Context: an optimization exercise on an open-source flow, tuned for small area. The choices shown serve that exercise and are no tape-out recipe.
RTL that was checked went through simulation tests only; none was proved equivalent to the original.
The series may have gaps, and a smaller design here may also do less where the tests do not look.
No functional check of the RTL was part of runs 2 to 4 and 8.
No activity file was given, so power comes from the tool's default toggle rates.

===== flow/run.sh =====
#!/bin/bash
# synth_recipe.tcl (not shown) runs the flow's synth.tcl, then flattens the netlist and writes it again
# the make line also repeats each setting of config.mk as NAME=value (left out here)
make -C /OpenROAD-flow-scripts/flow DESIGN_CONFIG=/design/flow/config.mk WORK_HOME=/design/flow/orfs CLKGATE_MAP_FILE= SYNTH_SCRIPT=/design/flow/synth_recipe.tcl finish

===== flow/config.mk =====
export PLATFORM = sky130hd
export DESIGN_NAME = IDPManager
export DESIGN_NICKNAME = IDPManager
export VERILOG_FILES = /design/flow/design.v
export SDC_FILE = /design/flow/constraint.sdc
export NUM_CORES = 4
export LEC_CHECK = 0
export CAP_MARGIN = 20
export CORE_MARGIN = 2
export CORE_UTILIZATION = 40
export SLEW_MARGIN = 20

===== flow/constraint.sdc =====
create_clock -name core_clock -period 16.0 [get_ports {clk}]
set_input_delay 3.2000 -clock core_clock [delete_from_list [all_inputs] [get_ports {clk}]]
set_output_delay 3.2000 -clock core_clock [all_outputs]
set_load 0.01 [all_outputs]

===== flow/design.v =====
module SimpleFIFO16(
	input clk,
	input rst_n,
	input read,
	input write,
	input [15:0] d_in,
	output [15:0] d_out,
	output full,  
	output empty,  
	output reg wr_ack,  
	output reg wr_err,  
	output reg rd_ack,  
	output reg rd_err,  
	output reg [4:0] data_count  
);
	localparam [2:0] INIT = 3'b000; 
	localparam [2:0] NO_OP = 3'b001;
	localparam [2:0] READ = 3'b010;
	localparam [2:0] RD_ERROR = 3'b011;
	localparam [2:0] WRITE = 3'b100;
	localparam [2:0] WR_ERROR = 3'b101;
	reg [2:0] state;
	reg [2:0] next_state;
	reg [4:0] next_data_count;
	reg [3:0] head, tail;
	reg [3:0] next_head, next_tail;
	reg [15:0] BUFFER[0:15]; 
	reg [15:0] next_data;
	assign full = (data_count == 5'd16)?1'b1:1'b0;
	assign empty = (data_count == 5'd0)?1'b1:1'b0;
	assign d_out = BUFFER[head];
	always @(posedge clk, negedge rst_n) begin
		if(~rst_n) {state, data_count, head, tail} <= 13'b000; 
		else begin 
			state <= next_state;
			data_count <= next_data_count;
			head <= next_head;
			tail <= next_tail;
			BUFFER[tail] <= next_data;
		end
	end
	always @(read, write, data_count, state) begin
		case ({read, write})
			2'b00: 
				next_state <= NO_OP;
			2'b10: 
				if(data_count > 0) next_state <= READ;
				else next_state <= RD_ERROR;
			2'b01: 
				if(data_count < 16) next_state <= WRITE;
				else next_state <= WR_ERROR;
			2'b11: 
				next_state <= NO_OP;
			default:
				next_state <= 3'bxxx;
		endcase
	end
	always @(read, write, data_count, head, tail, d_in) begin
		if({write, read} == 2'b00 || {write, read} == 2'b11) begin 
				next_head <= head;
				next_tail <= tail;
				next_data_count <= data_count;
				next_data <= BUFFER[tail];
		end
		else if(write == 1'b1) begin 
			if(data_count == 16) begin 
				next_head <= head;
				next_tail <= tail;
				next_data_count <= data_count;
				next_data <= BUFFER[tail];
			end
			else begin 
				next_head <= head;
				next_tail <= tail + 1'b1;
				next_data_count <= data_count + 1'b1;
				next_data <= d_in;
			end
		end
		else if(read == 1'b1) begin
			if(data_count == 0) begin 
				next_head <= head;
				next_tail <= tail;
				next_data_count <= data_count;
				next_data <= BUFFER[tail];
			end
			else begin 
				next_head <= head + 1'b1;
				next_tail <= tail;
				next_data_count <= data_count - 1'b1;
				next_data <= BUFFER[tail];
			end
		end
		else begin 
			{next_head, next_tail, next_data_count} = 13'bxxxx_xxxx_xxxx;
			next_data <= 16'dx;
		end
	end	
	always @(state) begin
		case(state)
			INIT:
				{wr_ack, wr_err, rd_ack, rd_err} = 4'b0000;
			NO_OP:
				{wr_ack, wr_err, rd_ack, rd_err} = 4'b0000;
			READ:
				{wr_ack, wr_err, rd_ack, rd_err} = 4'b0010;
			RD_ERROR: 
				{wr_ack, wr_err, rd_ack, rd_err} = 4'b0001;
			WRITE:
				{wr_ack, wr_err, rd_ack, rd_err} = 4'b1000;
			WR_ERROR:
				{wr_ack, wr_err, rd_ack, rd_err} = 4'b0100;
			default: 
				{wr_ack, wr_err, rd_ack, rd_err} <= 4'bx;
		endcase
	end
endmodule
module SimpleFIFO32to16(
	input clk,
	input rst_n,
	input read,
	input write,
	input [31:0] d_in,
	output [15:0] d_out,
	output full,  
	output empty,  
	output reg wr_ack,  
	output reg wr_err,  
	output reg rd_ack,  
	output reg rd_err,  
	output reg [4:0] data_count  
);
	localparam [2:0] INIT = 3'b000; 
	localparam [2:0] NO_OP = 3'b001;
	localparam [2:0] READ = 3'b010;
	localparam [2:0] RD_ERROR = 3'b011;
	localparam [2:0] WRITE = 3'b100;
	localparam [2:0] WR_ERROR = 3'b101;
	reg [2:0] state;
	reg [2:0] next_state;
	reg [4:0] next_data_count;
	reg [3:0] head, tail;
	reg [3:0] next_head, next_tail;
	reg [15:0] BUFFER[0:15]; 
	reg [31:0] next_data;
	assign full = (data_count == 5'd16)?1'b1:1'b0;
	assign empty = (data_count == 5'd0)?1'b1:1'b0;
	assign d_out = BUFFER[head];
	always @(posedge clk, negedge rst_n) begin
		if(~rst_n) {state, data_count, head, tail} <= 13'b000; 
		else begin 
			state <= next_state;
			data_count <= next_data_count;
			head <= next_head;
			tail <= next_tail;
			{BUFFER[tail], BUFFER[tail+1]} <= next_data;
		end
	end
	always @(read, write, data_count, state) begin
		case ({read, write})
			2'b00: 
				next_state <= NO_OP;
			2'b10: 
				if(data_count > 0) next_state <= READ;
				else next_state <= RD_ERROR;
			2'b01: 
				if(data_count < 16) next_state <= WRITE;
				else next_state <= WR_ERROR;
			2'b11: 
				next_state <= NO_OP;
			default:
				next_state <= 3'bxxx;
		endcase
	end
	always @(read, write, data_count, head, tail, d_in) begin
		if({write, read} == 2'b00 || {write, read} == 2'b11) begin 
				next_head <= head;
				next_tail <= tail;
				next_data_count <= data_count;
				next_data <= {BUFFER[tail], BUFFER[tail+1]};
		end
		else if(write == 1'b1) begin 
			if(data_count > 15) begin 
				next_head <= head;
				next_tail <= tail;
				next_data_count <= data_count;
				next_data <= {BUFFER[tail], BUFFER[tail+1]};
			end
			else begin 
				next_head <= head;
				next_tail <= tail + 2'd2;
				next_data_count <= data_count + 2'd2;
				next_data <= d_in;
			end
		end
		else if(read == 1'b1) begin
			if(data_count == 0) begin 
				next_head <= head;
				next_tail <= tail;
				next_data_count <= data_count;
				next_data <= {BUFFER[tail], BUFFER[tail+1]};
			end
			else begin 
				next_head <= head + 1'b1;
				next_tail <= tail;
				next_data_count <= data_count - 1'b1;
				next_data <= {BUFFER[tail], BUFFER[tail+1]};
			end
		end
		else begin 
			{next_head, next_tail, next_data_count} = 15'bxxxx_xxxx_xxxx;
			next_data <= 32'dx;
		end
	end	
	always @(state) begin
		case(state)
			INIT:
				{wr_ack, wr_err, rd_ack, rd_err} = 4'b0000;
			NO_OP:
				{wr_ack, wr_err, rd_ack, rd_err} = 4'b0000;
			READ:
				{wr_ack, wr_err, rd_ack, rd_err} = 4'b0010;
			RD_ERROR: 
				{wr_ack, wr_err, rd_ack, rd_err} = 4'b0001;
			WRITE:
				{wr_ack, wr_err, rd_ack, rd_err} = 4'b1000;
			WR_ERROR:
				{wr_ack, wr_err, rd_ack, rd_err} = 4'b0100;
			default: 
				{wr_ack, wr_err, rd_ack, rd_err} <= 4'bx;
		endcase
	end
endmodule
module HammingWeight(
    input clk,
    input rst_n,
    input op_start,
    input [15:0] din,
    output hw_vld,
    output [4:0] hamW 
);
    reg [2:0] state, next_state;
    reg [15:0] t0, next_t0;
    localparam STA_IDLE = 3'd0;
    localparam STA_C1 = 3'd1;
    localparam STA_C2 = 3'd2;
    localparam STA_C3 = 3'd3;
    localparam STA_C4 = 3'd4;
    localparam M1 = 16'h5555;
    localparam M2 = 16'h3333;
    localparam M4 = 16'h0f0f;
    localparam M8 = 16'h00ff;
    assign hw_vld = (state == STA_IDLE); 
    assign hamW = t0[4:0]; 
    always @(posedge clk, negedge rst_n) begin
        if(~rst_n) begin
            state <= 3'd0;
            t0 <= 16'd0;
        end
        else begin
            state <= next_state;
            t0 <= next_t0;
        end
    end
    always @(state, op_start, t0, M1, M2, M4, M8, din) begin
        case(state)
            STA_IDLE: begin
                next_t0 <= t0;
                if(op_start) next_state <= STA_C1;
                else next_state <= STA_IDLE;
            end
            STA_C1: begin
                next_t0 <= (din & M1) + ((din >> 1) & M1);
                next_state <= STA_C2;
            end
            STA_C2: begin
                next_t0 <= (t0 & M2) + ((t0 >> 2) & M2);
                next_state <= STA_C3;
            end
            STA_C3: begin
                next_t0 <= (t0 & M4) + ((t0 >> 4) & M4);
                next_state <= STA_C4;
            end
            STA_C4: begin
                next_t0 <= (t0 & M8) + ((t0 >> 8) & M8);
                next_state <= STA_IDLE;
            end
            default: begin
                next_t0 <= 16'dx;
                next_state <= 3'dx;
            end
        endcase
    end
endmodule
module IDPManager(
	input clk,
	input rst_n,
	output reg MEM_REQ,
	output [31:0]MEM_ADDR,
	output reg   [3:0]MEM_CMD,
	input      [31:0]MEM_DIN,
	input      MEM_VLD,
    input      MEM_FIN,
	input      MEM_IDP_SEL,
	input pxMem_WR_RDY,
    output pxMem_WR_VLD,
	input pxMem_GRANT,
	output reg pxMem_WR_REQ,
	output [19:0] pxMem_Addr,
	output [3:0] pxMem_burst, 
	output [15:0] pxMem_out,
    output [19:0] track_din,
	output reg track_write,
    input IDP_START,
    output IDP_STATUS,
    input [31:0] CFG_READ_START_ADDR, 
    input [8:0] CFG_WIDTH,
	input [8:0] CFG_HEIGHT,
    input [9:0] CFG_NUM_FMAP
);
    localparam STA_IDLE = 5'd0;
    localparam STA_LOAD_CFG = 5'd1; 
    localparam STA_LD_SM_GRANT_REQ = 5'd2;
    localparam STA_LD_SM_CMD = 5'd3;
    localparam STA_LD_SM_WAIT = 5'd4;
    localparam STA_LD_SM_WRT_BUFFER = 5'd5;
    localparam STA_REQ_HAM_WEIGHT = 5'd6; 
    localparam STA_WAIT_HAM_WEIGHT = 5'd7; 
    localparam STA_LD_PX_DETERM_READ = 5'd8; 
    localparam STA_LD_PX_GRANT_REQ = 5'd9;
    localparam STA_LD_PX_CMD = 5'd10;
    localparam STA_LD_PX_WAIT = 5'd11;
    localparam STA_LD_PX_WRT_BUFFER = 5'd12; 
    localparam STA_MOVE_EMPTY = 5'd13;
    localparam STA_DEC_NONEMPTY = 5'd14; 
    localparam STA_CPY_PX_GRANT_REQ = 5'd15; 
    localparam STA_CPY_PX_CMD = 5'd16; 
    localparam STA_CPY_PX_BURST = 5'd17; 
    localparam STA_PX_CALC_COLUMN_POSITION = 5'd18; 
    localparam STA_PX_CHECK_ROW_FINISH = 5'd19;
    localparam STA_SET_ROW_TRACK_ADDR = 5'd20; 
    localparam STA_CHECK_NEXT_ITERATION = 5'd21; 
    localparam STA_FINISH = 5'd22; 
    reg [4:0] state, next_state;
    reg [9:0] cur_idx, next_idx;
    reg [8:0] cur_col, next_col;
    reg [8:0] cur_row, next_row;
    reg [20:0] cur_pxm_addr, next_pxm_addr;
    reg [31:0] cur_ext_mem_read_addr, next_ext_mem_read_addr;
    reg [3:0] cur_burst, next_burst;
    reg [15:0] cur_SM, next_SM;
    reg [4:0] px_cnt, next_px_cnt;
    reg memBufRead, memBufWrite;
    wire [15:0] memBufout; wire [4:0] memBufcnt;
    SimpleFIFO32to16 memRdBuffer(clk, rst_n, memBufRead, memBufWrite, MEM_DIN, memBufout, , , , , , , memBufcnt);
	reg decBufread, decBwrite;
    wire [15:0] decBufin;
	wire [15:0] decBufout; wire [4:0] decBufcnt;
    assign decBufin = (state == STA_MOVE_EMPTY)?16'd0:memBufout;
	SimpleFIFO16 decodeBuf(clk, rst_n, decBufread, decBwrite, decBufin, decBufout, , , , , , , decBufcnt); 
    wire [4:0] hamW;
    wire ham_vld;
    wire ham_start;
    assign ham_start = (state == STA_REQ_HAM_WEIGHT);
    HammingWeight hamCalc(clk, rst_n, ham_start, cur_SM, ham_vld, hamW);
    assign MEM_ADDR = cur_ext_mem_read_addr;
    assign IDP_STATUS = (state != STA_IDLE);
    assign pxMem_burst = 4'd15;
    assign pxMem_out = decBufout;
    assign track_din = cur_pxm_addr - CFG_NUM_FMAP * 16 * (((CFG_WIDTH - 1) / 16) + 1);
    assign pxMem_WR_VLD = (state == STA_CPY_PX_BURST);
    assign pxMem_Addr = cur_pxm_addr;
    always @(posedge clk, negedge rst_n) begin
        if(~rst_n) begin
            state <= 5'd0;
            cur_idx <= 10'd0;
            cur_col <= 9'd0;
            cur_row <= 9'd0;
            cur_pxm_addr <= 20'd0;
            cur_ext_mem_read_addr <= 32'd0;
            cur_burst <= 4'd0;
            cur_SM <= 16'd0;
            px_cnt <= 5'd0;
        end
        else begin
            state <= next_state;
            cur_idx <= next_idx;
            cur_col <= next_col;
            cur_row <= next_row;
            cur_pxm_addr <= next_pxm_addr;
            cur_ext_mem_read_addr <= next_ext_mem_read_addr;
            cur_burst <= next_burst;
            cur_SM <= next_SM;
            px_cnt <= next_px_cnt;
        end
    end
    always @(*) begin
        case(state)
            STA_IDLE: begin
                if(IDP_START) next_state <= STA_LOAD_CFG;
                else next_state <= STA_IDLE;
            end
            STA_LOAD_CFG: next_state <= STA_LD_SM_GRANT_REQ;
            STA_LD_SM_GRANT_REQ: begin
                if(MEM_IDP_SEL) next_state <= STA_LD_SM_CMD;
                else next_state <= STA_LD_SM_GRANT_REQ;
            end
            STA_LD_SM_CMD: next_state <= STA_LD_SM_WAIT;
            STA_LD_SM_WAIT: begin
                if(MEM_VLD) next_state <= STA_LD_SM_WRT_BUFFER;
                else next_state <= STA_LD_SM_WAIT;
            end
            STA_LD_SM_WRT_BUFFER: begin
                if(MEM_FIN) next_state <= STA_REQ_HAM_WEIGHT;
                else next_state <= STA_LD_SM_WRT_BUFFER;
            end
            STA_REQ_HAM_WEIGHT: next_state <= STA_WAIT_HAM_WEIGHT;
            STA_WAIT_HAM_WEIGHT: begin
                if(ham_vld) next_state <= STA_LD_PX_DETERM_READ;
                else next_state <= STA_WAIT_HAM_WEIGHT;
            end
            STA_LD_PX_DETERM_READ: begin
                if(hamW == 5'd0) next_state <= STA_MOVE_EMPTY;
                next_state <= STA_LD_PX_GRANT_REQ;
            end
            STA_LD_PX_GRANT_REQ: begin
                if(MEM_IDP_SEL) next_state <= STA_LD_PX_CMD;
                else next_state <= STA_LD_PX_GRANT_REQ;
            end
            STA_LD_PX_CMD: next_state <= STA_LD_PX_WAIT;
            STA_LD_PX_WAIT: begin
                if(MEM_VLD) next_state <= STA_LD_PX_WRT_BUFFER;
                else next_state <= STA_LD_PX_WAIT;
            end
            STA_LD_PX_WRT_BUFFER: begin
                if(MEM_FIN) begin
                    if(cur_SM[15]) next_state <= STA_DEC_NONEMPTY;
                    else next_state <= STA_MOVE_EMPTY;
                end
                else next_state <= STA_LD_PX_WRT_BUFFER;
            end
            STA_MOVE_EMPTY: begin
                if(cur_SM[15]) next_state <= STA_DEC_NONEMPTY;
                else if(px_cnt == 5'd1) next_state <= STA_CPY_PX_GRANT_REQ;
				else next_state <= STA_MOVE_EMPTY;
            end
            STA_DEC_NONEMPTY: begin
				if(px_cnt == 5'd1) next_state <= STA_CPY_PX_GRANT_REQ;
				else if(~cur_SM[14]) next_state <= STA_MOVE_EMPTY; 
				else next_state <= STA_DEC_NONEMPTY;
            end
            STA_CPY_PX_GRANT_REQ: begin
                if(pxMem_GRANT) next_state <= STA_CPY_PX_CMD;
                else next_state <= STA_CPY_PX_GRANT_REQ;
            end
            STA_CPY_PX_CMD: next_state <= STA_CPY_PX_BURST;
            STA_CPY_PX_BURST: begin
                if(decBufcnt == 4'd1) next_state <= STA_PX_CALC_COLUMN_POSITION;
                else next_state <= STA_CPY_PX_BURST;
            end
            STA_PX_CALC_COLUMN_POSITION: next_state <= STA_PX_CHECK_ROW_FINISH;
            STA_PX_CHECK_ROW_FINISH: begin
                if(CFG_NUM_FMAP == cur_idx) next_state <= STA_SET_ROW_TRACK_ADDR;
                else next_state <= STA_CHECK_NEXT_ITERATION;
            end
            STA_SET_ROW_TRACK_ADDR: next_state <= STA_CHECK_NEXT_ITERATION;
            STA_CHECK_NEXT_ITERATION: begin
                if(CFG_HEIGHT == cur_row) next_state <= STA_FINISH;
                else begin
                    if(memBufcnt) next_state <= STA_REQ_HAM_WEIGHT;
                    else next_state <= STA_LD_SM_GRANT_REQ;
                end
            end
            STA_FINISH: next_state <= STA_IDLE;
            default: next_state <= 4'dx;
        endcase
    end
    wire [4:0]aab = hamW;
    always @(*) begin
        case(state)
            STA_IDLE: begin
                next_idx <= cur_idx;
                next_col <= cur_col;
                next_row <= cur_row;
                next_pxm_addr <= cur_pxm_addr;
                next_ext_mem_read_addr <= cur_ext_mem_read_addr;
                next_burst <= cur_burst;
                next_SM <= cur_SM;
                next_px_cnt <= px_cnt;
                MEM_REQ <= 1'd0;
                MEM_CMD <= 4'd0;
                pxMem_WR_REQ <= 1'd0;
                track_write <= 1'd0;
                memBufRead <= 1'd0;
                memBufWrite <= 1'd0;
                decBufread <= 1'd0;
                decBwrite <= 1'd0;
            end
            STA_LOAD_CFG: begin
                next_idx <= 10'd0;
                next_col <= 9'd0;
                next_row <= 9'd0;
                next_pxm_addr <= 20'd0;
                next_ext_mem_read_addr <= CFG_READ_START_ADDR;
                next_burst <= cur_burst;
                next_SM <= cur_SM;
                next_px_cnt <= px_cnt;
                MEM_REQ <= 1'd0;
                MEM_CMD <= 4'd0;
                pxMem_WR_REQ <= 1'd0;
                track_write <= 1'd0;
                memBufRead <= 1'd0;
                memBufWrite <= 1'd0;
                decBufread <= 1'd0;
                decBwrite <= 1'd0;
            end
            STA_LD_SM_GRANT_REQ: begin
                next_idx <= cur_idx;
                next_col <= cur_col;
                next_row <= cur_row;
                next_pxm_addr <= cur_pxm_addr;
                next_ext_mem_read_addr <= cur_ext_mem_read_addr;
                next_burst <= cur_burst;
                next_SM <= cur_SM;
                next_px_cnt <= px_cnt;
                MEM_REQ <= 1'd1;
                MEM_CMD <= 4'd0;
                pxMem_WR_REQ <= 1'd0;
                track_write <= 1'd0;
                memBufRead <= 1'd0;
                memBufWrite <= 1'd0;
                decBufread <= 1'd0;
                decBwrite <= 1'd0;
            end
            STA_LD_SM_CMD: begin
                next_idx <= cur_idx;
                next_col <= cur_col;
                next_row <= cur_row;
                next_pxm_addr <= cur_pxm_addr;
                next_ext_mem_read_addr <= cur_ext_mem_read_addr;
                next_burst <= cur_burst;
                next_SM <= cur_SM;
                next_px_cnt <= px_cnt;
                MEM_REQ <= 1'd1;
                MEM_CMD <= 4'd0;
                pxMem_WR_REQ <= 1'd0;
                track_write <= 1'd0;
                memBufRead <= 1'd0;
                memBufWrite <= 1'd0;
                decBufread <= 1'd0;
                decBwrite <= 1'd0;
            end
            STA_LD_SM_WAIT: begin
                next_idx <= cur_idx;
                next_col <= cur_col;
                next_row <= cur_row;
                next_pxm_addr <= cur_pxm_addr;
                next_ext_mem_read_addr <= cur_ext_mem_read_addr;
                next_burst <= cur_burst;
                next_SM <= cur_SM;
                next_px_cnt <= px_cnt;
                MEM_REQ <= 1'd0;
                MEM_CMD <= 4'd0;
                pxMem_WR_REQ <= 1'd0;
                track_write <= 1'd0;
                memBufRead <= 1'd0;
                memBufWrite <= 1'd0;
                decBufread <= 1'd0;
                decBwrite <= 1'd0;
            end
            STA_LD_SM_WRT_BUFFER: begin
                next_idx <= cur_idx;
                next_col <= cur_col;
                next_row <= cur_row;
                next_pxm_addr <= cur_pxm_addr;
                next_ext_mem_read_addr <= cur_ext_mem_read_addr + 2;
                next_burst <= cur_burst;
                next_SM <= MEM_DIN[31:16];
                next_px_cnt <= px_cnt;
                MEM_REQ <= 1'd0;
                MEM_CMD <= 4'd0;
                pxMem_WR_REQ <= 1'd0;
                track_write <= 1'd0;
                memBufRead <= 1'd0;
                memBufWrite <= 1'd0;
                decBufread <= 1'd0;
                decBwrite <= 1'd0;
            end
            STA_REQ_HAM_WEIGHT: begin
                next_idx <= cur_idx;
                next_col <= cur_col;
                next_row <= cur_row;
                next_pxm_addr <= cur_pxm_addr;
                next_ext_mem_read_addr <= cur_ext_mem_read_addr;
                next_burst <= cur_burst;
                next_SM <= cur_SM;
                next_px_cnt <= px_cnt;
                MEM_REQ <= 1'd0;
                MEM_CMD <= 4'd0;
                pxMem_WR_REQ <= 1'd0;
                track_write <= 1'd0;
                memBufRead <= 1'd0;
                memBufWrite <= 1'd0;
                decBufread <= 1'd0;
                decBwrite <= 1'd0;
            end
            STA_WAIT_HAM_WEIGHT: begin
                next_idx <= cur_idx;
                next_col <= cur_col;
                next_row <= cur_row;
                next_pxm_addr <= cur_pxm_addr;
                next_ext_mem_read_addr <= cur_ext_mem_read_addr;
                next_burst <= cur_burst;
                next_SM <= cur_SM;
                next_px_cnt <= px_cnt;
                MEM_REQ <= 1'd0;
                MEM_CMD <= 4'd0;
                pxMem_WR_REQ <= 1'd0;
                track_write <= 1'd0;
                memBufRead <= 1'd0;
                memBufWrite <= 1'd0;
                decBufread <= 1'd0;
                decBwrite <= 1'd0;
            end
            STA_LD_PX_DETERM_READ: begin
                next_idx <= cur_idx;
                next_col <= cur_col;
                next_row <= cur_row;
                next_pxm_addr <= cur_pxm_addr;
                next_ext_mem_read_addr <= cur_ext_mem_read_addr;
                next_burst <= cur_burst;
                next_SM <= cur_SM;
                next_px_cnt <= 5'd16;
                MEM_REQ <= 1'd0;
                MEM_CMD <= 4'd0;
                pxMem_WR_REQ <= 1'd0;
                track_write <= 1'd0;
                memBufRead <= 1'd0;
                memBufWrite <= 1'd0;
                decBufread <= 1'd0;
                decBwrite <= 1'd0;
            end
            STA_LD_PX_GRANT_REQ: begin
                next_idx <= cur_idx;
                next_col <= cur_col;
                next_row <= cur_row;
                next_pxm_addr <= cur_pxm_addr;
                next_ext_mem_read_addr <= cur_ext_mem_read_addr;
                next_burst <= cur_burst;
                next_SM <= cur_SM;
                next_px_cnt <= px_cnt;
                MEM_REQ <= 1'd1;
                MEM_CMD <= {1'd0, aab[3:1]}; 
                pxMem_WR_REQ <= 1'd0;
                track_write <= 1'd0;
                memBufRead <= 1'd0;
                memBufWrite <= 1'd0;
                decBufread <= 1'd0;
                decBwrite <= 1'd0;
            end
            STA_LD_PX_CMD: begin
                next_idx <= cur_idx;
                next_col <= cur_col;
                next_row <= cur_row;
                next_pxm_addr <= cur_pxm_addr;
                next_ext_mem_read_addr <= cur_ext_mem_read_addr + aab[3:1] * 4 + 4;
                next_burst <= cur_burst;
                next_SM <= cur_SM;
                next_px_cnt <= px_cnt;
                MEM_REQ <= 1'd1;
                MEM_CMD <= {1'd0, aab[3:1]}; 
                pxMem_WR_REQ <= 1'd0;
                track_write <= 1'd0;
                memBufRead <= 1'd0;
                memBufWrite <= 1'd0;
                decBufread <= 1'd0;
                decBwrite <= 1'd0;
            end
            STA_LD_PX_WAIT: begin
                next_idx <= cur_idx;
                next_col <= cur_col;
                next_row <= cur_row;
                next_pxm_addr <= cur_pxm_addr;
                next_ext_mem_read_addr <= cur_ext_mem_read_addr;
                next_burst <= cur_burst;
                next_SM <= cur_SM;
                next_px_cnt <= px_cnt;
                MEM_REQ <= 1'd1;
                MEM_CMD <= 4'd0;
                pxMem_WR_REQ <= 1'd0;
                track_write <= 1'd0;
                memBufRead <= 1'd0;
                memBufWrite <= 1'd0;
                decBufread <= 1'd0;
                decBwrite <= 1'd0;
            end
            STA_LD_PX_WRT_BUFFER: begin
                next_idx <= cur_idx;
                next_col <= cur_col;
                next_row <= cur_row;
                next_pxm_addr <= cur_pxm_addr;
                next_ext_mem_read_addr <= cur_ext_mem_read_addr;
                next_burst <= cur_burst;
                next_SM <= cur_SM;
                next_px_cnt <= px_cnt;
                MEM_REQ <= 1'd0;
                MEM_CMD <= 4'd0;
                pxMem_WR_REQ <= 1'd0;
                track_write <= 1'd0;
                memBufRead <= 1'd0;
                memBufWrite <= 1'd1;
                decBufread <= 1'd0;
                decBwrite <= 1'd0;
            end
            STA_MOVE_EMPTY: begin
                next_idx <= cur_idx;
                next_col <= cur_col;
                next_row <= cur_row;
                next_pxm_addr <= cur_pxm_addr;
                next_ext_mem_read_addr <= cur_ext_mem_read_addr;
                next_burst <= cur_burst;
                MEM_REQ <= 1'd0;
                MEM_CMD <= 4'd0;
                pxMem_WR_REQ <= 1'd0;
                track_write <= 1'd0;
                memBufRead <= 1'd0;
                memBufWrite <= 1'd0;
                decBufread <= 1'd0;
                if(cur_SM[15]) begin
                    next_SM <= cur_SM;
                    next_px_cnt <= px_cnt;
                    decBwrite <= 1'd0;
                end
                else begin
                    next_SM <= {cur_SM[14:0], 1'd0};
                    next_px_cnt <= px_cnt - 1'd1;
                    decBwrite <= 1'd1;
                end
            end
            STA_DEC_NONEMPTY: begin
                next_idx <= cur_idx;
                next_col <= cur_col;
                next_row <= cur_row;
                next_pxm_addr <= cur_pxm_addr;
                next_ext_mem_read_addr <= cur_ext_mem_read_addr;
                next_burst <= cur_burst;
                next_SM <= {cur_SM[14:0], 1'd0};
                MEM_REQ <= 1'd0;
                MEM_CMD <= 4'd0;
                pxMem_WR_REQ <= 1'd0;
                track_write <= 1'd0;
                memBufRead <= 1'd1;
                memBufWrite <= 1'd0;
                decBufread <= 1'd0;
                next_px_cnt <= px_cnt - 1'd1;
                decBwrite <= 1'd1;
            end
            STA_CPY_PX_GRANT_REQ: begin
                next_idx <= cur_idx;
                next_col <= cur_col;
                next_row <= cur_row;
                next_pxm_addr <= cur_pxm_addr;
                next_ext_mem_read_addr <= cur_ext_mem_read_addr;
                next_burst <= 4'd15;
                next_SM <= cur_SM;
                next_px_cnt <= px_cnt;
                MEM_REQ <= 1'd0;
                MEM_CMD <= 4'd0;
                pxMem_WR_REQ <= 1'd1;
                track_write <= 1'd0;
                memBufRead <= 1'd0;
                memBufWrite <= 1'd0;
                decBufread <= 1'd0;
                decBwrite <= 1'd0;
            end
            STA_CPY_PX_CMD: begin
                next_idx <= cur_idx;
                next_col <= cur_col;
                next_row <= cur_row;
                next_pxm_addr <= cur_pxm_addr;
                next_ext_mem_read_addr <= cur_ext_mem_read_addr;
                next_burst <= cur_burst;
                next_SM <= cur_SM;
                next_px_cnt <= px_cnt;
                MEM_REQ <= 1'd0;
                MEM_CMD <= 4'd0;
                pxMem_WR_REQ <= 1'd1;
                track_write <= 1'd0;
                memBufRead <= 1'd0;
                memBufWrite <= 1'd0;
                decBufread <= 1'd0;
                decBwrite <= 1'd0;
            end
            STA_CPY_PX_BURST: begin
                next_idx <= cur_idx;
                next_col <= cur_col;
                next_row <= cur_row;
                next_pxm_addr <= cur_pxm_addr + 1;
                next_ext_mem_read_addr <= cur_ext_mem_read_addr;
                next_burst <= cur_burst;
                next_SM <= cur_SM;
                next_px_cnt <= px_cnt;
                MEM_REQ <= 1'd0;
                MEM_CMD <= 4'd0;
                pxMem_WR_REQ <= 1'd1;
                track_write <= 1'd0;
                memBufRead <= 1'd0;
                memBufWrite <= 1'd0;
                decBufread <= 1'd1;
                decBwrite <= 1'd0;
            end
            STA_PX_CALC_COLUMN_POSITION: begin
                if(cur_col + 16 >= CFG_WIDTH) begin
                    next_idx <= cur_idx + 1;
                    next_col <= 0;
                end
                else begin
                    next_idx <= cur_idx;
                    next_col <= cur_col + 16;
                end
                next_row <= cur_row;
                next_pxm_addr <= cur_pxm_addr;
                next_ext_mem_read_addr <= cur_ext_mem_read_addr;
                next_burst <= cur_burst;
                next_SM <= cur_SM;
                next_px_cnt <= px_cnt;
                MEM_REQ <= 1'd0;
                MEM_CMD <= 4'd0;
                pxMem_WR_REQ <= 1'd0;
                track_write <= 1'd0;
                memBufRead <= 1'd0;
                memBufWrite <= 1'd0;
                decBufread <= 1'd0;
                decBwrite <= 1'd0;
            end
            STA_PX_CHECK_ROW_FINISH: begin
                next_idx <= cur_idx;
                next_col <= cur_col;
                next_row <= cur_row;
                next_pxm_addr <= cur_pxm_addr;
                next_ext_mem_read_addr <= cur_ext_mem_read_addr;
                next_burst <= cur_burst;
                next_SM <= cur_SM;
                next_px_cnt <= px_cnt;
                MEM_REQ <= 1'd0;
                MEM_CMD <= 4'd0;
                pxMem_WR_REQ <= 1'd0;
                track_write <= 1'd0;
                memBufRead <= 1'd0;
                memBufWrite <= 1'd0;
                decBufread <= 1'd0;
                decBwrite <= 1'd0;
            end
            STA_SET_ROW_TRACK_ADDR: begin
                next_idx <= 10'd0;
                next_col <= cur_col;
                next_row <= cur_row + 1;
                next_pxm_addr <= cur_pxm_addr;
                next_ext_mem_read_addr <= cur_ext_mem_read_addr;
                next_burst <= cur_burst;
                next_SM <= cur_SM;
                next_px_cnt <= px_cnt;
                MEM_REQ <= 1'd0;
                MEM_CMD <= 4'd0;
                pxMem_WR_REQ <= 1'd0;
                track_write <= 1'd1;
                memBufRead <= 1'd0;
                memBufWrite <= 1'd0;
                decBufread <= 1'd0;
                decBwrite <= 1'd0;
            end
            STA_CHECK_NEXT_ITERATION: begin
                next_idx <= cur_idx;
                next_col <= cur_col;
                next_row <= cur_row;
                next_pxm_addr <= cur_pxm_addr;
                next_ext_mem_read_addr <= cur_ext_mem_read_addr;
                next_burst <= cur_burst;
                next_px_cnt <= px_cnt;
                MEM_REQ <= 1'd0;
                MEM_CMD <= 4'd0;
                pxMem_WR_REQ <= 1'd0;
                track_write <= 1'd0;
                memBufWrite <= 1'd0;
                decBufread <= 1'd0;
                decBwrite <= 1'd0;
                if(memBufcnt) begin
                    memBufRead <= 1'd1;
                    next_SM <= memBufout;
                end
                else begin
                    memBufRead <= 1'd0;
                    next_SM <= cur_SM;
                end
            end
            STA_FINISH: begin
                next_idx <= cur_idx;
                next_col <= cur_col;
                next_row <= cur_row;
                next_pxm_addr <= cur_pxm_addr;
                next_ext_mem_read_addr <= cur_ext_mem_read_addr;
                next_burst <= cur_burst;
                next_SM <= cur_SM;
                next_px_cnt <= px_cnt;
                MEM_REQ <= 1'd0;
                MEM_CMD <= 4'd0;
                pxMem_WR_REQ <= 1'd0;
                track_write <= 1'd0;
                memBufRead <= 1'd0;
                memBufWrite <= 1'd0;
                decBufread <= 1'd0;
                decBwrite <= 1'd0;
            end
            default: begin
                next_idx <= 10'dx;
                next_col <= 9'dx;
                next_row <= 9'dx;
                next_pxm_addr <= 20'dx;
                next_ext_mem_read_addr <= 32'dx;
                next_burst <= 32'dx;
                next_SM <= 32'dx;
                next_px_cnt <= 32'dx;
                MEM_REQ <= 1'dx;
                MEM_CMD <= 1'dx;
                pxMem_WR_REQ <= 1'dx;
                track_write <= 1'dx;
                memBufRead <= 1'dx;
                memBufWrite <= 1'dx;
                decBufread <= 1'dx;
                decBwrite <= 1'dx;
            end
        endcase
    end
endmodule

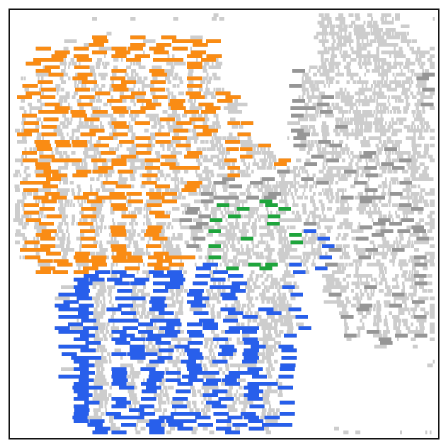
*Sequential cells coloured by instance or generate block, run 1*
`decodeBuf` -> blue  # sequential cells 269
`hamCalc` -> green  # sequential cells 19, where centre
`memRdBuffer` -> orange  # sequential cells 268
Util after Layout: 46.51%
Non-Filler Instances: 5017

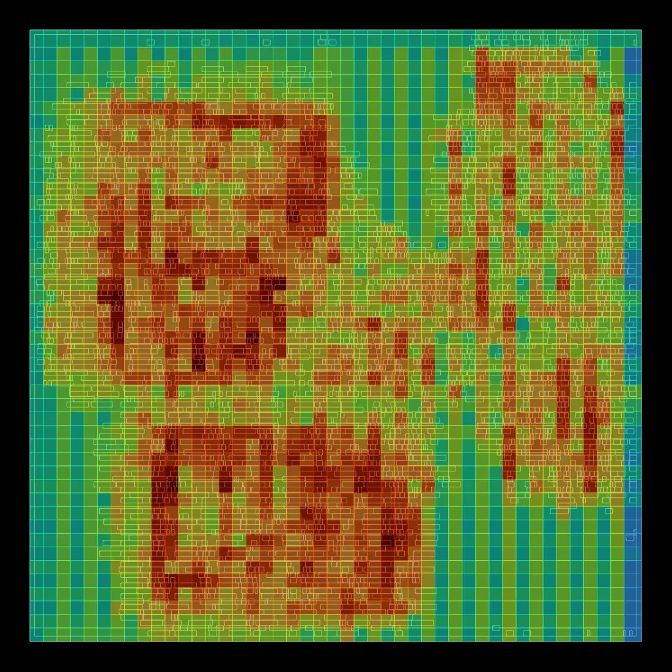
*Track usage over the die, run 1*
Avg WL per Cell: 26.18 um
met1 usage: 36.65%

==> results.json, run 1 <==
{
  "status": "finished clean",
  "antennaDiodeCount": 3,
  "hold_depth": 1,
  "ios": 201,
  "crit_path_start": "CFG_WIDTH[3]",
  "syn2layout_area_growth_pct": 15.62,
  "cts_resized": 0,
  "clock-sinks": 658,
  "grt_pass1_vias": 30110,
  "crit_path_end_kind": "primary output",
  "r2r_end": "memRdBuffer.BUFFER[3][7]$_DFFE_PP_",
  "synth_compound_gate_area_share_pct": 19.27,
  "synth_top_cell_area_share_pct": 40.41,
  "synth_ff_type": "edfxtp_1",
  "rsz0062_at_grt": "false",
  "peakVddDrop_uv": 115.7,
  "seq_share_pct": 43.26,
  "cts-root-buf": "clkbuf_16",
  "grt_max_degree": 78,
  "period_share_pct": 94.67,
  "finalSetupTns_ns": 0,
  "post_cts_buffers": 0,
  "drc_errors": 0,
  "topRoutingLayerUsed": "met4",
  "grtUsageTotal_pct": 26.17,
  "path_clk_slew_ns": 0.05,
  "synth_top_cell_by_area": "edfxtp_1",
  "p_leak_nw": 16.13,
  "clock.fmax_ghz": 0.06602,
  "grt_first_pass_wirelength_um": 193400,
  "slew_headroom_pct": 13.41,
  "synth_top_family_by_area": "compound AO/OA/AOI/OAI gates",
  "portBuffers": 194,
  "multiInputGateArea_um2": 17510,
  "synthDistinctLibCells": 78,
  "synth_edf_count": 512,
  "bufAreaShareNonClock_pct": 6.348,
  "regToRegStartpoint": "state[4]$_DFF_PN0_",
  "critPathCapture": "track_din[18]",
  "hold_path_end": "cur_ext_mem_read_addr[0]$_DFFE_PN0P_",
  "switching_power_w": 0.003962,
  "clkCellAreaFrac_pct": 5.566,
  "die_width_um": 312.4,
  "setup_viol": 0,
  "rrSetupSlack_ns": 10.79,
  "dominant_cells": "registers",
  "use_met3_pct": 6.357,
  "ys_async_sr_fraction_pct": 22.19,
  "cp_slowest_stage_delay_ns": 0.68,
  "vias": 31320,
  "grt_use_met2_pct": 38.92,
  "ys_seq_elements": 658,
  "internal-power_w": 0.005376,
  "reg_top3": "decodeBuf.BUFFER: 256 flops, memRdBuffer.BUFFER: 256 flops, cur_ext_mem_read_addr: 32 flops",
  "drt-pass1-iter-count": 10,
  "rr_worst_depth": 11,
  "syn_area_um2": 38050,
  "inverters": 166,
  "p_clk_share_pct": 18.4,
  "layout.nets": 3994,
  "syn-instance-count": 3561,
  "clkbuf_count": 101,
  "cap_violations": 0,
  "taps": 1265,
  "ys_top_cells_by_count": "edfxtp_1, nand2_1, nor2_1",
  "nNonClkBuffers": 302,
  "cts_buffers": 76,
  "yosysMostFrequentCell": "edfxtp_1",
  "criticalPathCategory": "in2out",
  "antenna_found_initial": 2,
  "multi_input_comb_cells": 2486,
  "holdBufCountCts": 0,
  "start_kind": "input pin"
}
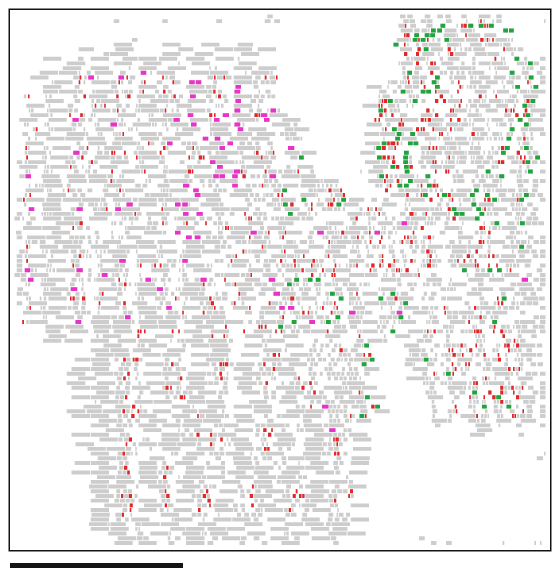
*Logic cells by family, run 1*
The bar under the picture is 100 um long.
xor and xnor cells -> green  # cells 125
mux cells -> magenta  # cells 79
nand cells -> red  # cells 497
multi-input combinational area share: 39.80%
most common cell after layout, fill and taps aside: edfxtp_1

==> run 1: layout by cell type, fill, tap and decap left out, drive strengths merged, types with 13 or more instances in the layout <==
master and instances:
a22oi 216, nor3 36, nor4 26, dfrtp 146, mux2 27, a21o 16, xnor2 68, nand4 59
and2 76, mux2i 52, clkinv 29, a21oi 208, o22ai 29, nand3 86, or3 14, inv 166
a41oi 13, nand2b 44, o21ai 180, and3 54, xor2 57, a222oi 96, edfxtp 512, nor2 263
ha 125, buf 109, a31oi 20, nor2b 28, clkbuf 101, a221oi 88, clkdlybuf4s50 193, nand2 303
fa 79, a22o 80
==> run 1: stage by stage <==
stage	total power [W]	area (um^2)	util (%)	worst slack, ns	hold WS, ns
after floorplan	0.005866	38080	-	2.514	0.4652
after global placement	0.007478	41450	43.82	0.8311	0.4911
after CTS	0.009273	43920	46.44	0.7765	0.5148
after detailed placement	0.007544	41480	43.85	0.7973	0.5023
final	0.009338	43990	46.51	0.8525	0.5083
after global routing	0.009866	43990	46.51	0.3956	0.5267
==> run 1: critical path, delay by kind of cell <==
family,cells,cell delay [ns]
xor+xnor,4,1.06
simple gates,7,1.80
buf+inv,5,1.08
compound gates,7,1.78
fa+ha+maj,8,3.01
### Where the registers sit, run 1

The bar under the picture is 100 um long.
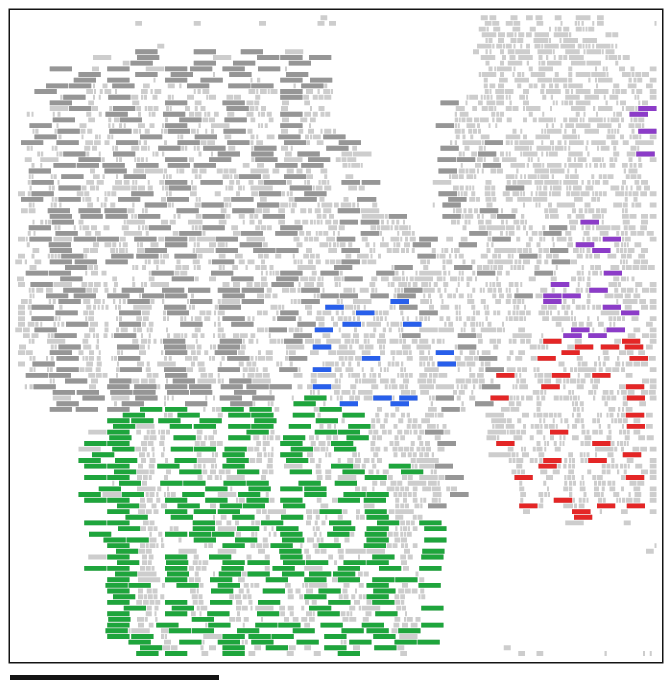

--- run 2 (changed files replaced; the others as in run 1) ---
removed: flow/run.sh
==> flow/design.v <==
module rca #(parameter W = 8) (
    input  [W-1:0] a,
    input  [W-1:0] b,
    input          ci,
    output [W-1:0] s
);
    wire [W:0] c;
    assign c[0] = ci;
    genvar i;
    generate
        for (i = 0; i < W; i = i + 1) begin : g
            assign s[i]   = a[i] ^ b[i] ^ c[i];
            assign c[i+1] = (a[i] & b[i]) | (c[i] & (a[i] ^ b[i]));
        end
    endgenerate
endmodule
module inc #(parameter W = 8) (
    input  [W-1:0] a,
    input          ci,
    output [W-1:0] s
);
    wire [W:0] c;
    assign c[0] = ci;
    genvar i;
    generate
        for (i = 0; i < W; i = i + 1) begin : g
            assign s[i]   = a[i] ^ c[i];
            assign c[i+1] = a[i] & c[i];
        end
    endgenerate
endmodule
module csa #(parameter W = 8) (
    input  [W-1:0] a,
    input  [W-1:0] b,
    input  [W-1:0] c,
    output [W-1:0] s,
    output [W-1:0] y
);
    wire [W-1:0] m = (a & b) | (a & c) | (b & c);
    assign s = a ^ b ^ c;
    assign y = {m[W-2:0], 1'b0};
endmodule
module pop16half (
    input  [15:0] x,
    output [2:0]  h
);
    wire [4:0] s1, c1;
    genvar i;
    generate
        for (i = 0; i < 5; i = i + 1) begin : g
            assign s1[i] = x[3*i] ^ x[3*i+1] ^ x[3*i+2];
            assign c1[i] = (x[3*i] & x[3*i+1]) | (x[3*i] & x[3*i+2]) | (x[3*i+1] & x[3*i+2]);
        end
    endgenerate
    wire a0 = s1[0] ^ s1[1] ^ s1[2];
    wire a1 = (s1[0] & s1[1]) | (s1[0] & s1[2]) | (s1[1] & s1[2]);
    wire b0 = s1[3] ^ s1[4] ^ x[15];
    wire b1 = (s1[3] & s1[4]) | (s1[3] & x[15]) | (s1[4] & x[15]);
    wire w1c = a0 & b0;                  
    wire d0 = c1[0] ^ c1[1] ^ c1[2];
    wire d1 = (c1[0] & c1[1]) | (c1[0] & c1[2]) | (c1[1] & c1[2]);
    wire e0 = c1[3] ^ c1[4] ^ a1;
    wire e1 = (c1[3] & c1[4]) | (c1[3] & a1) | (c1[4] & a1);
    wire f0 = b1 ^ w1c ^ d0;
    wire f1 = (b1 & w1c) | (b1 & d0) | (w1c & d0);
    wire g0 = e0 ^ f0;
    wire g1 = e0 & f0;
    wire k0 = d1 ^ e1 ^ f1;
    wire k1 = (d1 & e1) | (d1 & f1) | (e1 & f1);
    assign h[0] = g0;
    assign h[1] = k0 ^ g1;
    assign h[2] = k1 ^ (k0 & g1);
endmodule
module IDPManager(
    input clk,
    input rst_n,
    output MEM_REQ,
    output [31:0] MEM_ADDR,
    output [3:0] MEM_CMD,
    input  [31:0] MEM_DIN,
    input  MEM_VLD,
    input  MEM_FIN,
    input  MEM_IDP_SEL,
    input  pxMem_WR_RDY,
    output pxMem_WR_VLD,
    input  pxMem_GRANT,
    output pxMem_WR_REQ,
    output [19:0] pxMem_Addr,
    output [3:0] pxMem_burst,
    output [15:0] pxMem_out,
    output [19:0] track_din,
    output track_write,
    input  IDP_START,
    output IDP_STATUS,
    input  [31:0] CFG_READ_START_ADDR,
    input  [8:0] CFG_WIDTH,
    input  [8:0] CFG_HEIGHT,
    input  [9:0] CFG_NUM_FMAP
);
    localparam S_IDLE      = 5'd0;
    localparam S_LOAD_CFG  = 5'd1;
    localparam S_SM_GNT    = 5'd2;
    localparam S_SM_CMD    = 5'd3;
    localparam S_SM_WAIT   = 5'd4;
    localparam S_SM_WRT    = 5'd5;
    localparam S_HAM       = 5'd6;    
    localparam S_PX_GNT    = 5'd9;
    localparam S_PX_CMD    = 5'd10;
    localparam S_PX_WAIT   = 5'd11;
    localparam S_PX_WRT    = 5'd12;
    localparam S_MOVE      = 5'd13;
    localparam S_DEC       = 5'd14;
    localparam S_CPY_GNT   = 5'd15;
    localparam S_CPY_CMD   = 5'd16;
    localparam S_BURST     = 5'd17;
    localparam S_CALC_COL  = 5'd18;
    localparam S_CHK_ROW   = 5'd19;
    localparam S_SET_ROW   = 5'd20;
    localparam S_CHK_NEXT  = 5'd21;
    localparam S_FINISH    = 5'd22;
    reg [4:0] state, next_state;
    reg [31:0] ext_addr;
    reg [19:0] pxm_addr;
    reg [9:0]  cur_idx;
    reg [4:0]  cur_col;     
    reg [8:0]  cur_row;
    reg [15:0] cur_SM;
    reg [3:0]  cnt;
    reg [15:0] BUFFER [0:15];
    reg [2:0]  tail;        
    reg [4:0]  bcnt;
    reg [15:0] hoh;         
    reg [15:0] bout;
    integer k;
    always @(*) begin
        bout = 16'd0;
        for (k = 0; k < 16; k = k + 1) bout = bout | (BUFFER[k] & {16{hoh[k]}});
    end
    wire bempty = (bcnt == 5'd0);
    wire bfull  = (bcnt[4] == 1'b1);      
    wire st_burst = (state == S_BURST);
    wire bwrite = (state == S_PX_WRT) & ~bfull;
    wire bread  = ((st_burst & cur_SM[15]) | (state == S_CHK_NEXT)) & ~bempty;
    always @(posedge clk) begin
        if (bwrite) begin
            BUFFER[{tail, 1'b0}] <= MEM_DIN[31:16];
            BUFFER[{tail, 1'b1}] <= MEM_DIN[15:0];
        end
    end
    always @(posedge clk, negedge rst_n) begin
        if (~rst_n) begin
            hoh <= 16'd1;
            tail <= 3'd0;
            bcnt <= 5'd0;
        end else begin
            if (bwrite) begin
                tail <= tail + 1'b1;
                bcnt <= bcnt + 5'd2;
            end else if (bread) begin
                hoh <= {hoh[14:0], hoh[15]};
                bcnt <= bcnt - 1'b1;
            end
        end
    end
    wire [2:0] half;
    pop16half u_pop (.x(cur_SM), .h(half));
    assign IDP_STATUS   = (state != S_IDLE);
    assign MEM_REQ      = (state == S_SM_GNT) | (state == S_SM_CMD) | (state == S_PX_GNT) |
                          (state == S_PX_CMD) | (state == S_PX_WAIT);
    assign MEM_CMD      = {1'b0, ((state == S_PX_GNT) | (state == S_PX_CMD)) ? half : 3'd0};
    assign MEM_ADDR     = ext_addr;
    assign pxMem_WR_REQ = (state == S_CPY_GNT) | (state == S_CPY_CMD) | st_burst;
    assign pxMem_WR_VLD = st_burst;
    assign pxMem_Addr   = pxm_addr;
    assign pxMem_burst  = 4'd15;
    assign pxMem_out    = cur_SM[15] ? bout : 16'd0;
    assign track_write  = (state == S_SET_ROW);
    wire [5:0]  nseg;
    inc #(6) u_nseg (.a({1'b0, CFG_WIDTH[8:4]}), .ci(CFG_WIDTH[3:0] != 4'd0), .s(nseg));
    wire [15:0] N16 = {6'd0, CFG_NUM_FMAP};
    wire [15:0] r0 = ~pxm_addr[19:4];
    wire [15:0] r1 = N16 & {16{nseg[0]}};
    wire [15:0] r2 = (N16 << 1) & {16{nseg[1]}};
    wire [15:0] r3 = (N16 << 2) & {16{nseg[2]}};
    wire [15:0] r4 = (N16 << 3) & {16{nseg[3]}};
    wire [15:0] r5 = ((N16 << 4) & {16{nseg[4]}}) | ((N16 << 5) & {16{nseg[5]}});
    wire [15:0] s1a, y1a, s1b, y1b, s2, y2, s3, y3, tsum;
    csa #(16) u_c1a (.a(r0), .b(r1), .c(r2), .s(s1a), .y(y1a));
    csa #(16) u_c1b (.a(r3), .b(r4), .c(r5), .s(s1b), .y(y1b));
    csa #(16) u_c2  (.a(s1a), .b(y1a), .c(s1b), .s(s2), .y(y2));
    csa #(16) u_c3  (.a(s2), .b(y2), .c(y1b), .s(s3), .y(y3));
    rca #(16) u_tr  (.a(s3), .b(y3), .ci(1'b0), .s(tsum));
    assign track_din = {~tsum, pxm_addr[3:0]};
    wire [4:0] col_inc;
    inc #(5) u_col (.a(cur_col), .ci(1'b1), .s(col_inc));
    wire col_wrap = ({(cur_col == 5'd31), col_inc} >= nseg);
    always @(*) begin
        next_state = state;
        case (state)
            S_IDLE:     if (IDP_START) next_state = S_LOAD_CFG;
            S_LOAD_CFG: next_state = S_SM_GNT;
            S_SM_GNT:   if (MEM_IDP_SEL) next_state = S_SM_CMD;
            S_SM_CMD:   next_state = S_SM_WAIT;
            S_SM_WAIT:  if (MEM_VLD) next_state = S_SM_WRT;
            S_SM_WRT:   if (MEM_FIN) next_state = S_HAM;
            S_HAM:      if (cnt == 4'd15) next_state = S_PX_GNT;
            S_PX_GNT:   if (MEM_IDP_SEL) next_state = S_PX_CMD;
            S_PX_CMD:   next_state = S_PX_WAIT;
            S_PX_WAIT:  if (MEM_VLD) next_state = S_PX_WRT;
            S_PX_WRT:   if (MEM_FIN) next_state = cur_SM[15] ? S_DEC : S_MOVE;
            S_MOVE: begin
                if (cur_SM[15]) next_state = S_DEC;
                else if (cnt == 4'd15) next_state = S_CPY_GNT;
            end
            S_DEC: begin
                if (cnt == 4'd15) next_state = S_CPY_GNT;
                else if (~cur_SM[14]) next_state = S_MOVE;
            end
            S_CPY_GNT:  if (pxMem_GRANT) next_state = S_CPY_CMD;
            S_CPY_CMD:  next_state = S_BURST;
            S_BURST:    if (pxm_addr[3:0] == 4'd15) next_state = S_CALC_COL;
            S_CALC_COL: next_state = S_CHK_ROW;
            S_CHK_ROW:  next_state = (CFG_NUM_FMAP == cur_idx) ? S_SET_ROW : S_CHK_NEXT;
            S_SET_ROW:  next_state = S_CHK_NEXT;
            S_CHK_NEXT: begin
                if (CFG_HEIGHT == cur_row) next_state = S_FINISH;
                else if (~bempty) next_state = S_HAM;
                else next_state = S_SM_GNT;
            end
            S_FINISH:   next_state = S_IDLE;
            default:    next_state = 5'bxxxxx;
        endcase
    end
    wire st_smwrt = (state == S_SM_WRT);
    wire st_pxcmd = (state == S_PX_CMD);
    wire [31:0] ext_next;
    assign ext_next[0] = ext_addr[0];
    assign ext_next[1] = ext_addr[1] ^ st_smwrt;
    wire c2 = (st_smwrt & ext_addr[1]) | st_pxcmd;
    wire [2:0] f = half & {3{st_pxcmd}};
    wire [3:0] lo_sum;
    rca #(3) u_elo (.a(ext_addr[4:2]), .b(f), .ci(c2), .s(lo_sum[2:0]));
    assign lo_sum[3] = (ext_addr[4] & f[2]) | ((ext_addr[4] ^ f[2]) &
                       ((ext_addr[3] & f[1]) | ((ext_addr[3] ^ f[1]) &
                       ((ext_addr[2] & f[0]) | ((ext_addr[2] ^ f[0]) & c2)))));
    assign ext_next[4:2] = lo_sum[2:0];
    inc #(27) u_ehi (.a(ext_addr[31:5]), .ci(lo_sum[3]), .s(ext_next[31:5]));
    wire [19:0] pxm_next;
    inc #(20) u_pxm (.a(pxm_addr), .ci(st_burst), .s(pxm_next));
    wire rot = st_burst | (state == S_DEC) | ((state == S_MOVE) & ~cur_SM[15]);
    always @(posedge clk, negedge rst_n) begin
        if (~rst_n) begin
            state    <= S_IDLE;
            ext_addr <= 32'd0;
            pxm_addr <= 20'd0;
        end else begin
            state <= next_state;
            ext_addr <= (state == S_LOAD_CFG) ? CFG_READ_START_ADDR : ext_next;
            pxm_addr <= (state == S_LOAD_CFG) ? 20'd0 : pxm_next;
        end
    end
    wire [9:0] idx_inc;
    wire [8:0] row_inc;
    wire [3:0] cnt_inc;
    inc #(10) u_idx (.a(cur_idx), .ci(1'b1), .s(idx_inc));
    inc #(9)  u_row (.a(cur_row), .ci(1'b1), .s(row_inc));
    inc #(4)  u_cnt (.a(cnt), .ci(1'b1), .s(cnt_inc));
    always @(posedge clk) begin
        if (state == S_LOAD_CFG) begin
            cur_idx <= 10'd0;
            cur_col <= 5'd0;
            cur_row <= 9'd0;
        end else if (state == S_CALC_COL) begin
            if (col_wrap) begin
                cur_idx <= idx_inc;
                cur_col <= 5'd0;
            end else
                cur_col <= col_inc;
        end else if (state == S_SET_ROW) begin
            cur_idx <= 10'd0;
            cur_row <= row_inc;
        end
        if (state == S_SM_WRT) cur_SM <= MEM_DIN[31:16];
        else if ((state == S_CHK_NEXT) & ~bempty) cur_SM <= bout;
        else if (rot) cur_SM <= {cur_SM[14:0], cur_SM[15]};
        if ((state == S_SM_WRT) | (state == S_CHK_NEXT)) cnt <= 4'd9;
        else if ((state == S_HAM) | (state == S_DEC) | ((state == S_MOVE) & ~cur_SM[15]))
            cnt <= cnt_inc;
    end
endmodule
==> flow/flow/run.sh <==
#!/bin/bash
# The standard layout (standard synthesis, floorplan, power grid, placement,
# CTS, routing), with two changes: port buffers use the smallest buffer cell,
# and CTS uses small clock buffers without dummy loads.
set -euo pipefail
bash standard.sh \
  "BUFFER_PORTS_ARGS=-buffer_cell sky130_fd_sc_hd__buf_1" \
  "CTS_ARGS=-sink_clustering_enable -repair_clock_nets -buf_list {sky130_fd_sc_hd__clkbuf_4} -dont_use_dummy_load" \
  finish > flow_make.log 2>&1
==> flow/standard.sh <==
#!/bin/bash
# synth_recipe.tcl (not shown) runs the flow's synth.tcl, then flattens the netlist and writes it again
# the make line also repeats each setting of config.mk as NAME=value (left out here)
make -C /OpenROAD-flow-scripts/flow DESIGN_CONFIG=/design/flow/config.mk WORK_HOME=/design/flow/orfs CLKGATE_MAP_FILE= SYNTH_SCRIPT=/design/flow/synth_recipe.tcl "${@:-finish}"
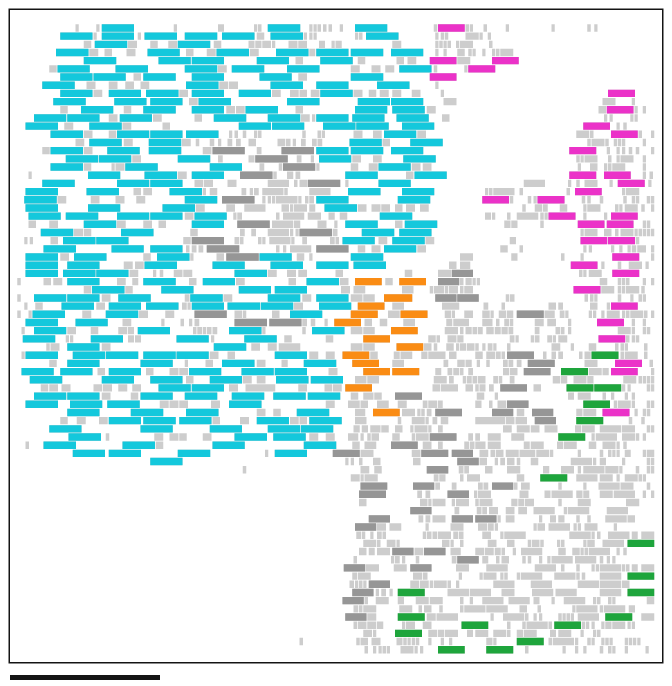
*Where the registers sit, run 2*
The bar under the picture is 50 um long.
`pxm_addr` -> green  # sequential cells 20
`BUFFER` -> cyan  # sequential cells 256
`ext_addr` -> magenta  # sequential cells 32
`hoh` -> orange  # sequential cells 16, where centre
not coloured = 57
Storage cell area: 10760 um^2
sequential group power: 0.00118 W
Seq/total area: 53.43%

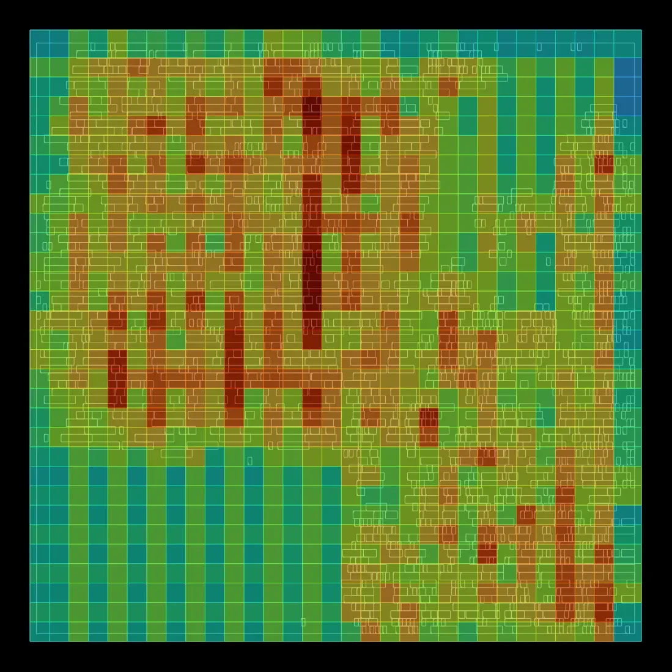
*Track usage over the die, run 2*
grt met3 use: 4.822%
met1 usage: 26.05%
Avg WL per Cell: 20.85 um
Util after Layout: 45.33%
busiest metal layer after global routing: met2

==> run 2 against run 1 <==
Still clean. Worst hold slack got worse by 0.029 ns. Final cell count fell by 56%. Cell area fell by 54%. Sequential share of layout area rose by 10 points. Via count fell by 62%. Largest power group is now sequential cells. Highest routed layer is now met5.
==> results.json, run 2 <==
{
  "status": "finished clean",
  "synth_top_cell_area_share_pct": 45.10,
  "syn2layout_area_growth_pct": 11.17,
  "grt_pass1_vias": 12100,
  "p_leak_nw": 7.786,
  "crit_path_end_kind": "primary output",
  "cp_top_family": "adder cells",
  "cp.depth": 26,
  "clock.fmax_ghz": 0.06588,
  "cts-root-buf": "clkbuf_4",
  "synthDistinctLibCells": 64,
  "power_frac_seq_pct": 46.7,
  "dieArea_um2": 46990,
  "grt_use_met2_pct": 32.13,
  "die_width_um": 216.8,
  "hold_slack_ns": 0.4798,
  "ys_seq_elements": 381,
  "cap_violations": 0,
  "switching_power_w": 0.0008537,
  "worst-endpoint-arrival_ns": 11.98,
  "yosysMostFrequentCell": "edfxtp_1",
  "p_clk_share_pct": 24.5,
  "place_worst_setup_slack_ns": 0.7620,
  "post_cts_buffers": 0,
  "setup_viol": 0,
  "slowest_stage": "fa_1",
  "start_kind": "input pin",
  "critPathCapture": "track_din[19]",
  "rsz0062_at_grt": "false",
  "multiInputGateArea_um2": 6658,
  "ios": 201,
  "rrSetupSlack_ns": 6.74,
  "criticalPathCategory": "in2out",
  "crit_path_start": "CFG_WIDTH[3]",
  "met1Wirelength_um": 19920,
  "peakVddDrop_uv": 120.6,
  "place_area_um2": 19380,
  "grt_max_degree": 70,
  "internal-power_w": 0.001671,
  "p_total_w": 0.002524,
  "period_share_pct": 94.87,
  "reg_top3": "BUFFER: 256 flops, ext_addr: 32 flops, pxm_addr: 20 flops",
  "dp_hpwl_um": 28360,
  "antenna_found_initial": 5,
  "hold_path_end": "cur_col[1]$_SDFFE_PP0P_",
  "core_um2": 44410,
  "finalSetupTns_ns": 0,
  "syn-instance-count": 1384,
  "holdBufCountCts": 0,
  "slew_headroom_pct": 20.47,
  "hold_depth": 1,
  "grtUsageTotal_pct": 19.69,
  "regToRegStartpoint": "cur_SM[12]$_DFFE_PP_",
  "synth_edf_count": 272,
  "grt_first_pass_wirelength_um": 70170,
  "synth_top_cell_by_area": "edfxtp_1",
  "r2r_end": "ext_addr[31]$_DFF_PN0_",
  "cp_slowest_stage_delay_ns": 0.57,
  "syn_area_um2": 18110,
  "portBuffers": 194,
  "layout_setup_ws_ns": 0.8200,
  "layout.nets": 1866,
  "drt-pass1-iter-count": 5,
  "clock-sinks": 381,
  "hold_path_class": "reg2reg",
  "mostFrequentLayoutCell": "edfxtp_1",
  "ys_top_cells_by_count": "edfxtp_1, nand2_1, ha_1",
  "topRoutingLayerUsed": "met5",
  "synth_ff_type": "edfxtp_1",
  "vias": 11920,
  "cts_resized": 0,
  "cts_buffers": 98
}
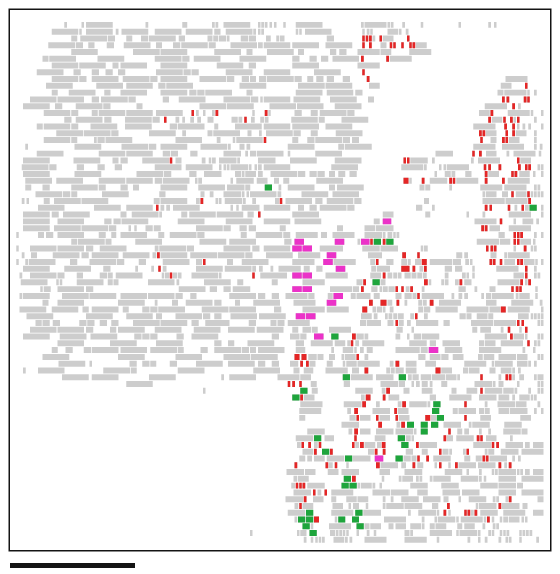
*Logic cells by family, run 2*
The bar under the picture is 50 um long.
nand cells -> red  # cells 219
mux cells -> magenta  # cells 20, where centre
xor and xnor cells -> green  # cells 35
multi-input combinational area share: 33.07%
Non-Filler Instances: 2202

[run 2: cell count changes in the layout (fill, tap and decap cells not counted), moves of 113 or more]
cell	change
edfxtp_1	-240
nor2_1	-226
a22oi_1	-208
buf_1	+193
clkdlybuf4s50_1	-193
a21oi_1	-161
o21ai_0	-154
nand2_1	-113
[run 2: final cells by class]
cell class	count	share of cell area [%]
Sequential cell	381	53.43
Multi-Input combinational cell	824	33.07
Timing Repair Buffer	212	4.406
Tap cell	592	3.679
Clock buffer	98	3.654
Inverter	91	1.709
Antenna cell	4	0.04972
[run 2: kinds of logic after synthesis]
| family | Yosys count | share of synthesized area (%) |
|---|---|---|
| multiplexers | 20 | 1.223 |
| AND/OR/NAND/NOR | 364 | 9.742 |
| XOR/XNOR | 35 | 1.693 |
| adder cells (fa/ha/maj) | 158 | 13.49 |
| other | 2 | 0.04147 |
| AO/OA/AOI/OAI | 242 | 10.14 |
| flip-flops | 381 | 59.40 |
| buffers and inverters | 182 | 4.277 |
### The metal 2 layer, run 2

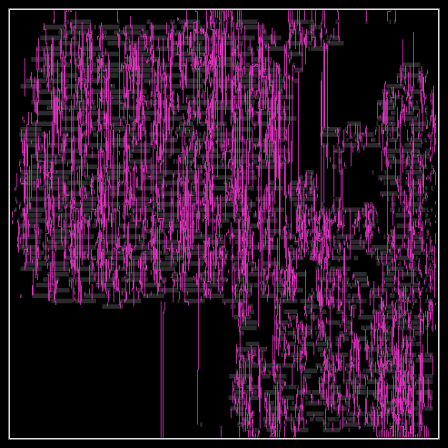

==> run 3, diff against run 2 <==
--- a/flow/flow/run.sh
+++ b/flow/flow/run.sh
@@ -6,4 +6,4 @@
 bash standard.sh \
   "BUFFER_PORTS_ARGS=-buffer_cell sky130_fd_sc_hd__buf_1" \
-  "CTS_ARGS=-sink_clustering_enable -repair_clock_nets -buf_list {sky130_fd_sc_hd__clkbuf_4} -dont_use_dummy_load" \
+  "CTS_ARGS=-sink_clustering_enable -repair_clock_nets -buf_list {sky130_fd_sc_hd__clkbuf_8} -sink_clustering_size 16 -sink_clustering_max_diameter 50 -dont_use_dummy_load" \
   finish > flow_make.log 2>&1
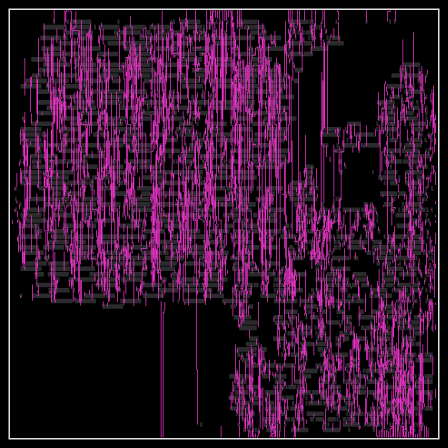
*The metal 2 layer, run 3*
nets with wire on the layer = 1500
share of all routed wire = 47%
M2 GR Usage: 31.72%
via count: 11550
overall routed net length: 45450 um

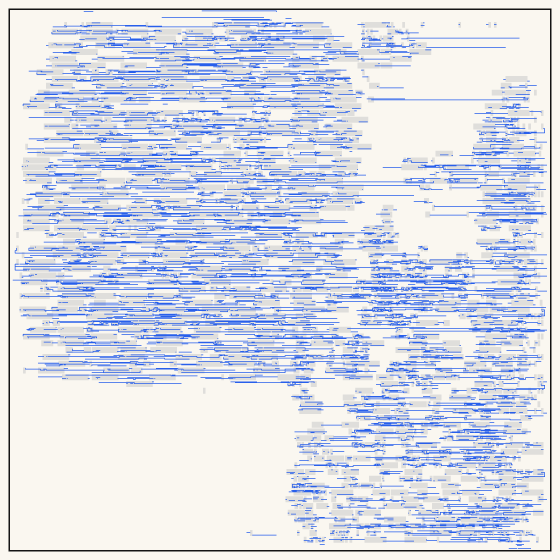
*The metal 1 layer, run 3*
share of all routed wire = 44%
longest straight run = 62.6 um
met1 usage: 26.05%

==> run 3 against run 2 <==
Routed wire length shrank 1.0%. Synthesized cell count is the same. Clock power shrank 12%. Largest power group unchanged.
==> results.json, run 3 <==
{
  "ys_top_cells_by_count": "edfxtp_1, nand2_1, ha_1",
  "synth_top_cell_area_share_pct": 45.10,
  "syn2layout_area_growth_pct": 10.18,
  "peakVddDrop_uv": 120.6,
  "layout_setup_ws_ns": 0.8205,
  "regToRegStartpoint": "cur_SM[14]$_DFFE_PP_",
  "synth_top_cell_by_area": "edfxtp_1",
  "power_frac_seq_pct": 48.1,
  "synthSimpleGateAreaFrac_pct": 9.742,
  "core_um2": 44410,
  "rsz0062_at_grt": "false",
  "slowest_stage": "fa_1",
  "worst-endpoint-arrival_ns": 11.98,
  "crit_path_start": "CFG_WIDTH[3]",
  "grt_max_degree": 70,
  "final_cells": 2142,
  "dp_hpwl_um": 28360,
  "grt_pass1_vias": 11560,
  "cp_top_family": "adder cells",
  "yosys.area_share.adder_pct": 13.49,
  "portBuffers": 194,
  "hold_slack_ns": 0.4824,
  "clock-sinks": 381,
  "setup_viol": 0,
  "synthDistinctLibCells": 64,
  "rrSetupSlack_ns": 6.82,
  "synth_edf_count": 272,
  "holdBufCountCts": 0,
  "cts-root-buf": "clkbuf_8",
  "p_leak_nw": 7.630,
  "pg_seq_w": 0.00118,
  "place_worst_setup_slack_ns": 0.7620,
  "drt-pass1-iter-count": 5,
  "switching_power_w": 0.0008260,
  "mostFrequentLayoutCell": "edfxtp_1",
  "antenna_found_initial": 3,
  "reg_top3": "BUFFER: 256 flops, ext_addr: 32 flops, pxm_addr: 20 flops",
  "topRoutingLayerUsed": "met5",
  "start_kind": "input pin",
  "cts_resized": 0,
  "cts_buffers": 41,
  "syn-instance-count": 1384,
  "die_width_um": 216.8,
  "post_cts_buffers": 0,
  "synth.area.mux_share_pct": 1.223,
  "routedWlPerCell_um": 21.22,
  "hold_path_end": "cur_col[1]$_SDFFE_PP0P_",
  "synth_top_family_by_area": "adder cells",
  "cp_slowest_stage_delay_ns": 0.57,
  "status": "finished clean",
  "synth_ff_type": "edfxtp_1",
  "p_total_w": 0.002446,
  "hold_depth": 1,
  "finalSetupTns_ns": 0,
  "clock.fmax_ghz": 0.06588,
  "slew_headroom_pct": 22.46,
  "cap_violations": 0,
  "dieArea_um2": 46990,
  "grt_first_pass_wirelength_um": 68770,
  "p_clk_share_pct": 22.3,
  "yosysMostFrequentCell": "edfxtp_1",
  "hold_path_class": "reg2reg"
}
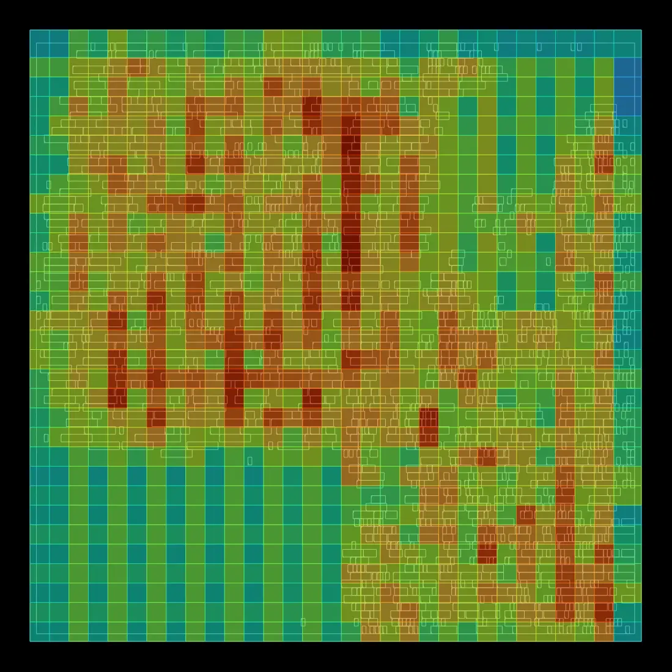
*Track usage over the die, run 3*
All-Layer GR Usage: 19.29%
Util after Layout: 44.92%
grt met3 use: 4.053%

==> run 3: cell counts after synthesis <==
Identical to the previous run, type by type.
==> run 3: final cells by class <==
type / count / area (um^2)
clock buffer: 41 / 564.3
multi-input combinational: 824 / 6658
inverter: 91 / 344.1
timing repair buffer: 212 / 887.1
sequential: 381 / 10760
fill: 4071 / 24460
antenna: 1 / 2.502
tap: 592 / 740.7
==> run 3: cell families (layout without fill, tap and decap cells) <==
| logic type | Yosys count | in the layout |
|---|---|---|
| AND/OR/NAND/NOR | 364 | 364 |
| multiplexers | 20 | 20 |
| buffers and inverters | 182 | 344 |
| flip-flops | 381 | 381 |
| XOR/XNOR | 35 | 35 |
| adder cells (fa/ha/maj) | 158 | 158 |
| AO/OA/AOI/OAI | 242 | 242 |
| other | 2 | 6 |
==> run 3: worst max-delay path by stage <==
stage | end | slack [ns] | cells past startpoint
CTS | track_din[19] | 0.76 | 26
global route | track_din[19] | 0.44 | 26
finish | track_din[19] | 0.82 | 26
detailed placement | track_din[19] | 0.76 | 26
floorplan | track_din[19] | 1.23 | 25
global placement | track_din[19] | 0.82 | 26
### Logic cells by family, run 3

The bar under the picture is 50 um long.
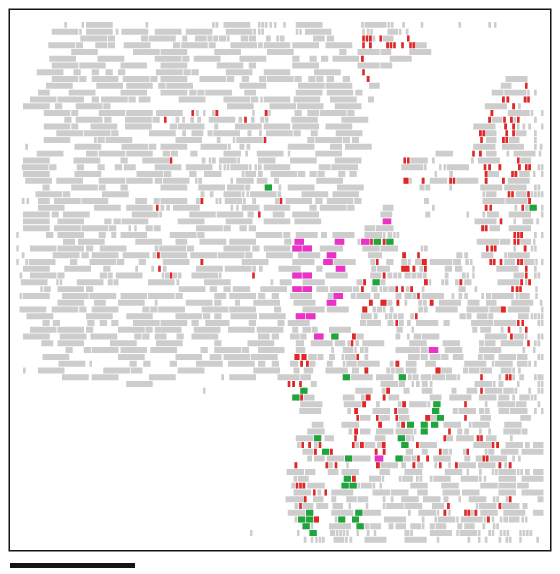

==> run 4, diff against run 3 <==
==> flow/flow/run.sh (replaced) <==
#!/bin/bash
# The standard layout (standard synthesis, floorplan, power grid, placement,
# CTS, routing), with two changes: port buffers use the smallest buffer cell,
# and CTS uses small clock buffers without dummy loads.
set -euo pipefail
bash standard.sh \
  "BUFFER_PORTS_ARGS=-buffer_cell sky130_fd_sc_hd__buf_1" \
  "CTS_ARGS=-sink_clustering_enable -repair_clock_nets -buf_list {sky130_fd_sc_hd__clkbuf_4} -sink_clustering_size 10 -sink_clustering_max_diameter 40 -dont_use_dummy_load" \
  finish > flow_make.log 2>&1
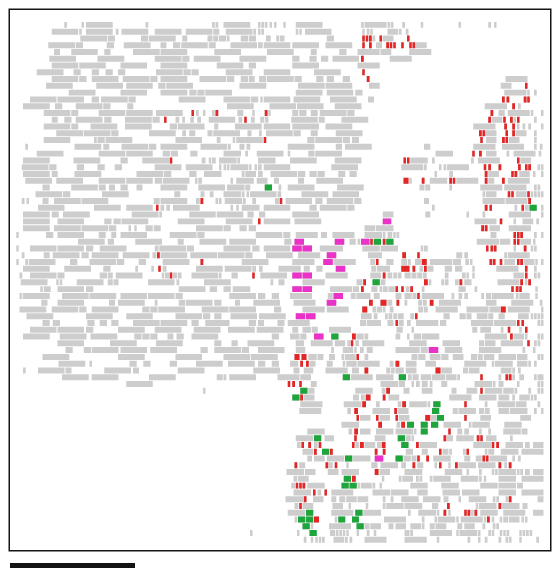
*Logic cells by family, run 4*
The bar under the picture is 50 um long.
xor and xnor cells -> green  # cells 35
mux cells -> magenta  # cells 20, where centre
nand cells -> red  # cells 219
multi-input combinational area share: 33.58%
Non-Filler Instances: 2162

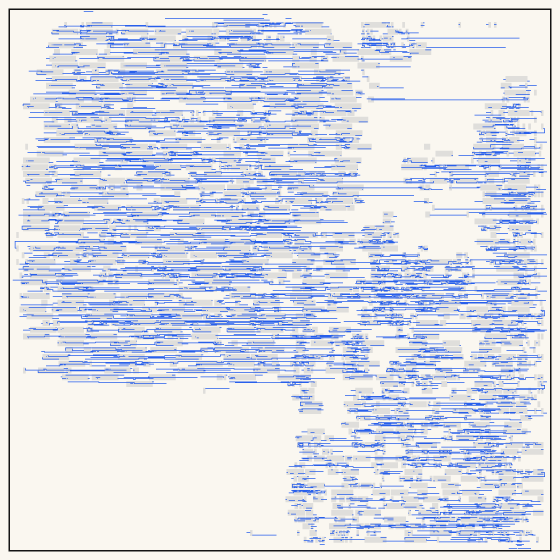
*The metal 1 layer, run 4*
nets with wire on the layer = 1640
main direction = horizontal
longest straight run = 68.8 um
share of all routed wire = 43%
overall routed net length: 45470 um
via count: 11680
met1 usage: 26.22%

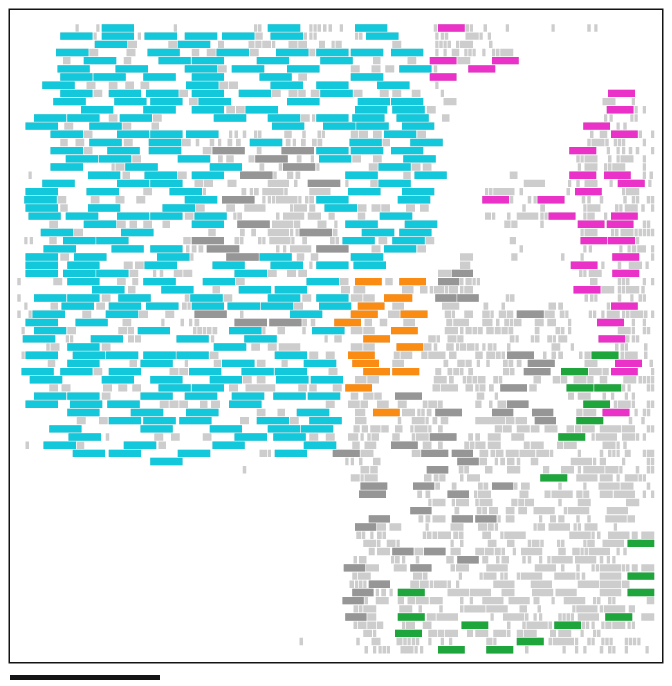
*Where the registers sit, run 4*
The bar under the picture is 50 um long.
`ext_addr` -> magenta  # sequential cells 32
`BUFFER` -> cyan  # sequential cells 256
`hoh` -> orange  # sequential cells 16, where centre
`pxm_addr` -> green  # sequential cells 20
not coloured = 57
Seq/total area: 54.25%
Util after Layout: 44.64%

==> run 4 against run 3 <==
Combinational power barely moved. Final cell count rose by 0.93%. Routed wire length barely moved. Largest cell class unchanged. Highest routed layer unchanged.
==> results.json, run 4 <==
{
  "peakVddDrop_uv": 120.4,
  "synth_ff_type": "edfxtp_1",
  "fin_crit_ns": 15.18,
  "largest_reg_flops": 256,
  "required_ns": 12.80,
  "layout_setup_ws_ns": 0.8204,
  "top_usage_layer": "met2",
  "place_worst_setup_slack_ns": 0.7620,
  "path_clk_slew_ns": 0.05,
  "ios": 201,
  "status": "finished clean",
  "cts_buffers": 57,
  "r2r_end": "ext_addr[31]$_DFF_PN0_",
  "period_share_pct": 94.87,
  "critPathMaxFanout": 11,
  "drt-pass1-iter-count": 5,
  "yosysMostFrequentCell": "edfxtp_1",
  "cts-root-buf": "clkbuf_4",
  "rrSetupSlack_ns": 6.85,
  "clock-sinks": 381,
  "cp.depth": 26,
  "dieArea_um2": 46990,
  "synth_top_cell_by_area": "edfxtp_1",
  "clkLatencyLatePin_ns": 0.85,
  "syn-instance-count": 1384,
  "use_met3_pct": 3.927,
  "critPathCapture": "track_din[19]",
  "place_congestion": 0.8102,
  "crit_path_start": "CFG_WIDTH[3]",
  "syn_area_um2": 18110,
  "grt_max_degree": 70,
  "final_max_slew_viol_count": 0,
  "p_clk_share_pct": 20.1,
  "final_cell_mix": "edfxtp_1, buf_1, nand2_1",
  "grt_pass1_vias": 11720,
  "setup_viol": 0,
  "start_util_pct": 40.77,
  "criticalPathCategory": "in2out",
  "regToRegStartpoint": "cur_SM[14]$_DFFE_PP_",
  "min-delay-start": "cur_col[1]$_SDFFE_PP0P_",
  "p_leak_nw": 7.597,
  "internal-power_w": 0.001553,
  "holdBufCountCts": 0,
  "die_width_um": 216.8,
  "multiInputGateArea_um2": 6658,
  "finish.instance_area_um2": 19830,
  "mostFrequentLayoutCell": "edfxtp_1",
  "cp_common_cell": "fa_1",
  "cts_resized": 0,
  "hold_path_end": "cur_col[1]$_SDFFE_PP0P_",
  "ys_async_sr_fraction_pct": 21.26,
  "synth_top_cell_area_share_pct": 45.10,
  "ys_seq_elements": 381,
  "synth_edf_count": 272,
  "core_um2": 44410,
  "finalSetupTns_ns": 0,
  "routedWlPerCell_um": 21.03,
  "reg_top3": "BUFFER: 256 flops, ext_addr: 32 flops, pxm_addr: 20 flops",
  "worstMarginPinSlew_ns": 1.201,
  "rr_worst_depth": 39,
  "worst-endpoint-arrival_ns": 11.98,
  "hold_violations": 0,
  "crit_path_end_kind": "primary output",
  "grtUsageTotal_pct": 19.36,
  "synthDistinctLibCells": 64,
  "ctsHtreeMaxLevel": 2,
  "grt_first_pass_wirelength_um": 69240,
  "seq_area_um2": 10760,
  "dp_hpwl_um": 28360,
  "yosys-top-cells-area": "edfxtp_1, dfrtp_1, fa_1",
  "cp_slowest_stage_delay_ns": 0.57,
  "layout.nets": 1825,
  "clock.fmax_ghz": 0.06588,
  "hold_depth": 1,
  "rsz0062_at_grt": "false",
  "combPwrFrac_pct": 30.4,
  "start_kind": "input pin",
  "power_frac_seq_pct": 49.6,
  "place_area_um2": 19380,
  "portBuffers": 194,
  "synth_seq_area_share_pct": 59.40,
  "hold_path_class": "reg2reg",
  "die_y_um": 216.8,
  "swShare_pct": 34.60,
  "via_per_inst": 5.404,
  "slowest_stage": "fa_1",
  "slew_headroom_pct": 19.93,
  "antenna_found_initial": 5,
  "syn_avg_cell_area_um2": 13.08,
  "cap_violations": 0,
  "grt.overflow.total": 0,
  "tritoncts": "built",
  "ys_top_cells_by_count": "edfxtp_1, nand2_1, ha_1",
  "dpl.cell_count": 2100,
  "placementRows": 77,
  "hold_slack_ns": 0.4775,
  "switching_power_w": 0.0008217,
  "grt_use_met2_pct": 31.81,
  "num-fill-cells": 4102,
  "post_cts_buffers": 0,
  "clock_skew_ns": 0.1391,
  "cp_top_family": "adder cells",
  "syn2layout_area_growth_pct": 9.487,
  "largest-register": "BUFFER",
  "p_total_w": 0.002375
}
==> run 4: cell counts after synthesis <==
No cell type changed its count.
==> run 4: logic make-up (layout without fill, tap and decap cells) <==
family	count (synthesis)	count (layout)	share of synthesized area (%)
buffers and inverters	182	360	4.277
other	2	10	0.04147
and+or+nand+nor	364	364	9.742
xor gates and xnor gates	35	35	1.693
AOI/OAI and AO/OA	242	242	10.14
adders and majority gates	158	158	13.49
muxes	20	20	1.223
DFF	381	381	59.40
==> run 4: layout make-up <==
cell class	count	area share, %
inverters	91	1.735
flip-flops and latches	381	54.25
multi-input cells	824	33.58
repair buffers	212	4.474
clock buffers	57	2.158
well taps	592	3.736
diodes	5	0.06311
==> run 4: power by group through the flow <==
stage	Sequential [W]	Combinational [W]	Clock, W
6_report	0.00118	0.000721	0.000477
4_1_cts	0.00118	0.000737	0.000496
3_3_place_gp	0.00120	0.000720	0
3_5_place_dp	0.00120	0.000735	0
5_1_grt	0.00119	0.000829	0.000534
2_1_floorplan	0.00120	0.000476	0
==> run 4: per-layer routing <==
layer,share of wire [%],wire [um]
met4,2.3,1055
met5,0.059,27
met2,47,21460
met3,7.0,3191
met1,43,19730
### The metal 2 layer, run 4

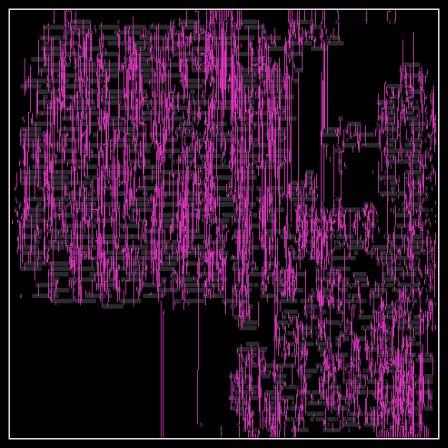

==> run 5, diff against run 4 <==
--- a/flow/design.v
+++ b/flow/design.v
@@ -128,13 +128,8 @@
     reg [3:0]  cnt;
     reg [15:0] BUFFER [0:15];
+    reg [3:0]  head;
     reg [2:0]  tail;        
     reg [4:0]  bcnt;
-    reg [15:0] hoh;         
-    reg [15:0] bout;
-    integer k;
-    always @(*) begin
-        bout = 16'd0;
-        for (k = 0; k < 16; k = k + 1) bout = bout | (BUFFER[k] & {16{hoh[k]}});
-    end
+    wire [15:0] bout = BUFFER[head];
     wire bempty = (bcnt == 5'd0);
     wire bfull  = (bcnt[4] == 1'b1);      
@@ -150,5 +145,5 @@
     always @(posedge clk, negedge rst_n) begin
         if (~rst_n) begin
-            hoh <= 16'd1;
+            head <= 4'd0;
             tail <= 3'd0;
             bcnt <= 5'd0;
@@ -158,5 +153,5 @@
                 bcnt <= bcnt + 5'd2;
             end else if (bread) begin
-                hoh <= {hoh[14:0], hoh[15]};
+                head <= head + 1'b1;
                 bcnt <= bcnt - 1'b1;
             end
==> flow/run.sh (new file) <==
#!/bin/bash
# synth_recipe.tcl (not shown) runs the flow's synth.tcl, then flattens the netlist and writes it again
# the make line also repeats each setting of config.mk as NAME=value (left out here)
make -C /OpenROAD-flow-scripts/flow DESIGN_CONFIG=/design/flow/config.mk WORK_HOME=/design/flow/orfs CLKGATE_MAP_FILE= SYNTH_SCRIPT=/design/flow/synth_recipe.tcl finish
removed: flow/flow/run.sh
removed: flow/standard.sh
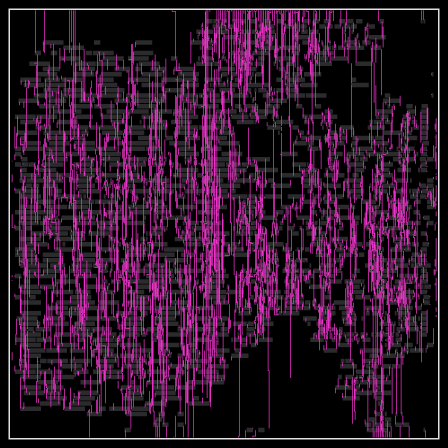
*The metal 2 layer, run 5*
nets with wire on the layer = 1512
wire length on this layer = 20.8 mm
main direction = vertical
share of all routed wire = 48%
longest straight run = 102 um
M2 GR Usage: 29.60%
overall routed net length: 42930 um

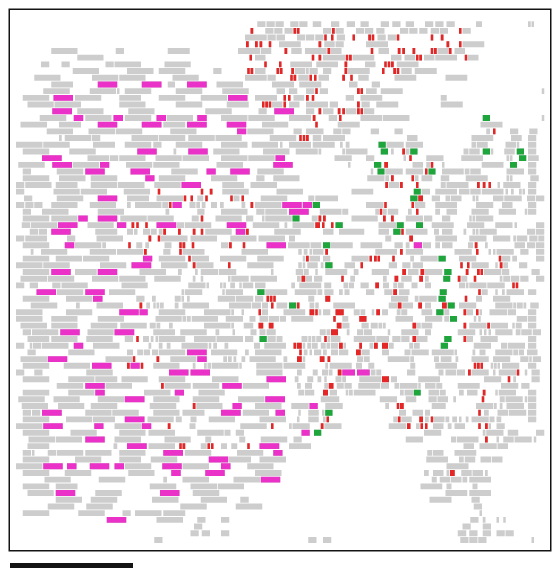
*Logic cells by family, run 5*
The bar under the picture is 50 um long.
xor and xnor cells -> green  # cells 37
nand cells -> red  # cells 253
mux cells -> magenta  # cells 101
multi-input combinational area share: 32.96%

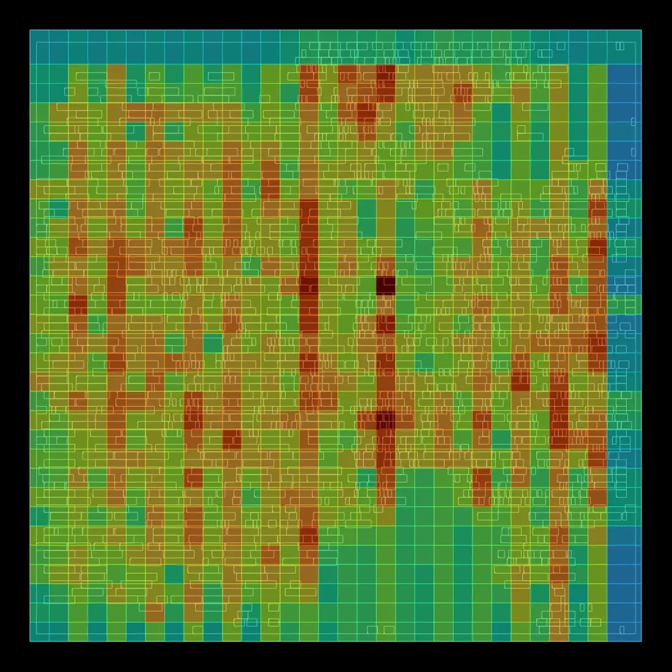
*Track usage over the die, run 5*
Avg WL per Cell: 19.86 um
All-Layer GR Usage: 18.16%
Util after Layout: 49.11%

==> run 5 against run 4 <==
Critical path depth is 2 lower. Cell area is 13% higher. Setup slack worse by 0.43 ns. Maximum frequency is 2.7% lower. Clock skew is 0.11 ns lower. Sequential share of layout area is 7.5 points lower. Flip-flop and latch count is 12 lower. First-iteration DRC count is 30% lower. Power is 30% higher. Register-to-register slack better by 0.16 ns. Critical path type unchanged. Critical endpoint is now track_din[18]. Largest power group unchanged. Highest routed layer is now met4.
==> results.json, run 5 <==
{
  "syn_avg_cell_area_um2": 13.75,
  "yosys.area_share.adder_pct": 13.24,
  "hold_slack_ns": 0.4675,
  "start_util_pct": 40.67,
  "cap_violations": 0,
  "synth_ff_type": "edfxtp_1",
  "dr_wl_met2_um": 20760,
  "placementRows": 78,
  "cts-root-buf": "clkbuf_16",
  "met3_length_um": 2087,
  "criticalPathCategory": "in2out",
  "critPathMaxFanout": 2,
  "cp_slowest_stage_delay_ns": 0.57,
  "clkLatencyLatePin_ns": 0.57,
  "use_met3_pct": 2.606,
  "yosysMostFrequentCell": "edfxtp_1",
  "path_clk_slew_ns": 0.05,
  "cts_buffers": 42,
  "cts_resized": 0,
  "synth_top_cell_area_share_pct": 44.06,
  "crit_path_end_kind": "primary output",
  "syn-instance-count": 1348,
  "layout.nets": 1787,
  "post_cts_buffers": 0,
  "ys_top_cells_by_count": "edfxtp_1, nand2_1, ha_1",
  "synth.area.mux_share_pct": 10.04,
  "drt-pass1-iter-count": 5,
  "slew_headroom_pct": 31.49,
  "status": "finished clean",
  "yosys-top-cells-area": "edfxtp_1, dfrtp_1, mux4_2",
  "largest-register": "BUFFER",
  "via_per_inst": 5.193,
  "final_cell_mix": "edfxtp_1, nand2_1, clkdlybuf4s50_1",
  "hold_path_class": "reg2reg",
  "grt_pass1_vias": 11470,
  "synth_top_family_by_area": "adder cells",
  "core_um2": 45580,
  "fin_crit_ns": 15.61,
  "num-fill-cells": 4019,
  "worstMarginPinSlew_ns": 1.028,
  "cp_top_family": "adder cells",
  "finalSetupTns_ns": 0,
  "grt_first_pass_wirelength_um": 66180,
  "clock.fmax_ghz": 0.06407,
  "die_width_um": 219.3,
  "worst-endpoint-arrival_ns": 12.41,
  "place_congestion": 0.7941,
  "synth-xor-area-share_pct": 1.748,
  "holdBufCountCts": 0,
  "syn2layout_area_growth_pct": 20.74,
  "syn_area_um2": 18540,
  "synth_edf_count": 272,
  "clock-sinks": 369,
  "antenna_found_initial": 1,
  "synthDistinctLibCells": 74,
  "final_max_slew_viol_count": 0,
  "start_kind": "input pin",
  "final_cells": 2162,
  "mostFrequentLayoutCell": "edfxtp_1",
  "die_y_um": 219.3,
  "grt.overflow.total": 0,
  "antenna_left": 0,
  "topRoutingLayerUsed": "met4",
  "ctsHtreeMaxLevel": 2,
  "synth_seq_area_share_pct": 56.40,
  "ys_async_sr_fraction_pct": 18.70,
  "synth_top_cell_by_area": "edfxtp_1",
  "synth_compound_gate_area_share_pct": 5.325,
  "met1Wirelength_um": 19090,
  "vias": 11230,
  "slowest_stage": "fa_1",
  "tritoncts": "built",
  "grt_max_degree": 70,
  "ys_seq_elements": 369,
  "met1_usage_pct": 24.91,
  "ios": 201,
  "required_ns": 12.80,
  "place_worst_setup_slack_ns": 0.1615,
  "top_usage_layer": "met2",
  "synthSimpleGateAreaFrac_pct": 8.990,
  "reg_top3": "BUFFER: 256 flops, ext_addr: 32 flops, pxm_addr: 20 flops",
  "finish.instance_area_um2": 22380,
  "place_area_um2": 21010,
  "clock_skew_ns": 0.03027,
  "portBuffers": 194
}
[run 5: layout make-up]
class	instances	area share, %
inverters	90	1.509
clock buffers	47	4.875
well taps	600	3.354
diodes	2	0.02236
repair buffers	214	9.347
clock inverters	29	1.202
multi-input cells	811	32.96
flip-flops and latches	369	46.73
[run 5: worst paths after layout]
check | from | end | slack (ns) | cells past startpoint
min in group asynchronous | rst_n | ext_addr[30]$_DFF_PN0_ | 2.79 | 1
setup reg to reg | state[3]$_DFFE_PN0P_ | ext_addr[31]$_DFF_PN0_ | 7.01 | 38
hold / removal | cur_col[1]$_SDFFE_PP0P_ | cur_col[1]$_SDFFE_PP0P_ | 0.47 | 2
max in group asynchronous | rst_n | head[2]$_DFFE_PN0P_ | 12.49 | 1
hold reg to reg | cur_col[1]$_SDFFE_PP0P_ | cur_col[1]$_SDFFE_PP0P_ | 0.47 | 2
setup / recovery | CFG_WIDTH[3] | track_din[18] | 0.39 | 24
[run 5: where the power goes]
part / leakage, nW / switching, W / internal, W / total [W]
Sequential: 3.57 / 0.0000809 / 0.00111 / 0.00119
Clock: 0.667 / 0.000384 / 0.000570 / 0.000955
Combinational: 4.47 / 0.000485 / 0.000456 / 0.000941
### Where the registers sit, run 5

The bar under the picture is 50 um long.
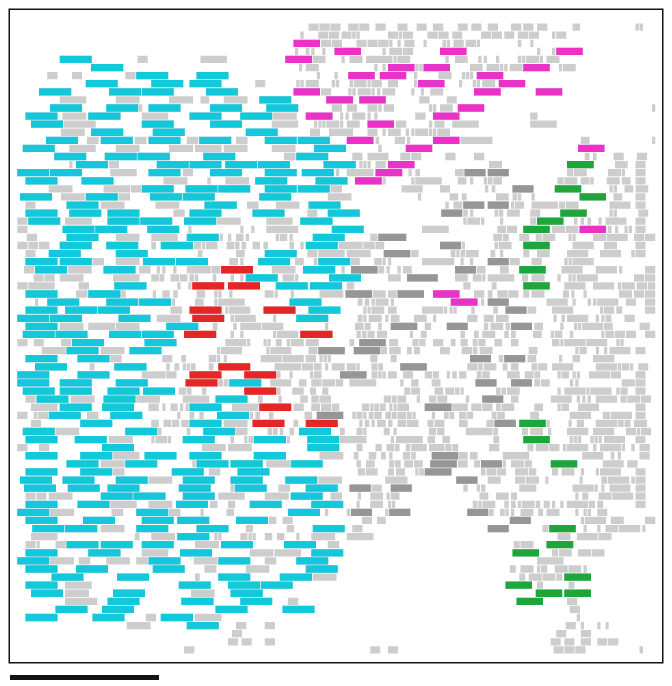

==> run 6, diff against run 5 <==
--- a/flow/design.v
+++ b/flow/design.v
@@ -72,4 +72,34 @@
     assign h[2] = k1 ^ (k0 & g1);
 endmodule
+module dec #(parameter W = 8) (
+    input  [W-1:0] a,
+    input          bi,
+    output [W-1:0] s
+);
+    wire [W:0] b;
+    assign b[0] = bi;
+    genvar i;
+    generate
+        for (i = 0; i < W; i = i + 1) begin : g
+            assign s[i]   = a[i] ^ b[i];
+            assign b[i+1] = ~a[i] & b[i];
+        end
+    endgenerate
+endmodule
+module geq #(parameter W = 8) (
+    input  [W-1:0] a,
+    input  [W-1:0] b,
+    output         ge
+);
+    wire [W:0] c;
+    assign c[0] = 1'b1;
+    genvar i;
+    generate
+        for (i = 0; i < W; i = i + 1) begin : g
+            assign c[i+1] = (a[i] & ~b[i]) | (c[i] & (a[i] | ~b[i]));
+        end
+    endgenerate
+    assign ge = c[W];
+endmodule
 module IDPManager(
     input clk,
@@ -122,14 +152,19 @@
     reg [31:0] ext_addr;
     reg [19:0] pxm_addr;
-    reg [9:0]  cur_idx;
+    reg [9:0]  cur_idx;     
     reg [4:0]  cur_col;     
-    reg [8:0]  cur_row;
+    reg [8:0]  cur_row;     
     reg [15:0] cur_SM;
     reg [3:0]  cnt;
     reg [15:0] BUFFER [0:15];
-    reg [3:0]  head;
     reg [2:0]  tail;        
     reg [4:0]  bcnt;
-    wire [15:0] bout = BUFFER[head];
+    reg [15:0] hoh;         
+    reg [15:0] bout;
+    integer k;
+    always @(*) begin
+        bout = 16'd0;
+        for (k = 0; k < 16; k = k + 1) bout = bout | (BUFFER[k] & {16{hoh[k]}});
+    end
     wire bempty = (bcnt == 5'd0);
     wire bfull  = (bcnt[4] == 1'b1);      
@@ -137,4 +172,10 @@
     wire bwrite = (state == S_PX_WRT) & ~bfull;
     wire bread  = ((st_burst & cur_SM[15]) | (state == S_CHK_NEXT)) & ~bempty;
+    wire [2:0] tail_inc;
+    wire [3:0] bcnt_up;
+    wire [4:0] bcnt_dn;
+    inc #(3) u_tail (.a(tail), .ci(1'b1), .s(tail_inc));
+    inc #(4) u_bup (.a(bcnt[4:1]), .ci(1'b1), .s(bcnt_up));
+    dec #(5) u_bdn (.a(bcnt), .bi(1'b1), .s(bcnt_dn));
     always @(posedge clk) begin
         if (bwrite) begin
@@ -145,14 +186,14 @@
     always @(posedge clk, negedge rst_n) begin
         if (~rst_n) begin
-            head <= 4'd0;
+            hoh <= 16'd1;
             tail <= 3'd0;
             bcnt <= 5'd0;
         end else begin
             if (bwrite) begin
-                tail <= tail + 1'b1;
-                bcnt <= bcnt + 5'd2;
+                tail <= tail_inc;
+                bcnt <= {bcnt_up, bcnt[0]};
             end else if (bread) begin
-                head <= head + 1'b1;
-                bcnt <= bcnt - 1'b1;
+                hoh <= {hoh[14:0], hoh[15]};
+                bcnt <= bcnt_dn;
             end
         end
@@ -189,5 +230,7 @@
     wire [4:0] col_inc;
     inc #(5) u_col (.a(cur_col), .ci(1'b1), .s(col_inc));
-    wire col_wrap = ({(cur_col == 5'd31), col_inc} >= nseg);
+    wire col_ge;
+    geq #(5) u_colge (.a(cur_col), .b(CFG_WIDTH[8:4]), .ge(col_ge));
+    wire col_wrap = col_ge | ((col_inc == CFG_WIDTH[8:4]) & (CFG_WIDTH[3:0] == 4'd0));
     always @(*) begin
         next_state = state;
@@ -216,8 +259,8 @@
             S_BURST:    if (pxm_addr[3:0] == 4'd15) next_state = S_CALC_COL;
             S_CALC_COL: next_state = S_CHK_ROW;
-            S_CHK_ROW:  next_state = (CFG_NUM_FMAP == cur_idx) ? S_SET_ROW : S_CHK_NEXT;
+            S_CHK_ROW:  next_state = (&cur_idx) ? S_SET_ROW : S_CHK_NEXT;
             S_SET_ROW:  next_state = S_CHK_NEXT;
             S_CHK_NEXT: begin
-                if (CFG_HEIGHT == cur_row) next_state = S_FINISH;
+                if (&cur_row) next_state = S_FINISH;
                 else if (~bempty) next_state = S_HAM;
                 else next_state = S_SM_GNT;
@@ -263,7 +306,7 @@
     always @(posedge clk) begin
         if (state == S_LOAD_CFG) begin
-            cur_idx <= 10'd0;
+            cur_idx <= ~CFG_NUM_FMAP;
             cur_col <= 5'd0;
-            cur_row <= 9'd0;
+            cur_row <= ~CFG_HEIGHT;
         end else if (state == S_CALC_COL) begin
             if (col_wrap) begin
@@ -273,5 +316,5 @@
                 cur_col <= col_inc;
         end else if (state == S_SET_ROW) begin
-            cur_idx <= 10'd0;
+            cur_idx <= ~CFG_NUM_FMAP;
             cur_row <= row_inc;
         end
==> flow/flow/run.sh (new file) <==
#!/bin/bash
# The standard layout (standard synthesis, floorplan, power grid, placement,
# CTS, routing), with two changes: port buffers use the smallest buffer cell,
# and CTS uses small clock buffers without dummy loads.
set -euo pipefail
bash standard.sh \
  "BUFFER_PORTS_ARGS=-buffer_cell sky130_fd_sc_hd__buf_1" \
  "CTS_ARGS=-sink_clustering_enable -repair_clock_nets -buf_list {sky130_fd_sc_hd__clkbuf_2 sky130_fd_sc_hd__clkbuf_4} -sink_clustering_size 12 -sink_clustering_max_diameter 45 -dont_use_dummy_load" \
  finish > flow_make.log 2>&1
==> flow/standard.sh (new file) <==
#!/bin/bash
# synth_recipe.tcl (not shown) runs the flow's synth.tcl, then flattens the netlist and writes it again
# the make line also repeats each setting of config.mk as NAME=value (left out here)
make -C /OpenROAD-flow-scripts/flow DESIGN_CONFIG=/design/flow/config.mk WORK_HOME=/design/flow/orfs CLKGATE_MAP_FILE= SYNTH_SCRIPT=/design/flow/synth_recipe.tcl "${@:-finish}"
removed: flow/run.sh
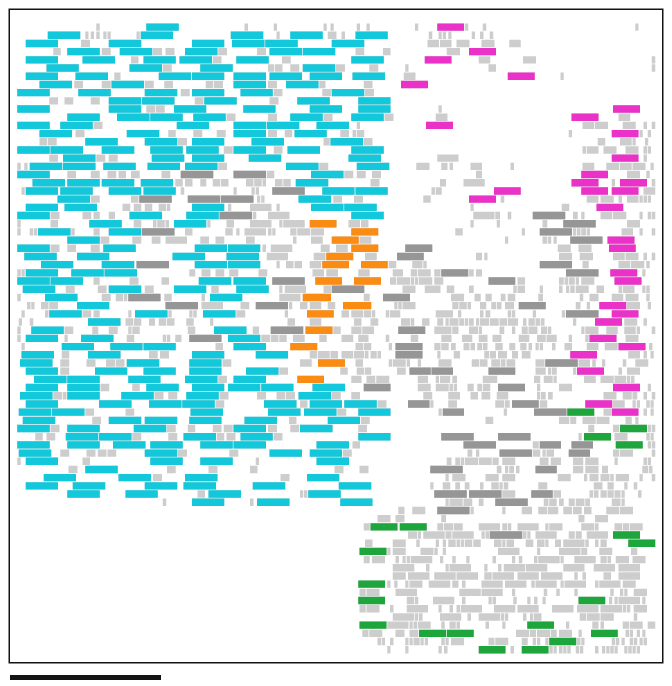
*Where the registers sit, run 6*
The bar under the picture is 50 um long.
`BUFFER` -> cyan  # sequential cells 256
`hoh` -> orange  # sequential cells 16, where centre
`ext_addr` -> magenta  # sequential cells 32
`pxm_addr` -> green  # sequential cells 20, where south-east
not coloured = 57
sequential group power: 0.00128 W
Seq/total area: 55.30%
Storage cell area: 10950 um^2
Util after Layout: 44.57%

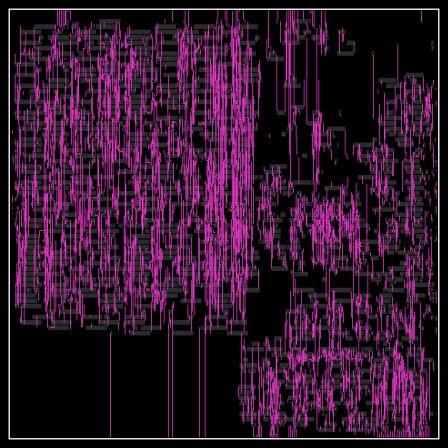
*The metal 2 layer, run 6*
main direction = vertical
longest straight run = 76.8 um
nets with wire on the layer = 1462
share of all routed wire = 48%
overall routed net length: 44800 um
M2 GR Usage: 31.30%
via count: 11260

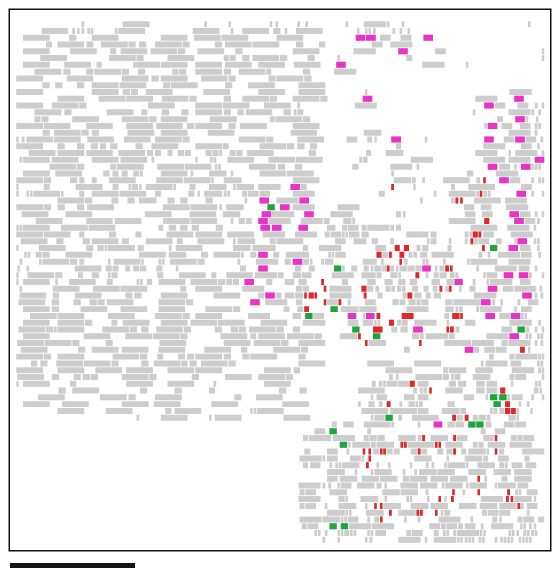
*Logic cells by family, run 6*
The bar under the picture is 50 um long.
mux cells -> magenta  # cells 53
nand cells -> red  # cells 86
xor and xnor cells -> green  # cells 18
multi-input combinational area share: 32.76%
Non-Filler Instances: 2047

==> run 6 against run 5 <==
Via count is 0.30% higher. Sequential power is 8% higher. Register-to-register slack worse by 0.14 ns. Clock power decreased by 52%. Synthesized cell count down 6.5%. Sequential share of layout area grew 8.6 points. Critical path type unchanged. Clock skew increased by 0.17 ns. Worst hold slack better by 0.032 ns. Setup slack improved by 0.55 ns. Routed wire length up 4.4%.
==> results.json, run 6 <==
{
  "status": "finished clean",
  "dominant_cells": "registers",
  "die_y_um": 216.5,
  "slew_headroom_pct": 23.25,
  "antenna_found_initial": 3,
  "synth_compound_gate_area_share_pct": 10.70,
  "final_max_slew_viol_count": 0,
  "dr_wl_met2_um": 21340,
  "via_per_inst": 5.501,
  "critPathMaxFanout": 10,
  "inverters": 91,
  "synth_edf_count": 291,
  "core_um2": 44410,
  "ctsHtreeMaxLevel": 2,
  "yosys.area_share.adder_pct": 13.25,
  "required_ns": 12.80,
  "taps": 592,
  "cp_top_family": "adder cells",
  "synth.area.mux_share_pct": 3.263,
  "topRoutingLayerUsed": "met5",
  "grt.overflow.total": 0,
  "grtUsageTotal_pct": 19.21,
  "ys_seq_elements": 381,
  "worstMarginPinSlew_ns": 1.151,
  "layout.nets": 1708,
  "grt_max_degree": 75,
  "multi_input_comb_cells": 714,
  "final_cell_mix": "edfxtp_1, buf_1, ha_1",
  "syn_avg_cell_area_um2": 14.32,
  "mostFrequentLayoutCell": "edfxtp_1",
  "antenna_left": 0,
  "synth_top_cell_by_area": "edfxtp_1",
  "cp.depth": 27,
  "drt-pass1-iter-count": 7,
  "met1Wirelength_um": 19310,
  "seq_cell_count": 381,
  "synth_top_family_by_area": "adder cells",
  "cts_resized": 0,
  "worst-endpoint-arrival_ns": 11.85,
  "rr_worst_depth": 40,
  "cts_buffers": 51,
  "place_congestion": 0.8005,
  "synthDistinctLibCells": 71,
  "use_met3_pct": 3.775,
  "clock-sinks": 381,
  "clkCellAreaFrac_pct": 1.934,
  "ios": 201,
  "start_kind": "input pin",
  "grt_pass1_vias": 11420,
  "met1_usage_pct": 26.15,
  "clock.fmax_ghz": 0.06643,
  "clkbuf_count": 51,
  "bufAreaShareNonClock_pct": 4.494,
  "synth_ff_type": "edfxtp_1",
  "post_cts_buffers": 0,
  "synth-xor-area-share_pct": 0.8730,
  "syn-instance-count": 1261,
  "num-fill-cells": 4089,
  "yosys-top-cells-area": "edfxtp_1, dfrtp_1, fa_1",
  "synth_top_cell_area_share_pct": 48.39,
  "syn_area_um2": 18060,
  "hold_slack_ns": 0.4998,
  "placementRows": 77,
  "holdBufCountCts": 0,
  "reg_top3": "BUFFER: 256 flops, ext_addr: 32 flops, pxm_addr: 20 flops",
  "cp_slowest_stage_delay_ns": 0.56,
  "grt_first_pass_wirelength_um": 68390,
  "die_width_um": 216.5,
  "largest-register": "BUFFER",
  "clock_skew_ns": 0.2039
}
-- run 6: cell types whose count changed in the layout (fill, tap and decap cells not counted), sizes merged, moves of 15 or more --
cell           previous run  this run
nor2                     33        48
a22o                      5        69
mux4                     64         0
nor2b                     5        26
clkinv                   23         0
a21oi                    60        23
nand2                   214        59
edfxtp                  272       291
clkdlybuf4s50           192         0
dfxtp                    28         9
a221oi                    0        65
buf                      21       214
a211oi                    2        17
-- run 6: worst paths after layout --
path / startpoint / endpoint / slack, ns
max: CFG_WIDTH[3] / track_din[19] / 0.95
min: cnt[0]$_SDFFE_PP1P_ / cnt[0]$_SDFFE_PP1P_ / 0.50
max reg2reg: cur_SM[3]$_DFFE_PP_ / ext_addr[30]$_DFF_PN0_ / 6.87
min reg2reg: cnt[0]$_SDFFE_PP1P_ / cnt[0]$_SDFFE_PP1P_ / 0.50
max in group asynchronous: rst_n / tail[0]$_DFFE_PN0P_ / 12.41
min in group asynchronous: rst_n / pxm_addr[5]$_DFF_PN0_ / 2.34
-- run 6: report_power, final --
group,internal (W),switching [W],total [W],leakage [nW]
combinational,0.000424,0.000616,0.00104,3.48
sequential,0.00120,0.0000840,0.00128,3.73
clock,0.000145,0.000311,0.000456,0.235
### Track usage over the die, run 6

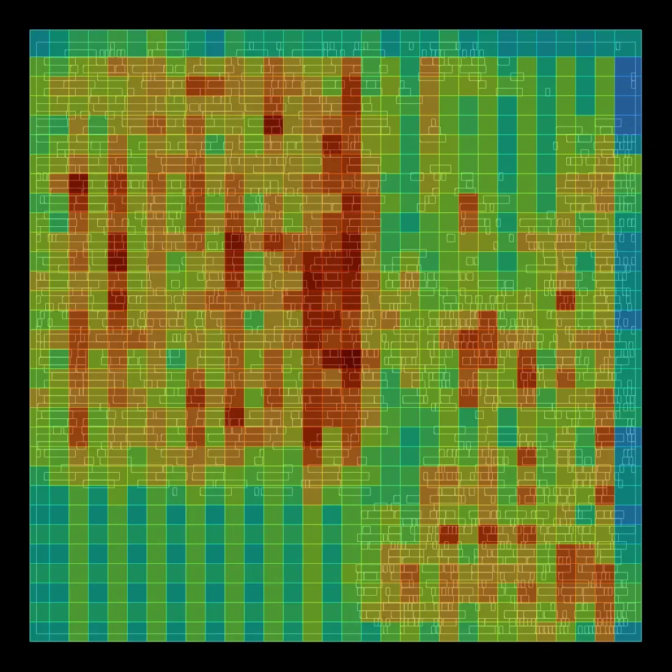

==> run 7, diff against run 6 <==
==> flow/flow/run.sh (replaced) <==
#!/bin/bash
# The standard layout (standard synthesis, floorplan, power grid, placement,
# CTS, routing), with two changes: port buffers use the smallest buffer cell,
# and CTS uses small clock buffers without dummy loads.
set -euo pipefail
bash standard.sh \
  "BUFFER_PORTS_ARGS=-buffer_cell sky130_fd_sc_hd__buf_1" \
  "CTS_ARGS=-sink_clustering_enable -repair_clock_nets -buf_list {sky130_fd_sc_hd__clkbuf_4} -sink_clustering_size 10 -sink_clustering_max_diameter 40 -dont_use_dummy_load" \
  finish > flow_make.log 2>&1
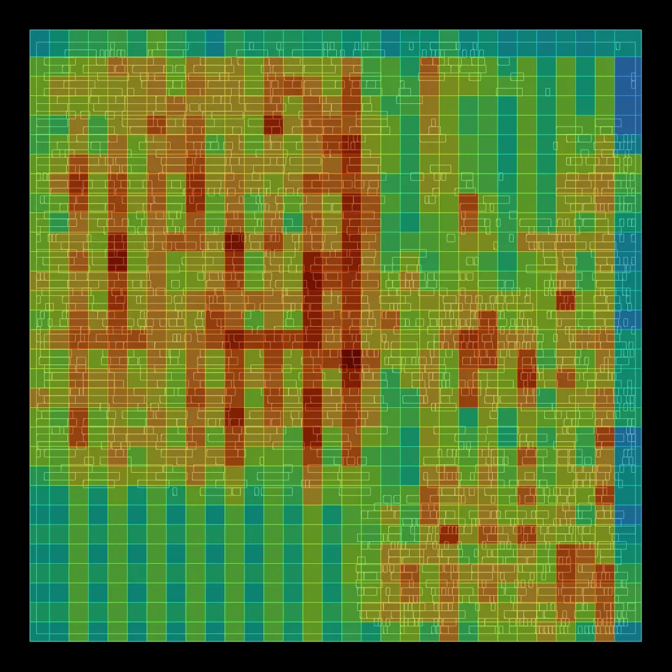
*Track usage over the die, run 7*
Util after Layout: 44.73%
met1 usage: 26.22%

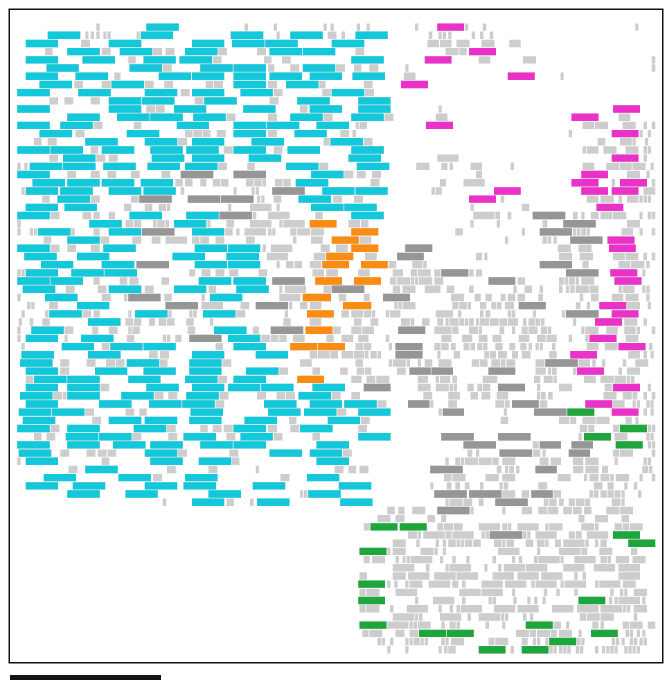
*Where the registers sit, run 7*
The bar under the picture is 50 um long.
`BUFFER` -> cyan  # sequential cells 256
`pxm_addr` -> green  # sequential cells 20, where south-east
`hoh` -> orange  # sequential cells 16, where centre
`ext_addr` -> magenta  # sequential cells 32
Seq/total area: 55.11%

==> run 7 against run 6 <==
Clock-buffer cell count grew 10. Global-route usage about the same. Setup slack improved by 0.0072 ns. Critical endpoint unchanged. Maximum frequency about the same. Via count grew 0.28%. Still clean on timing, DRC and antenna. Routed wire length is 0.26% higher. Worst hold slack improved by 0.0036 ns.
==> results.json, run 7 <==
{
  "status": "finished clean",
  "met1Wirelength_um": 19550,
  "grt_first_pass_wirelength_um": 68440,
  "grt.overflow.total": 0,
  "top_power_group": "sequential cells",
  "syn_area_um2": 18060,
  "hold_path_class": "reg2reg",
  "clock_skew_ns": 0.1385,
  "critPathMaxFanout": 10,
  "criticalPathCategory": "in2out",
  "grt_use_met2_pct": 31.31,
  "combPwrFrac_pct": 37.0,
  "multiInputGateArea_um2": 6486,
  "post_cts_buffers": 0,
  "peakVddDrop_uv": 154.2,
  "p_leak_nw": 7.491,
  "worstMarginPinSlew_ns": 1.169,
  "rsz0062_at_grt": "false",
  "cp.depth": 27,
  "finish.instance_area_um2": 19870,
  "syn_avg_cell_area_um2": 14.32,
  "largest_reg_flops": 256,
  "drt-total-wl_um": 44920,
  "seq_area_um2": 10950,
  "cp_top_family": "adder cells",
  "switching_power_w": 0.001015,
  "reg_top3": "BUFFER: 256 flops, ext_addr: 32 flops, pxm_addr: 20 flops",
  "p_total_w": 0.002807,
  "worst-endpoint-arrival_ns": 11.85,
  "cp_slowest_stage_delay_ns": 0.56,
  "required_ns": 12.80,
  "hold_violations": 0,
  "ys_seq_elements": 381,
  "rr_worst_depth": 40,
  "clock-sinks": 381,
  "synth.area.mux_share_pct": 3.263,
  "placementRows": 77,
  "hold_depth": 2,
  "p_comb_w": 0.00104,
  "ios": 201,
  "synth_edf_count": 291,
  "path_clk_slew_ns": 0.08,
  "layout-drive-gt1-share_pct": 10.19,
  "topRoutingLayerUsed": "met5",
  "layout_setup_ws_ns": 0.9535,
  "crit_path_end_kind": "primary output",
  "cts-root-buf": "clkbuf_4",
  "antenna_left": 0,
  "start_kind": "input pin",
  "drt-initial-drc-count": 781,
  "largest-register": "BUFFER",
  "internal-power_w": 0.001792,
  "vias": 11290,
  "fin_crit_ns": 15.05,
  "synth_top_cell_area_share_pct": 48.39,
  "clock.fmax_ghz": 0.06646,
  "p_clk_share_pct": 17.4,
  "synth_ff_type": "edfxtp_1",
  "synth_top_family_by_area": "adder cells",
  "use_met3_pct": 3.467,
  "place_area_um2": 19400,
  "antenna_found_initial": 2,
  "syn2layout_area_growth_pct": 10.01,
  "grt_pass1_vias": 11470,
  "mostFrequentLayoutCell": "edfxtp_1",
  "ys_warn_count": 1,
  "top_usage_layer": "met2",
  "layout.nets": 1718,
  "grt_max_degree": 75,
  "yosys-top-cells-area": "edfxtp_1, dfrtp_1, fa_1",
  "via_per_inst": 5.495,
  "die_width_um": 216.5,
  "slew_headroom_pct": 22.08,
  "synth_compound_gate_area_share_pct": 10.70,
  "clk_path_buf_depth": 3,
  "ctsHtreeMaxLevel": 2,
  "period_share_pct": 94.04,
  "synth-xor-area-share_pct": 0.8730,
  "holdBufCountCts": 0,
  "core_um2": 44410,
  "place_worst_setup_slack_ns": 0.8701,
  "cts_resized": 0,
  "final_max_slew_viol_count": 0,
  "syn-instance-count": 1261,
  "synthDistinctLibCells": 71,
  "yosys.area_share.adder_pct": 13.25,
  "dpl.cell_count": 1993,
  "grtUsageTotal_pct": 19.23,
  "finalSetupTns_ns": 0,
  "dr_wl_met2_um": 21450,
  "final_cell_mix": "edfxtp_1, buf_1, ha_1",
  "pg_seq_w": 0.00128,
  "place_congestion": 0.8005,
  "powerClk_w": 0.000488,
  "cts_buffers": 61,
  "swShare_pct": 36.15,
  "synth_top_cell_by_area": "edfxtp_1",
  "num-fill-cells": 4083,
  "portBuffers": 194,
  "setup_viol": 0,
  "power_frac_seq_pct": 45.6,
  "die_y_um": 216.5,
  "clkLatencyLatePin_ns": 0.85,
  "synth_seq_area_share_pct": 60.62,
  "drt-pass1-iter-count": 5
}
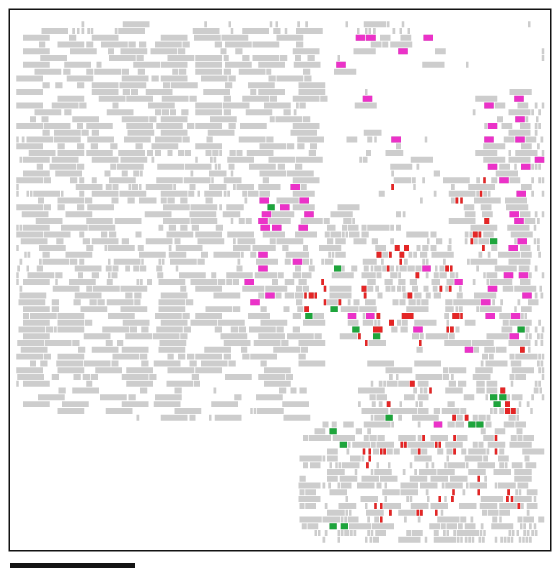
*Logic cells by family, run 7*
The bar under the picture is 50 um long.
xor and xnor cells -> green  # cells 18
nand cells -> red  # cells 86
mux cells -> magenta  # cells 53
multi-input combinational area share: 32.65%
Non-Filler Instances: 2055

run 7: cell counts after synthesis:
Identical to the previous run, type by type.
run 7: path summary, 6_finish.rpt:
check	start	end	slack, ns
max in group asynchronous	rst_n	bcnt[0]$_DFFE_PN0P_	12.46
min reg2reg	cnt[0]$_SDFFE_PP1P_	cnt[0]$_SDFFE_PP1P_	0.50
min	cnt[0]$_SDFFE_PP1P_	cnt[0]$_SDFFE_PP1P_	0.50
max	CFG_WIDTH[3]	track_din[19]	0.95
max reg2reg	cur_SM[3]$_DFFE_PP_	ext_addr[30]$_DFF_PN0_	6.89
min in group asynchronous	rst_n	pxm_addr[6]$_DFF_PN0_	2.35
run 7: final cells by class:
cell class | instances | share of cell area, %
diodes | 1 | 0.01260
clock buffers | 61 | 2.305
repair buffers | 215 | 4.478
multi-input cells | 714 | 32.65
flip-flops and latches | 381 | 55.11
inverters | 91 | 1.719
well taps | 592 | 3.728
run 7: stage by stage:
step	hold WS, ns	utilization (%)
3_3_place_gp	0.4806	43.67
5_1_grt	0.5329	44.73
6_report	0.5034	44.73
3_5_place_dp	0.4888	43.68
4_1_cts	0.5087	44.71
2_1_floorplan	0.4660	-
### The metal 2 layer, run 7

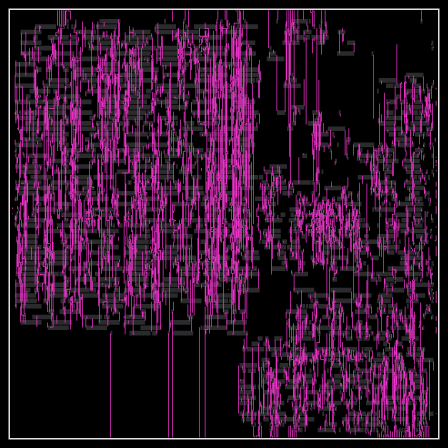

==> run 8, diff against run 7 <==
--- a/flow/design.v
+++ b/flow/design.v
@@ -128,25 +128,25 @@
     input  [9:0] CFG_NUM_FMAP
 );
-    localparam S_IDLE      = 5'd0;
-    localparam S_LOAD_CFG  = 5'd1;
-    localparam S_SM_GNT    = 5'd2;
-    localparam S_SM_CMD    = 5'd3;
-    localparam S_SM_WAIT   = 5'd4;
-    localparam S_SM_WRT    = 5'd5;
-    localparam S_HAM       = 5'd6;    
-    localparam S_PX_GNT    = 5'd9;
-    localparam S_PX_CMD    = 5'd10;
-    localparam S_PX_WAIT   = 5'd11;
-    localparam S_PX_WRT    = 5'd12;
-    localparam S_MOVE      = 5'd13;
-    localparam S_DEC       = 5'd14;
-    localparam S_CPY_GNT   = 5'd15;
-    localparam S_CPY_CMD   = 5'd16;
-    localparam S_BURST     = 5'd17;
-    localparam S_CALC_COL  = 5'd18;
-    localparam S_CHK_ROW   = 5'd19;
-    localparam S_SET_ROW   = 5'd20;
-    localparam S_CHK_NEXT  = 5'd21;
-    localparam S_FINISH    = 5'd22;
+    localparam S_IDLE = 5'd0;
+    localparam S_LOAD_CFG = 5'd1;
+    localparam S_SM_GNT = 5'd4;
+    localparam S_SM_CMD = 5'd5;
+    localparam S_SM_WAIT = 5'd6;
+    localparam S_SM_WRT = 5'd7;
+    localparam S_HAM = 5'd3;    
+    localparam S_PX_GNT = 5'd8;
+    localparam S_PX_CMD = 5'd9;
+    localparam S_PX_WAIT = 5'd10;
+    localparam S_PX_WRT = 5'd11;
+    localparam S_MOVE = 5'd12;
+    localparam S_DEC = 5'd13;
+    localparam S_CPY_GNT = 5'd16;
+    localparam S_CPY_CMD = 5'd17;
+    localparam S_BURST = 5'd18;
+    localparam S_CALC_COL = 5'd20;
+    localparam S_CHK_ROW = 5'd21;
+    localparam S_SET_ROW = 5'd22;
+    localparam S_CHK_NEXT = 5'd23;
+    localparam S_FINISH = 5'd2;
     reg [4:0] state, next_state;
     reg [31:0] ext_addr;
@@ -286,5 +286,7 @@
     wire [19:0] pxm_next;
     inc #(20) u_pxm (.a(pxm_addr), .ci(st_burst), .s(pxm_next));
-    wire rot = st_burst | (state == S_DEC) | ((state == S_MOVE) & ~cur_SM[15]);
+    wire rot = st_burst | (state == S_DEC) | ((state == S_MOVE) & ~cur_SM[15]) |
+               (state == S_CALC_COL) | (state == S_CHK_ROW) | (state == S_SET_ROW) |
+               (state == S_IDLE) | (state == S_LOAD_CFG) | (state == S_FINISH);
     always @(posedge clk, negedge rst_n) begin
         if (~rst_n) begin
@@ -319,8 +321,8 @@
             cur_row <= row_inc;
         end
-        if (state == S_SM_WRT) cur_SM <= MEM_DIN[31:16];
-        else if ((state == S_CHK_NEXT) & ~bempty) cur_SM <= bout;
+        if (state[4:2] == 3'b001) cur_SM <= MEM_DIN[31:16];
+        else if (state == S_CHK_NEXT) cur_SM <= bout;
         else if (rot) cur_SM <= {cur_SM[14:0], cur_SM[15]};
-        if ((state == S_SM_WRT) | (state == S_CHK_NEXT)) cnt <= 4'd9;
+        if ((state[4:2] == 3'b001) | (state == S_CHK_NEXT)) cnt <= 4'd9;
         else if ((state == S_HAM) | (state == S_DEC) | ((state == S_MOVE) & ~cur_SM[15]))
             cnt <= cnt_inc;
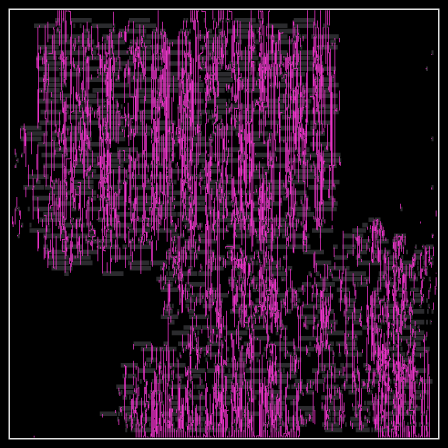
*The metal 2 layer, run 8*
share of all routed wire = 49%
longest straight run = 79.6 um
overall routed net length: 45880 um
M2 GR Usage: 32.85%

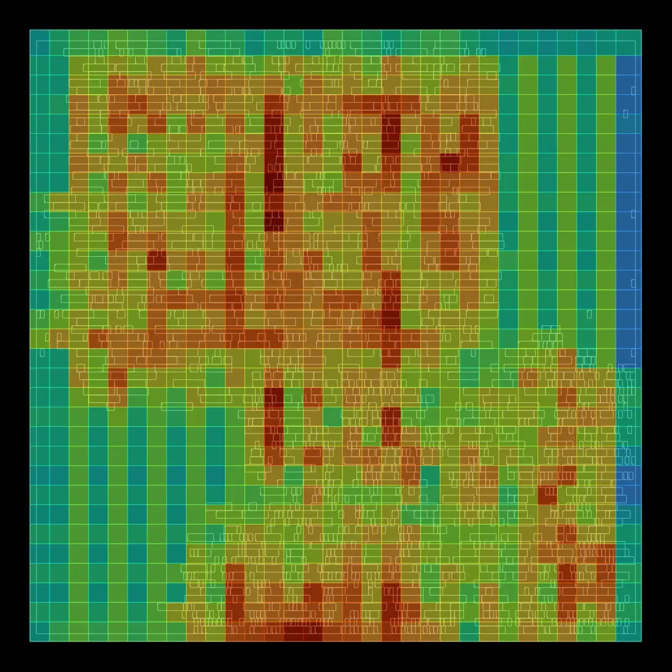
*Track usage over the die, run 8*
grt met3 use: 3.185%
Util after Layout: 44.38%
met1 usage: 26.52%

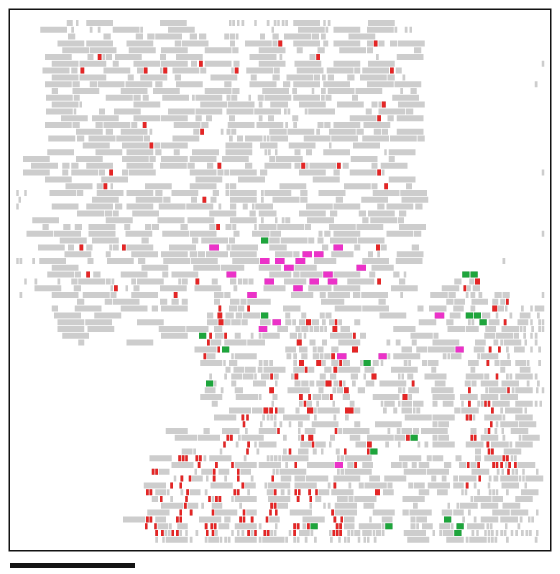
*Logic cells by family, run 8*
The bar under the picture is 50 um long.
mux cells -> magenta  # cells 23, where centre
xor and xnor cells -> green  # cells 18
nand cells -> red  # cells 210, where widely spread
multi-input combinational area share: 32.53%
Non-Filler Instances: 2118

==> run 8 against run 7 <==
Sequential power is essentially flat. Setup slack lost 0.16 ns. Maximum frequency shrank 1.0%. Worst hold slack lost 0.030 ns. Critical path type unchanged. Clock skew grew 0.0041 ns. Sequential share of layout area grew 0.57 points. Final cell count grew 3.1%. Combinational power is essentially flat. Synthesized cell count grew 6.3%. Core utilization shrank 0.35 points. Routed wire length grew 2.1%.
==> results.json, run 8 <==
{
  "largest-register": "BUFFER",
  "rrSetupSlack_ns": 7.09,
  "ys_seq_elements": 381,
  "synth_ff_type": "edfxtp_1",
  "cp.depth": 26,
  "p_total_w": 0.002715,
  "p_leak_nw": 7.617,
  "synthDistinctLibCells": 73,
  "layout-drive-gt1-share_pct": 7.541,
  "drt-initial-drc-count": 912,
  "r2r_end": "ext_addr[31]$_DFF_PN0_",
  "status": "finished clean",
  "min-delay-start": "ext_addr[0]$_DFFE_PN0P_",
  "final_max_slew_viol_count": 0,
  "crit_path_start": "CFG_WIDTH[3]",
  "antenna_left": 0,
  "synth_edf_count": 291,
  "rsz0062_at_grt": "false",
  "synth_top_cell_area_share_pct": 48.60,
  "layout.nets": 1781,
  "final_cell_mix": "edfxtp_1, buf_1, nand2_1",
  "met1Wirelength_um": 19400,
  "slew_headroom_pct": 20.81,
  "seq_area_um2": 10950,
  "cts_resized": 0
}
-- run 8: cell types whose count changed after synthesis, sizes merged, moves of 15 or more --
cell / change
mux2: -29
a22o: -31
a221oi: -33
o21ai: +19
a21o: -17
a211oi: -15
nand3: +32
a22oi: +80
and4: -16
nand2: +92
-- run 8: cell type report --
type / count / area share, %
antenna: 1 / 0.01272
clock buffer: 49 / 1.870
inverter: 90 / 1.718
multi-input combinational: 793 / 32.53
sequential: 381 / 55.67
tap: 592 / 3.766
timing repair buffer: 212 / 4.427
-- run 8: cell families after synthesis --
| kind of cell | share of synthesized area (%) |
|---|---|
| DFF | 60.89 |
| and+or+nand+nor | 9.110 |
| adders and majority gates | 13.31 |
| xor gates and xnor gates | 0.8769 |
| buffers and inverters | 3.925 |
| AOI/OAI and AO/OA | 10.45 |
| muxes | 1.406 |
| other | 0.04177 |
-- run 8: where the power goes --
part / switching [W] / internal (W)
sequential: 0.0000783 / 0.00118
combinational: 0.000629 / 0.000390
clock: 0.000301 / 0.000140
total: 0.00101 / 0.00171

==> layout pictures side by side <==
The metal 1 layer.
image #1
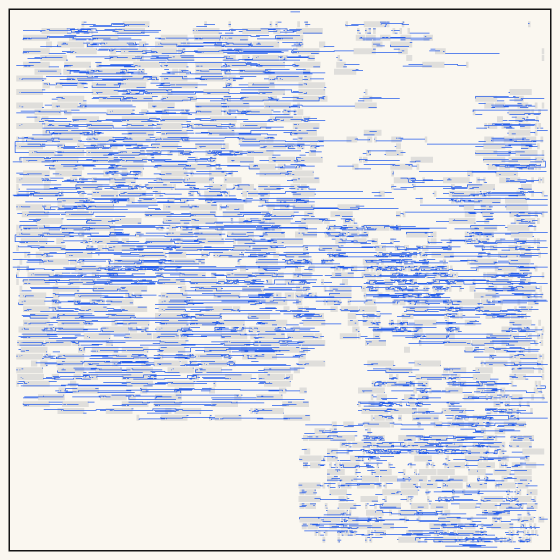
image #2
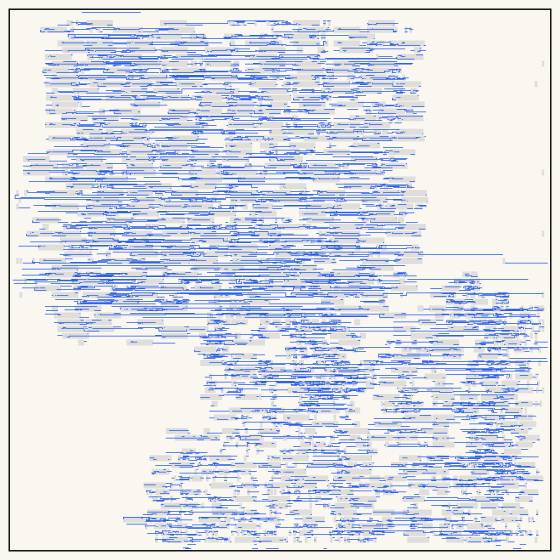
image #3
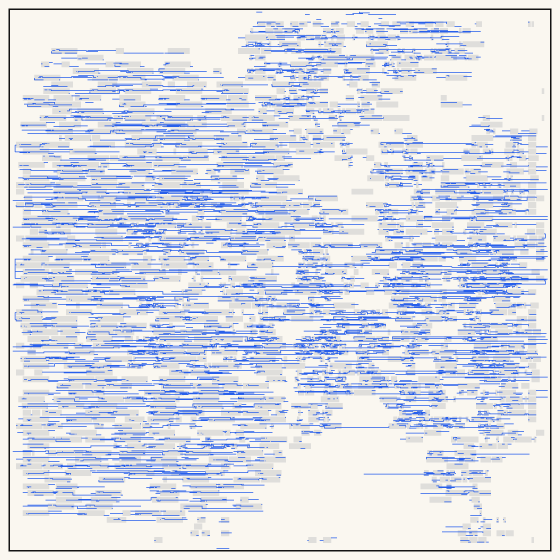
| from | picture |
|---|---|
| run 6 | image #1 |
| run 8 | image #2 |
| run 5 | image #3 |

Key to image #3:
wire length on this layer = 19100 um
share of all routed wire = 44%

-- re-timing with driven ports --
The flow's constraints put no driver on any port. The routed layouts listed below were extracted and timed again, unchanged, in two steps. Step 1 (the two cells are an assumption about what drives the block):
set clk [get_ports {clk}]
set_driving_cell -lib_cell sky130_fd_sc_hd__clkbuf_16 $clk
set_driving_cell -lib_cell sky130_fd_sc_hd__buf_2 [delete_from_list [all_inputs] $clk]
Step 2 times the ports against the registers' clock, not the clock port: input delays grow and output delays shrink by t, the midpoint of the rising clock arrivals with the driver on. a / b / c = ideal / step 1 / step 2; a / b = the first two.
| run | shift t [ns] | setup WS [ns] | worst hold slack (ns) |
|---|---|---|---|
| run 1 | 0.697 | 0.852 / 0.832 / 0.832 | 0.508 / 0.508 / 0.508 |
| run 2 | 0.822 | 0.820 / 0.798 / 0.798 | 0.480 / 0.480 / 0.480 |
| run 3 | 0.642 | 0.821 / 0.799 / 0.799 | 0.482 / 0.482 / 0.482 |
| run 4 | 0.831 | 0.820 / 0.798 / 0.798 | 0.477 / 0.477 / 0.477 |
| run 5 | 0.611 | 0.392 / 0.368 / 0.368 | 0.468 / 0.468 / 0.468 |
| run 6 | 0.815 | 0.946 / 0.925 / 0.925 | 0.500 / 0.500 / 0.500 |
| run 7 | 0.834 | 0.953 / 0.932 / 0.932 | 0.503 / 0.503 / 0.503 |
| run 8 | 0.748 | 0.795 / 0.774 / 0.774 | 0.473 / 0.473 / 0.473 |
After both steps setup and hold are still met in every run listed. The setup slack of run 5, which loses most, moves by -0.024 ns with the drivers and by -0.024 ns with both steps.
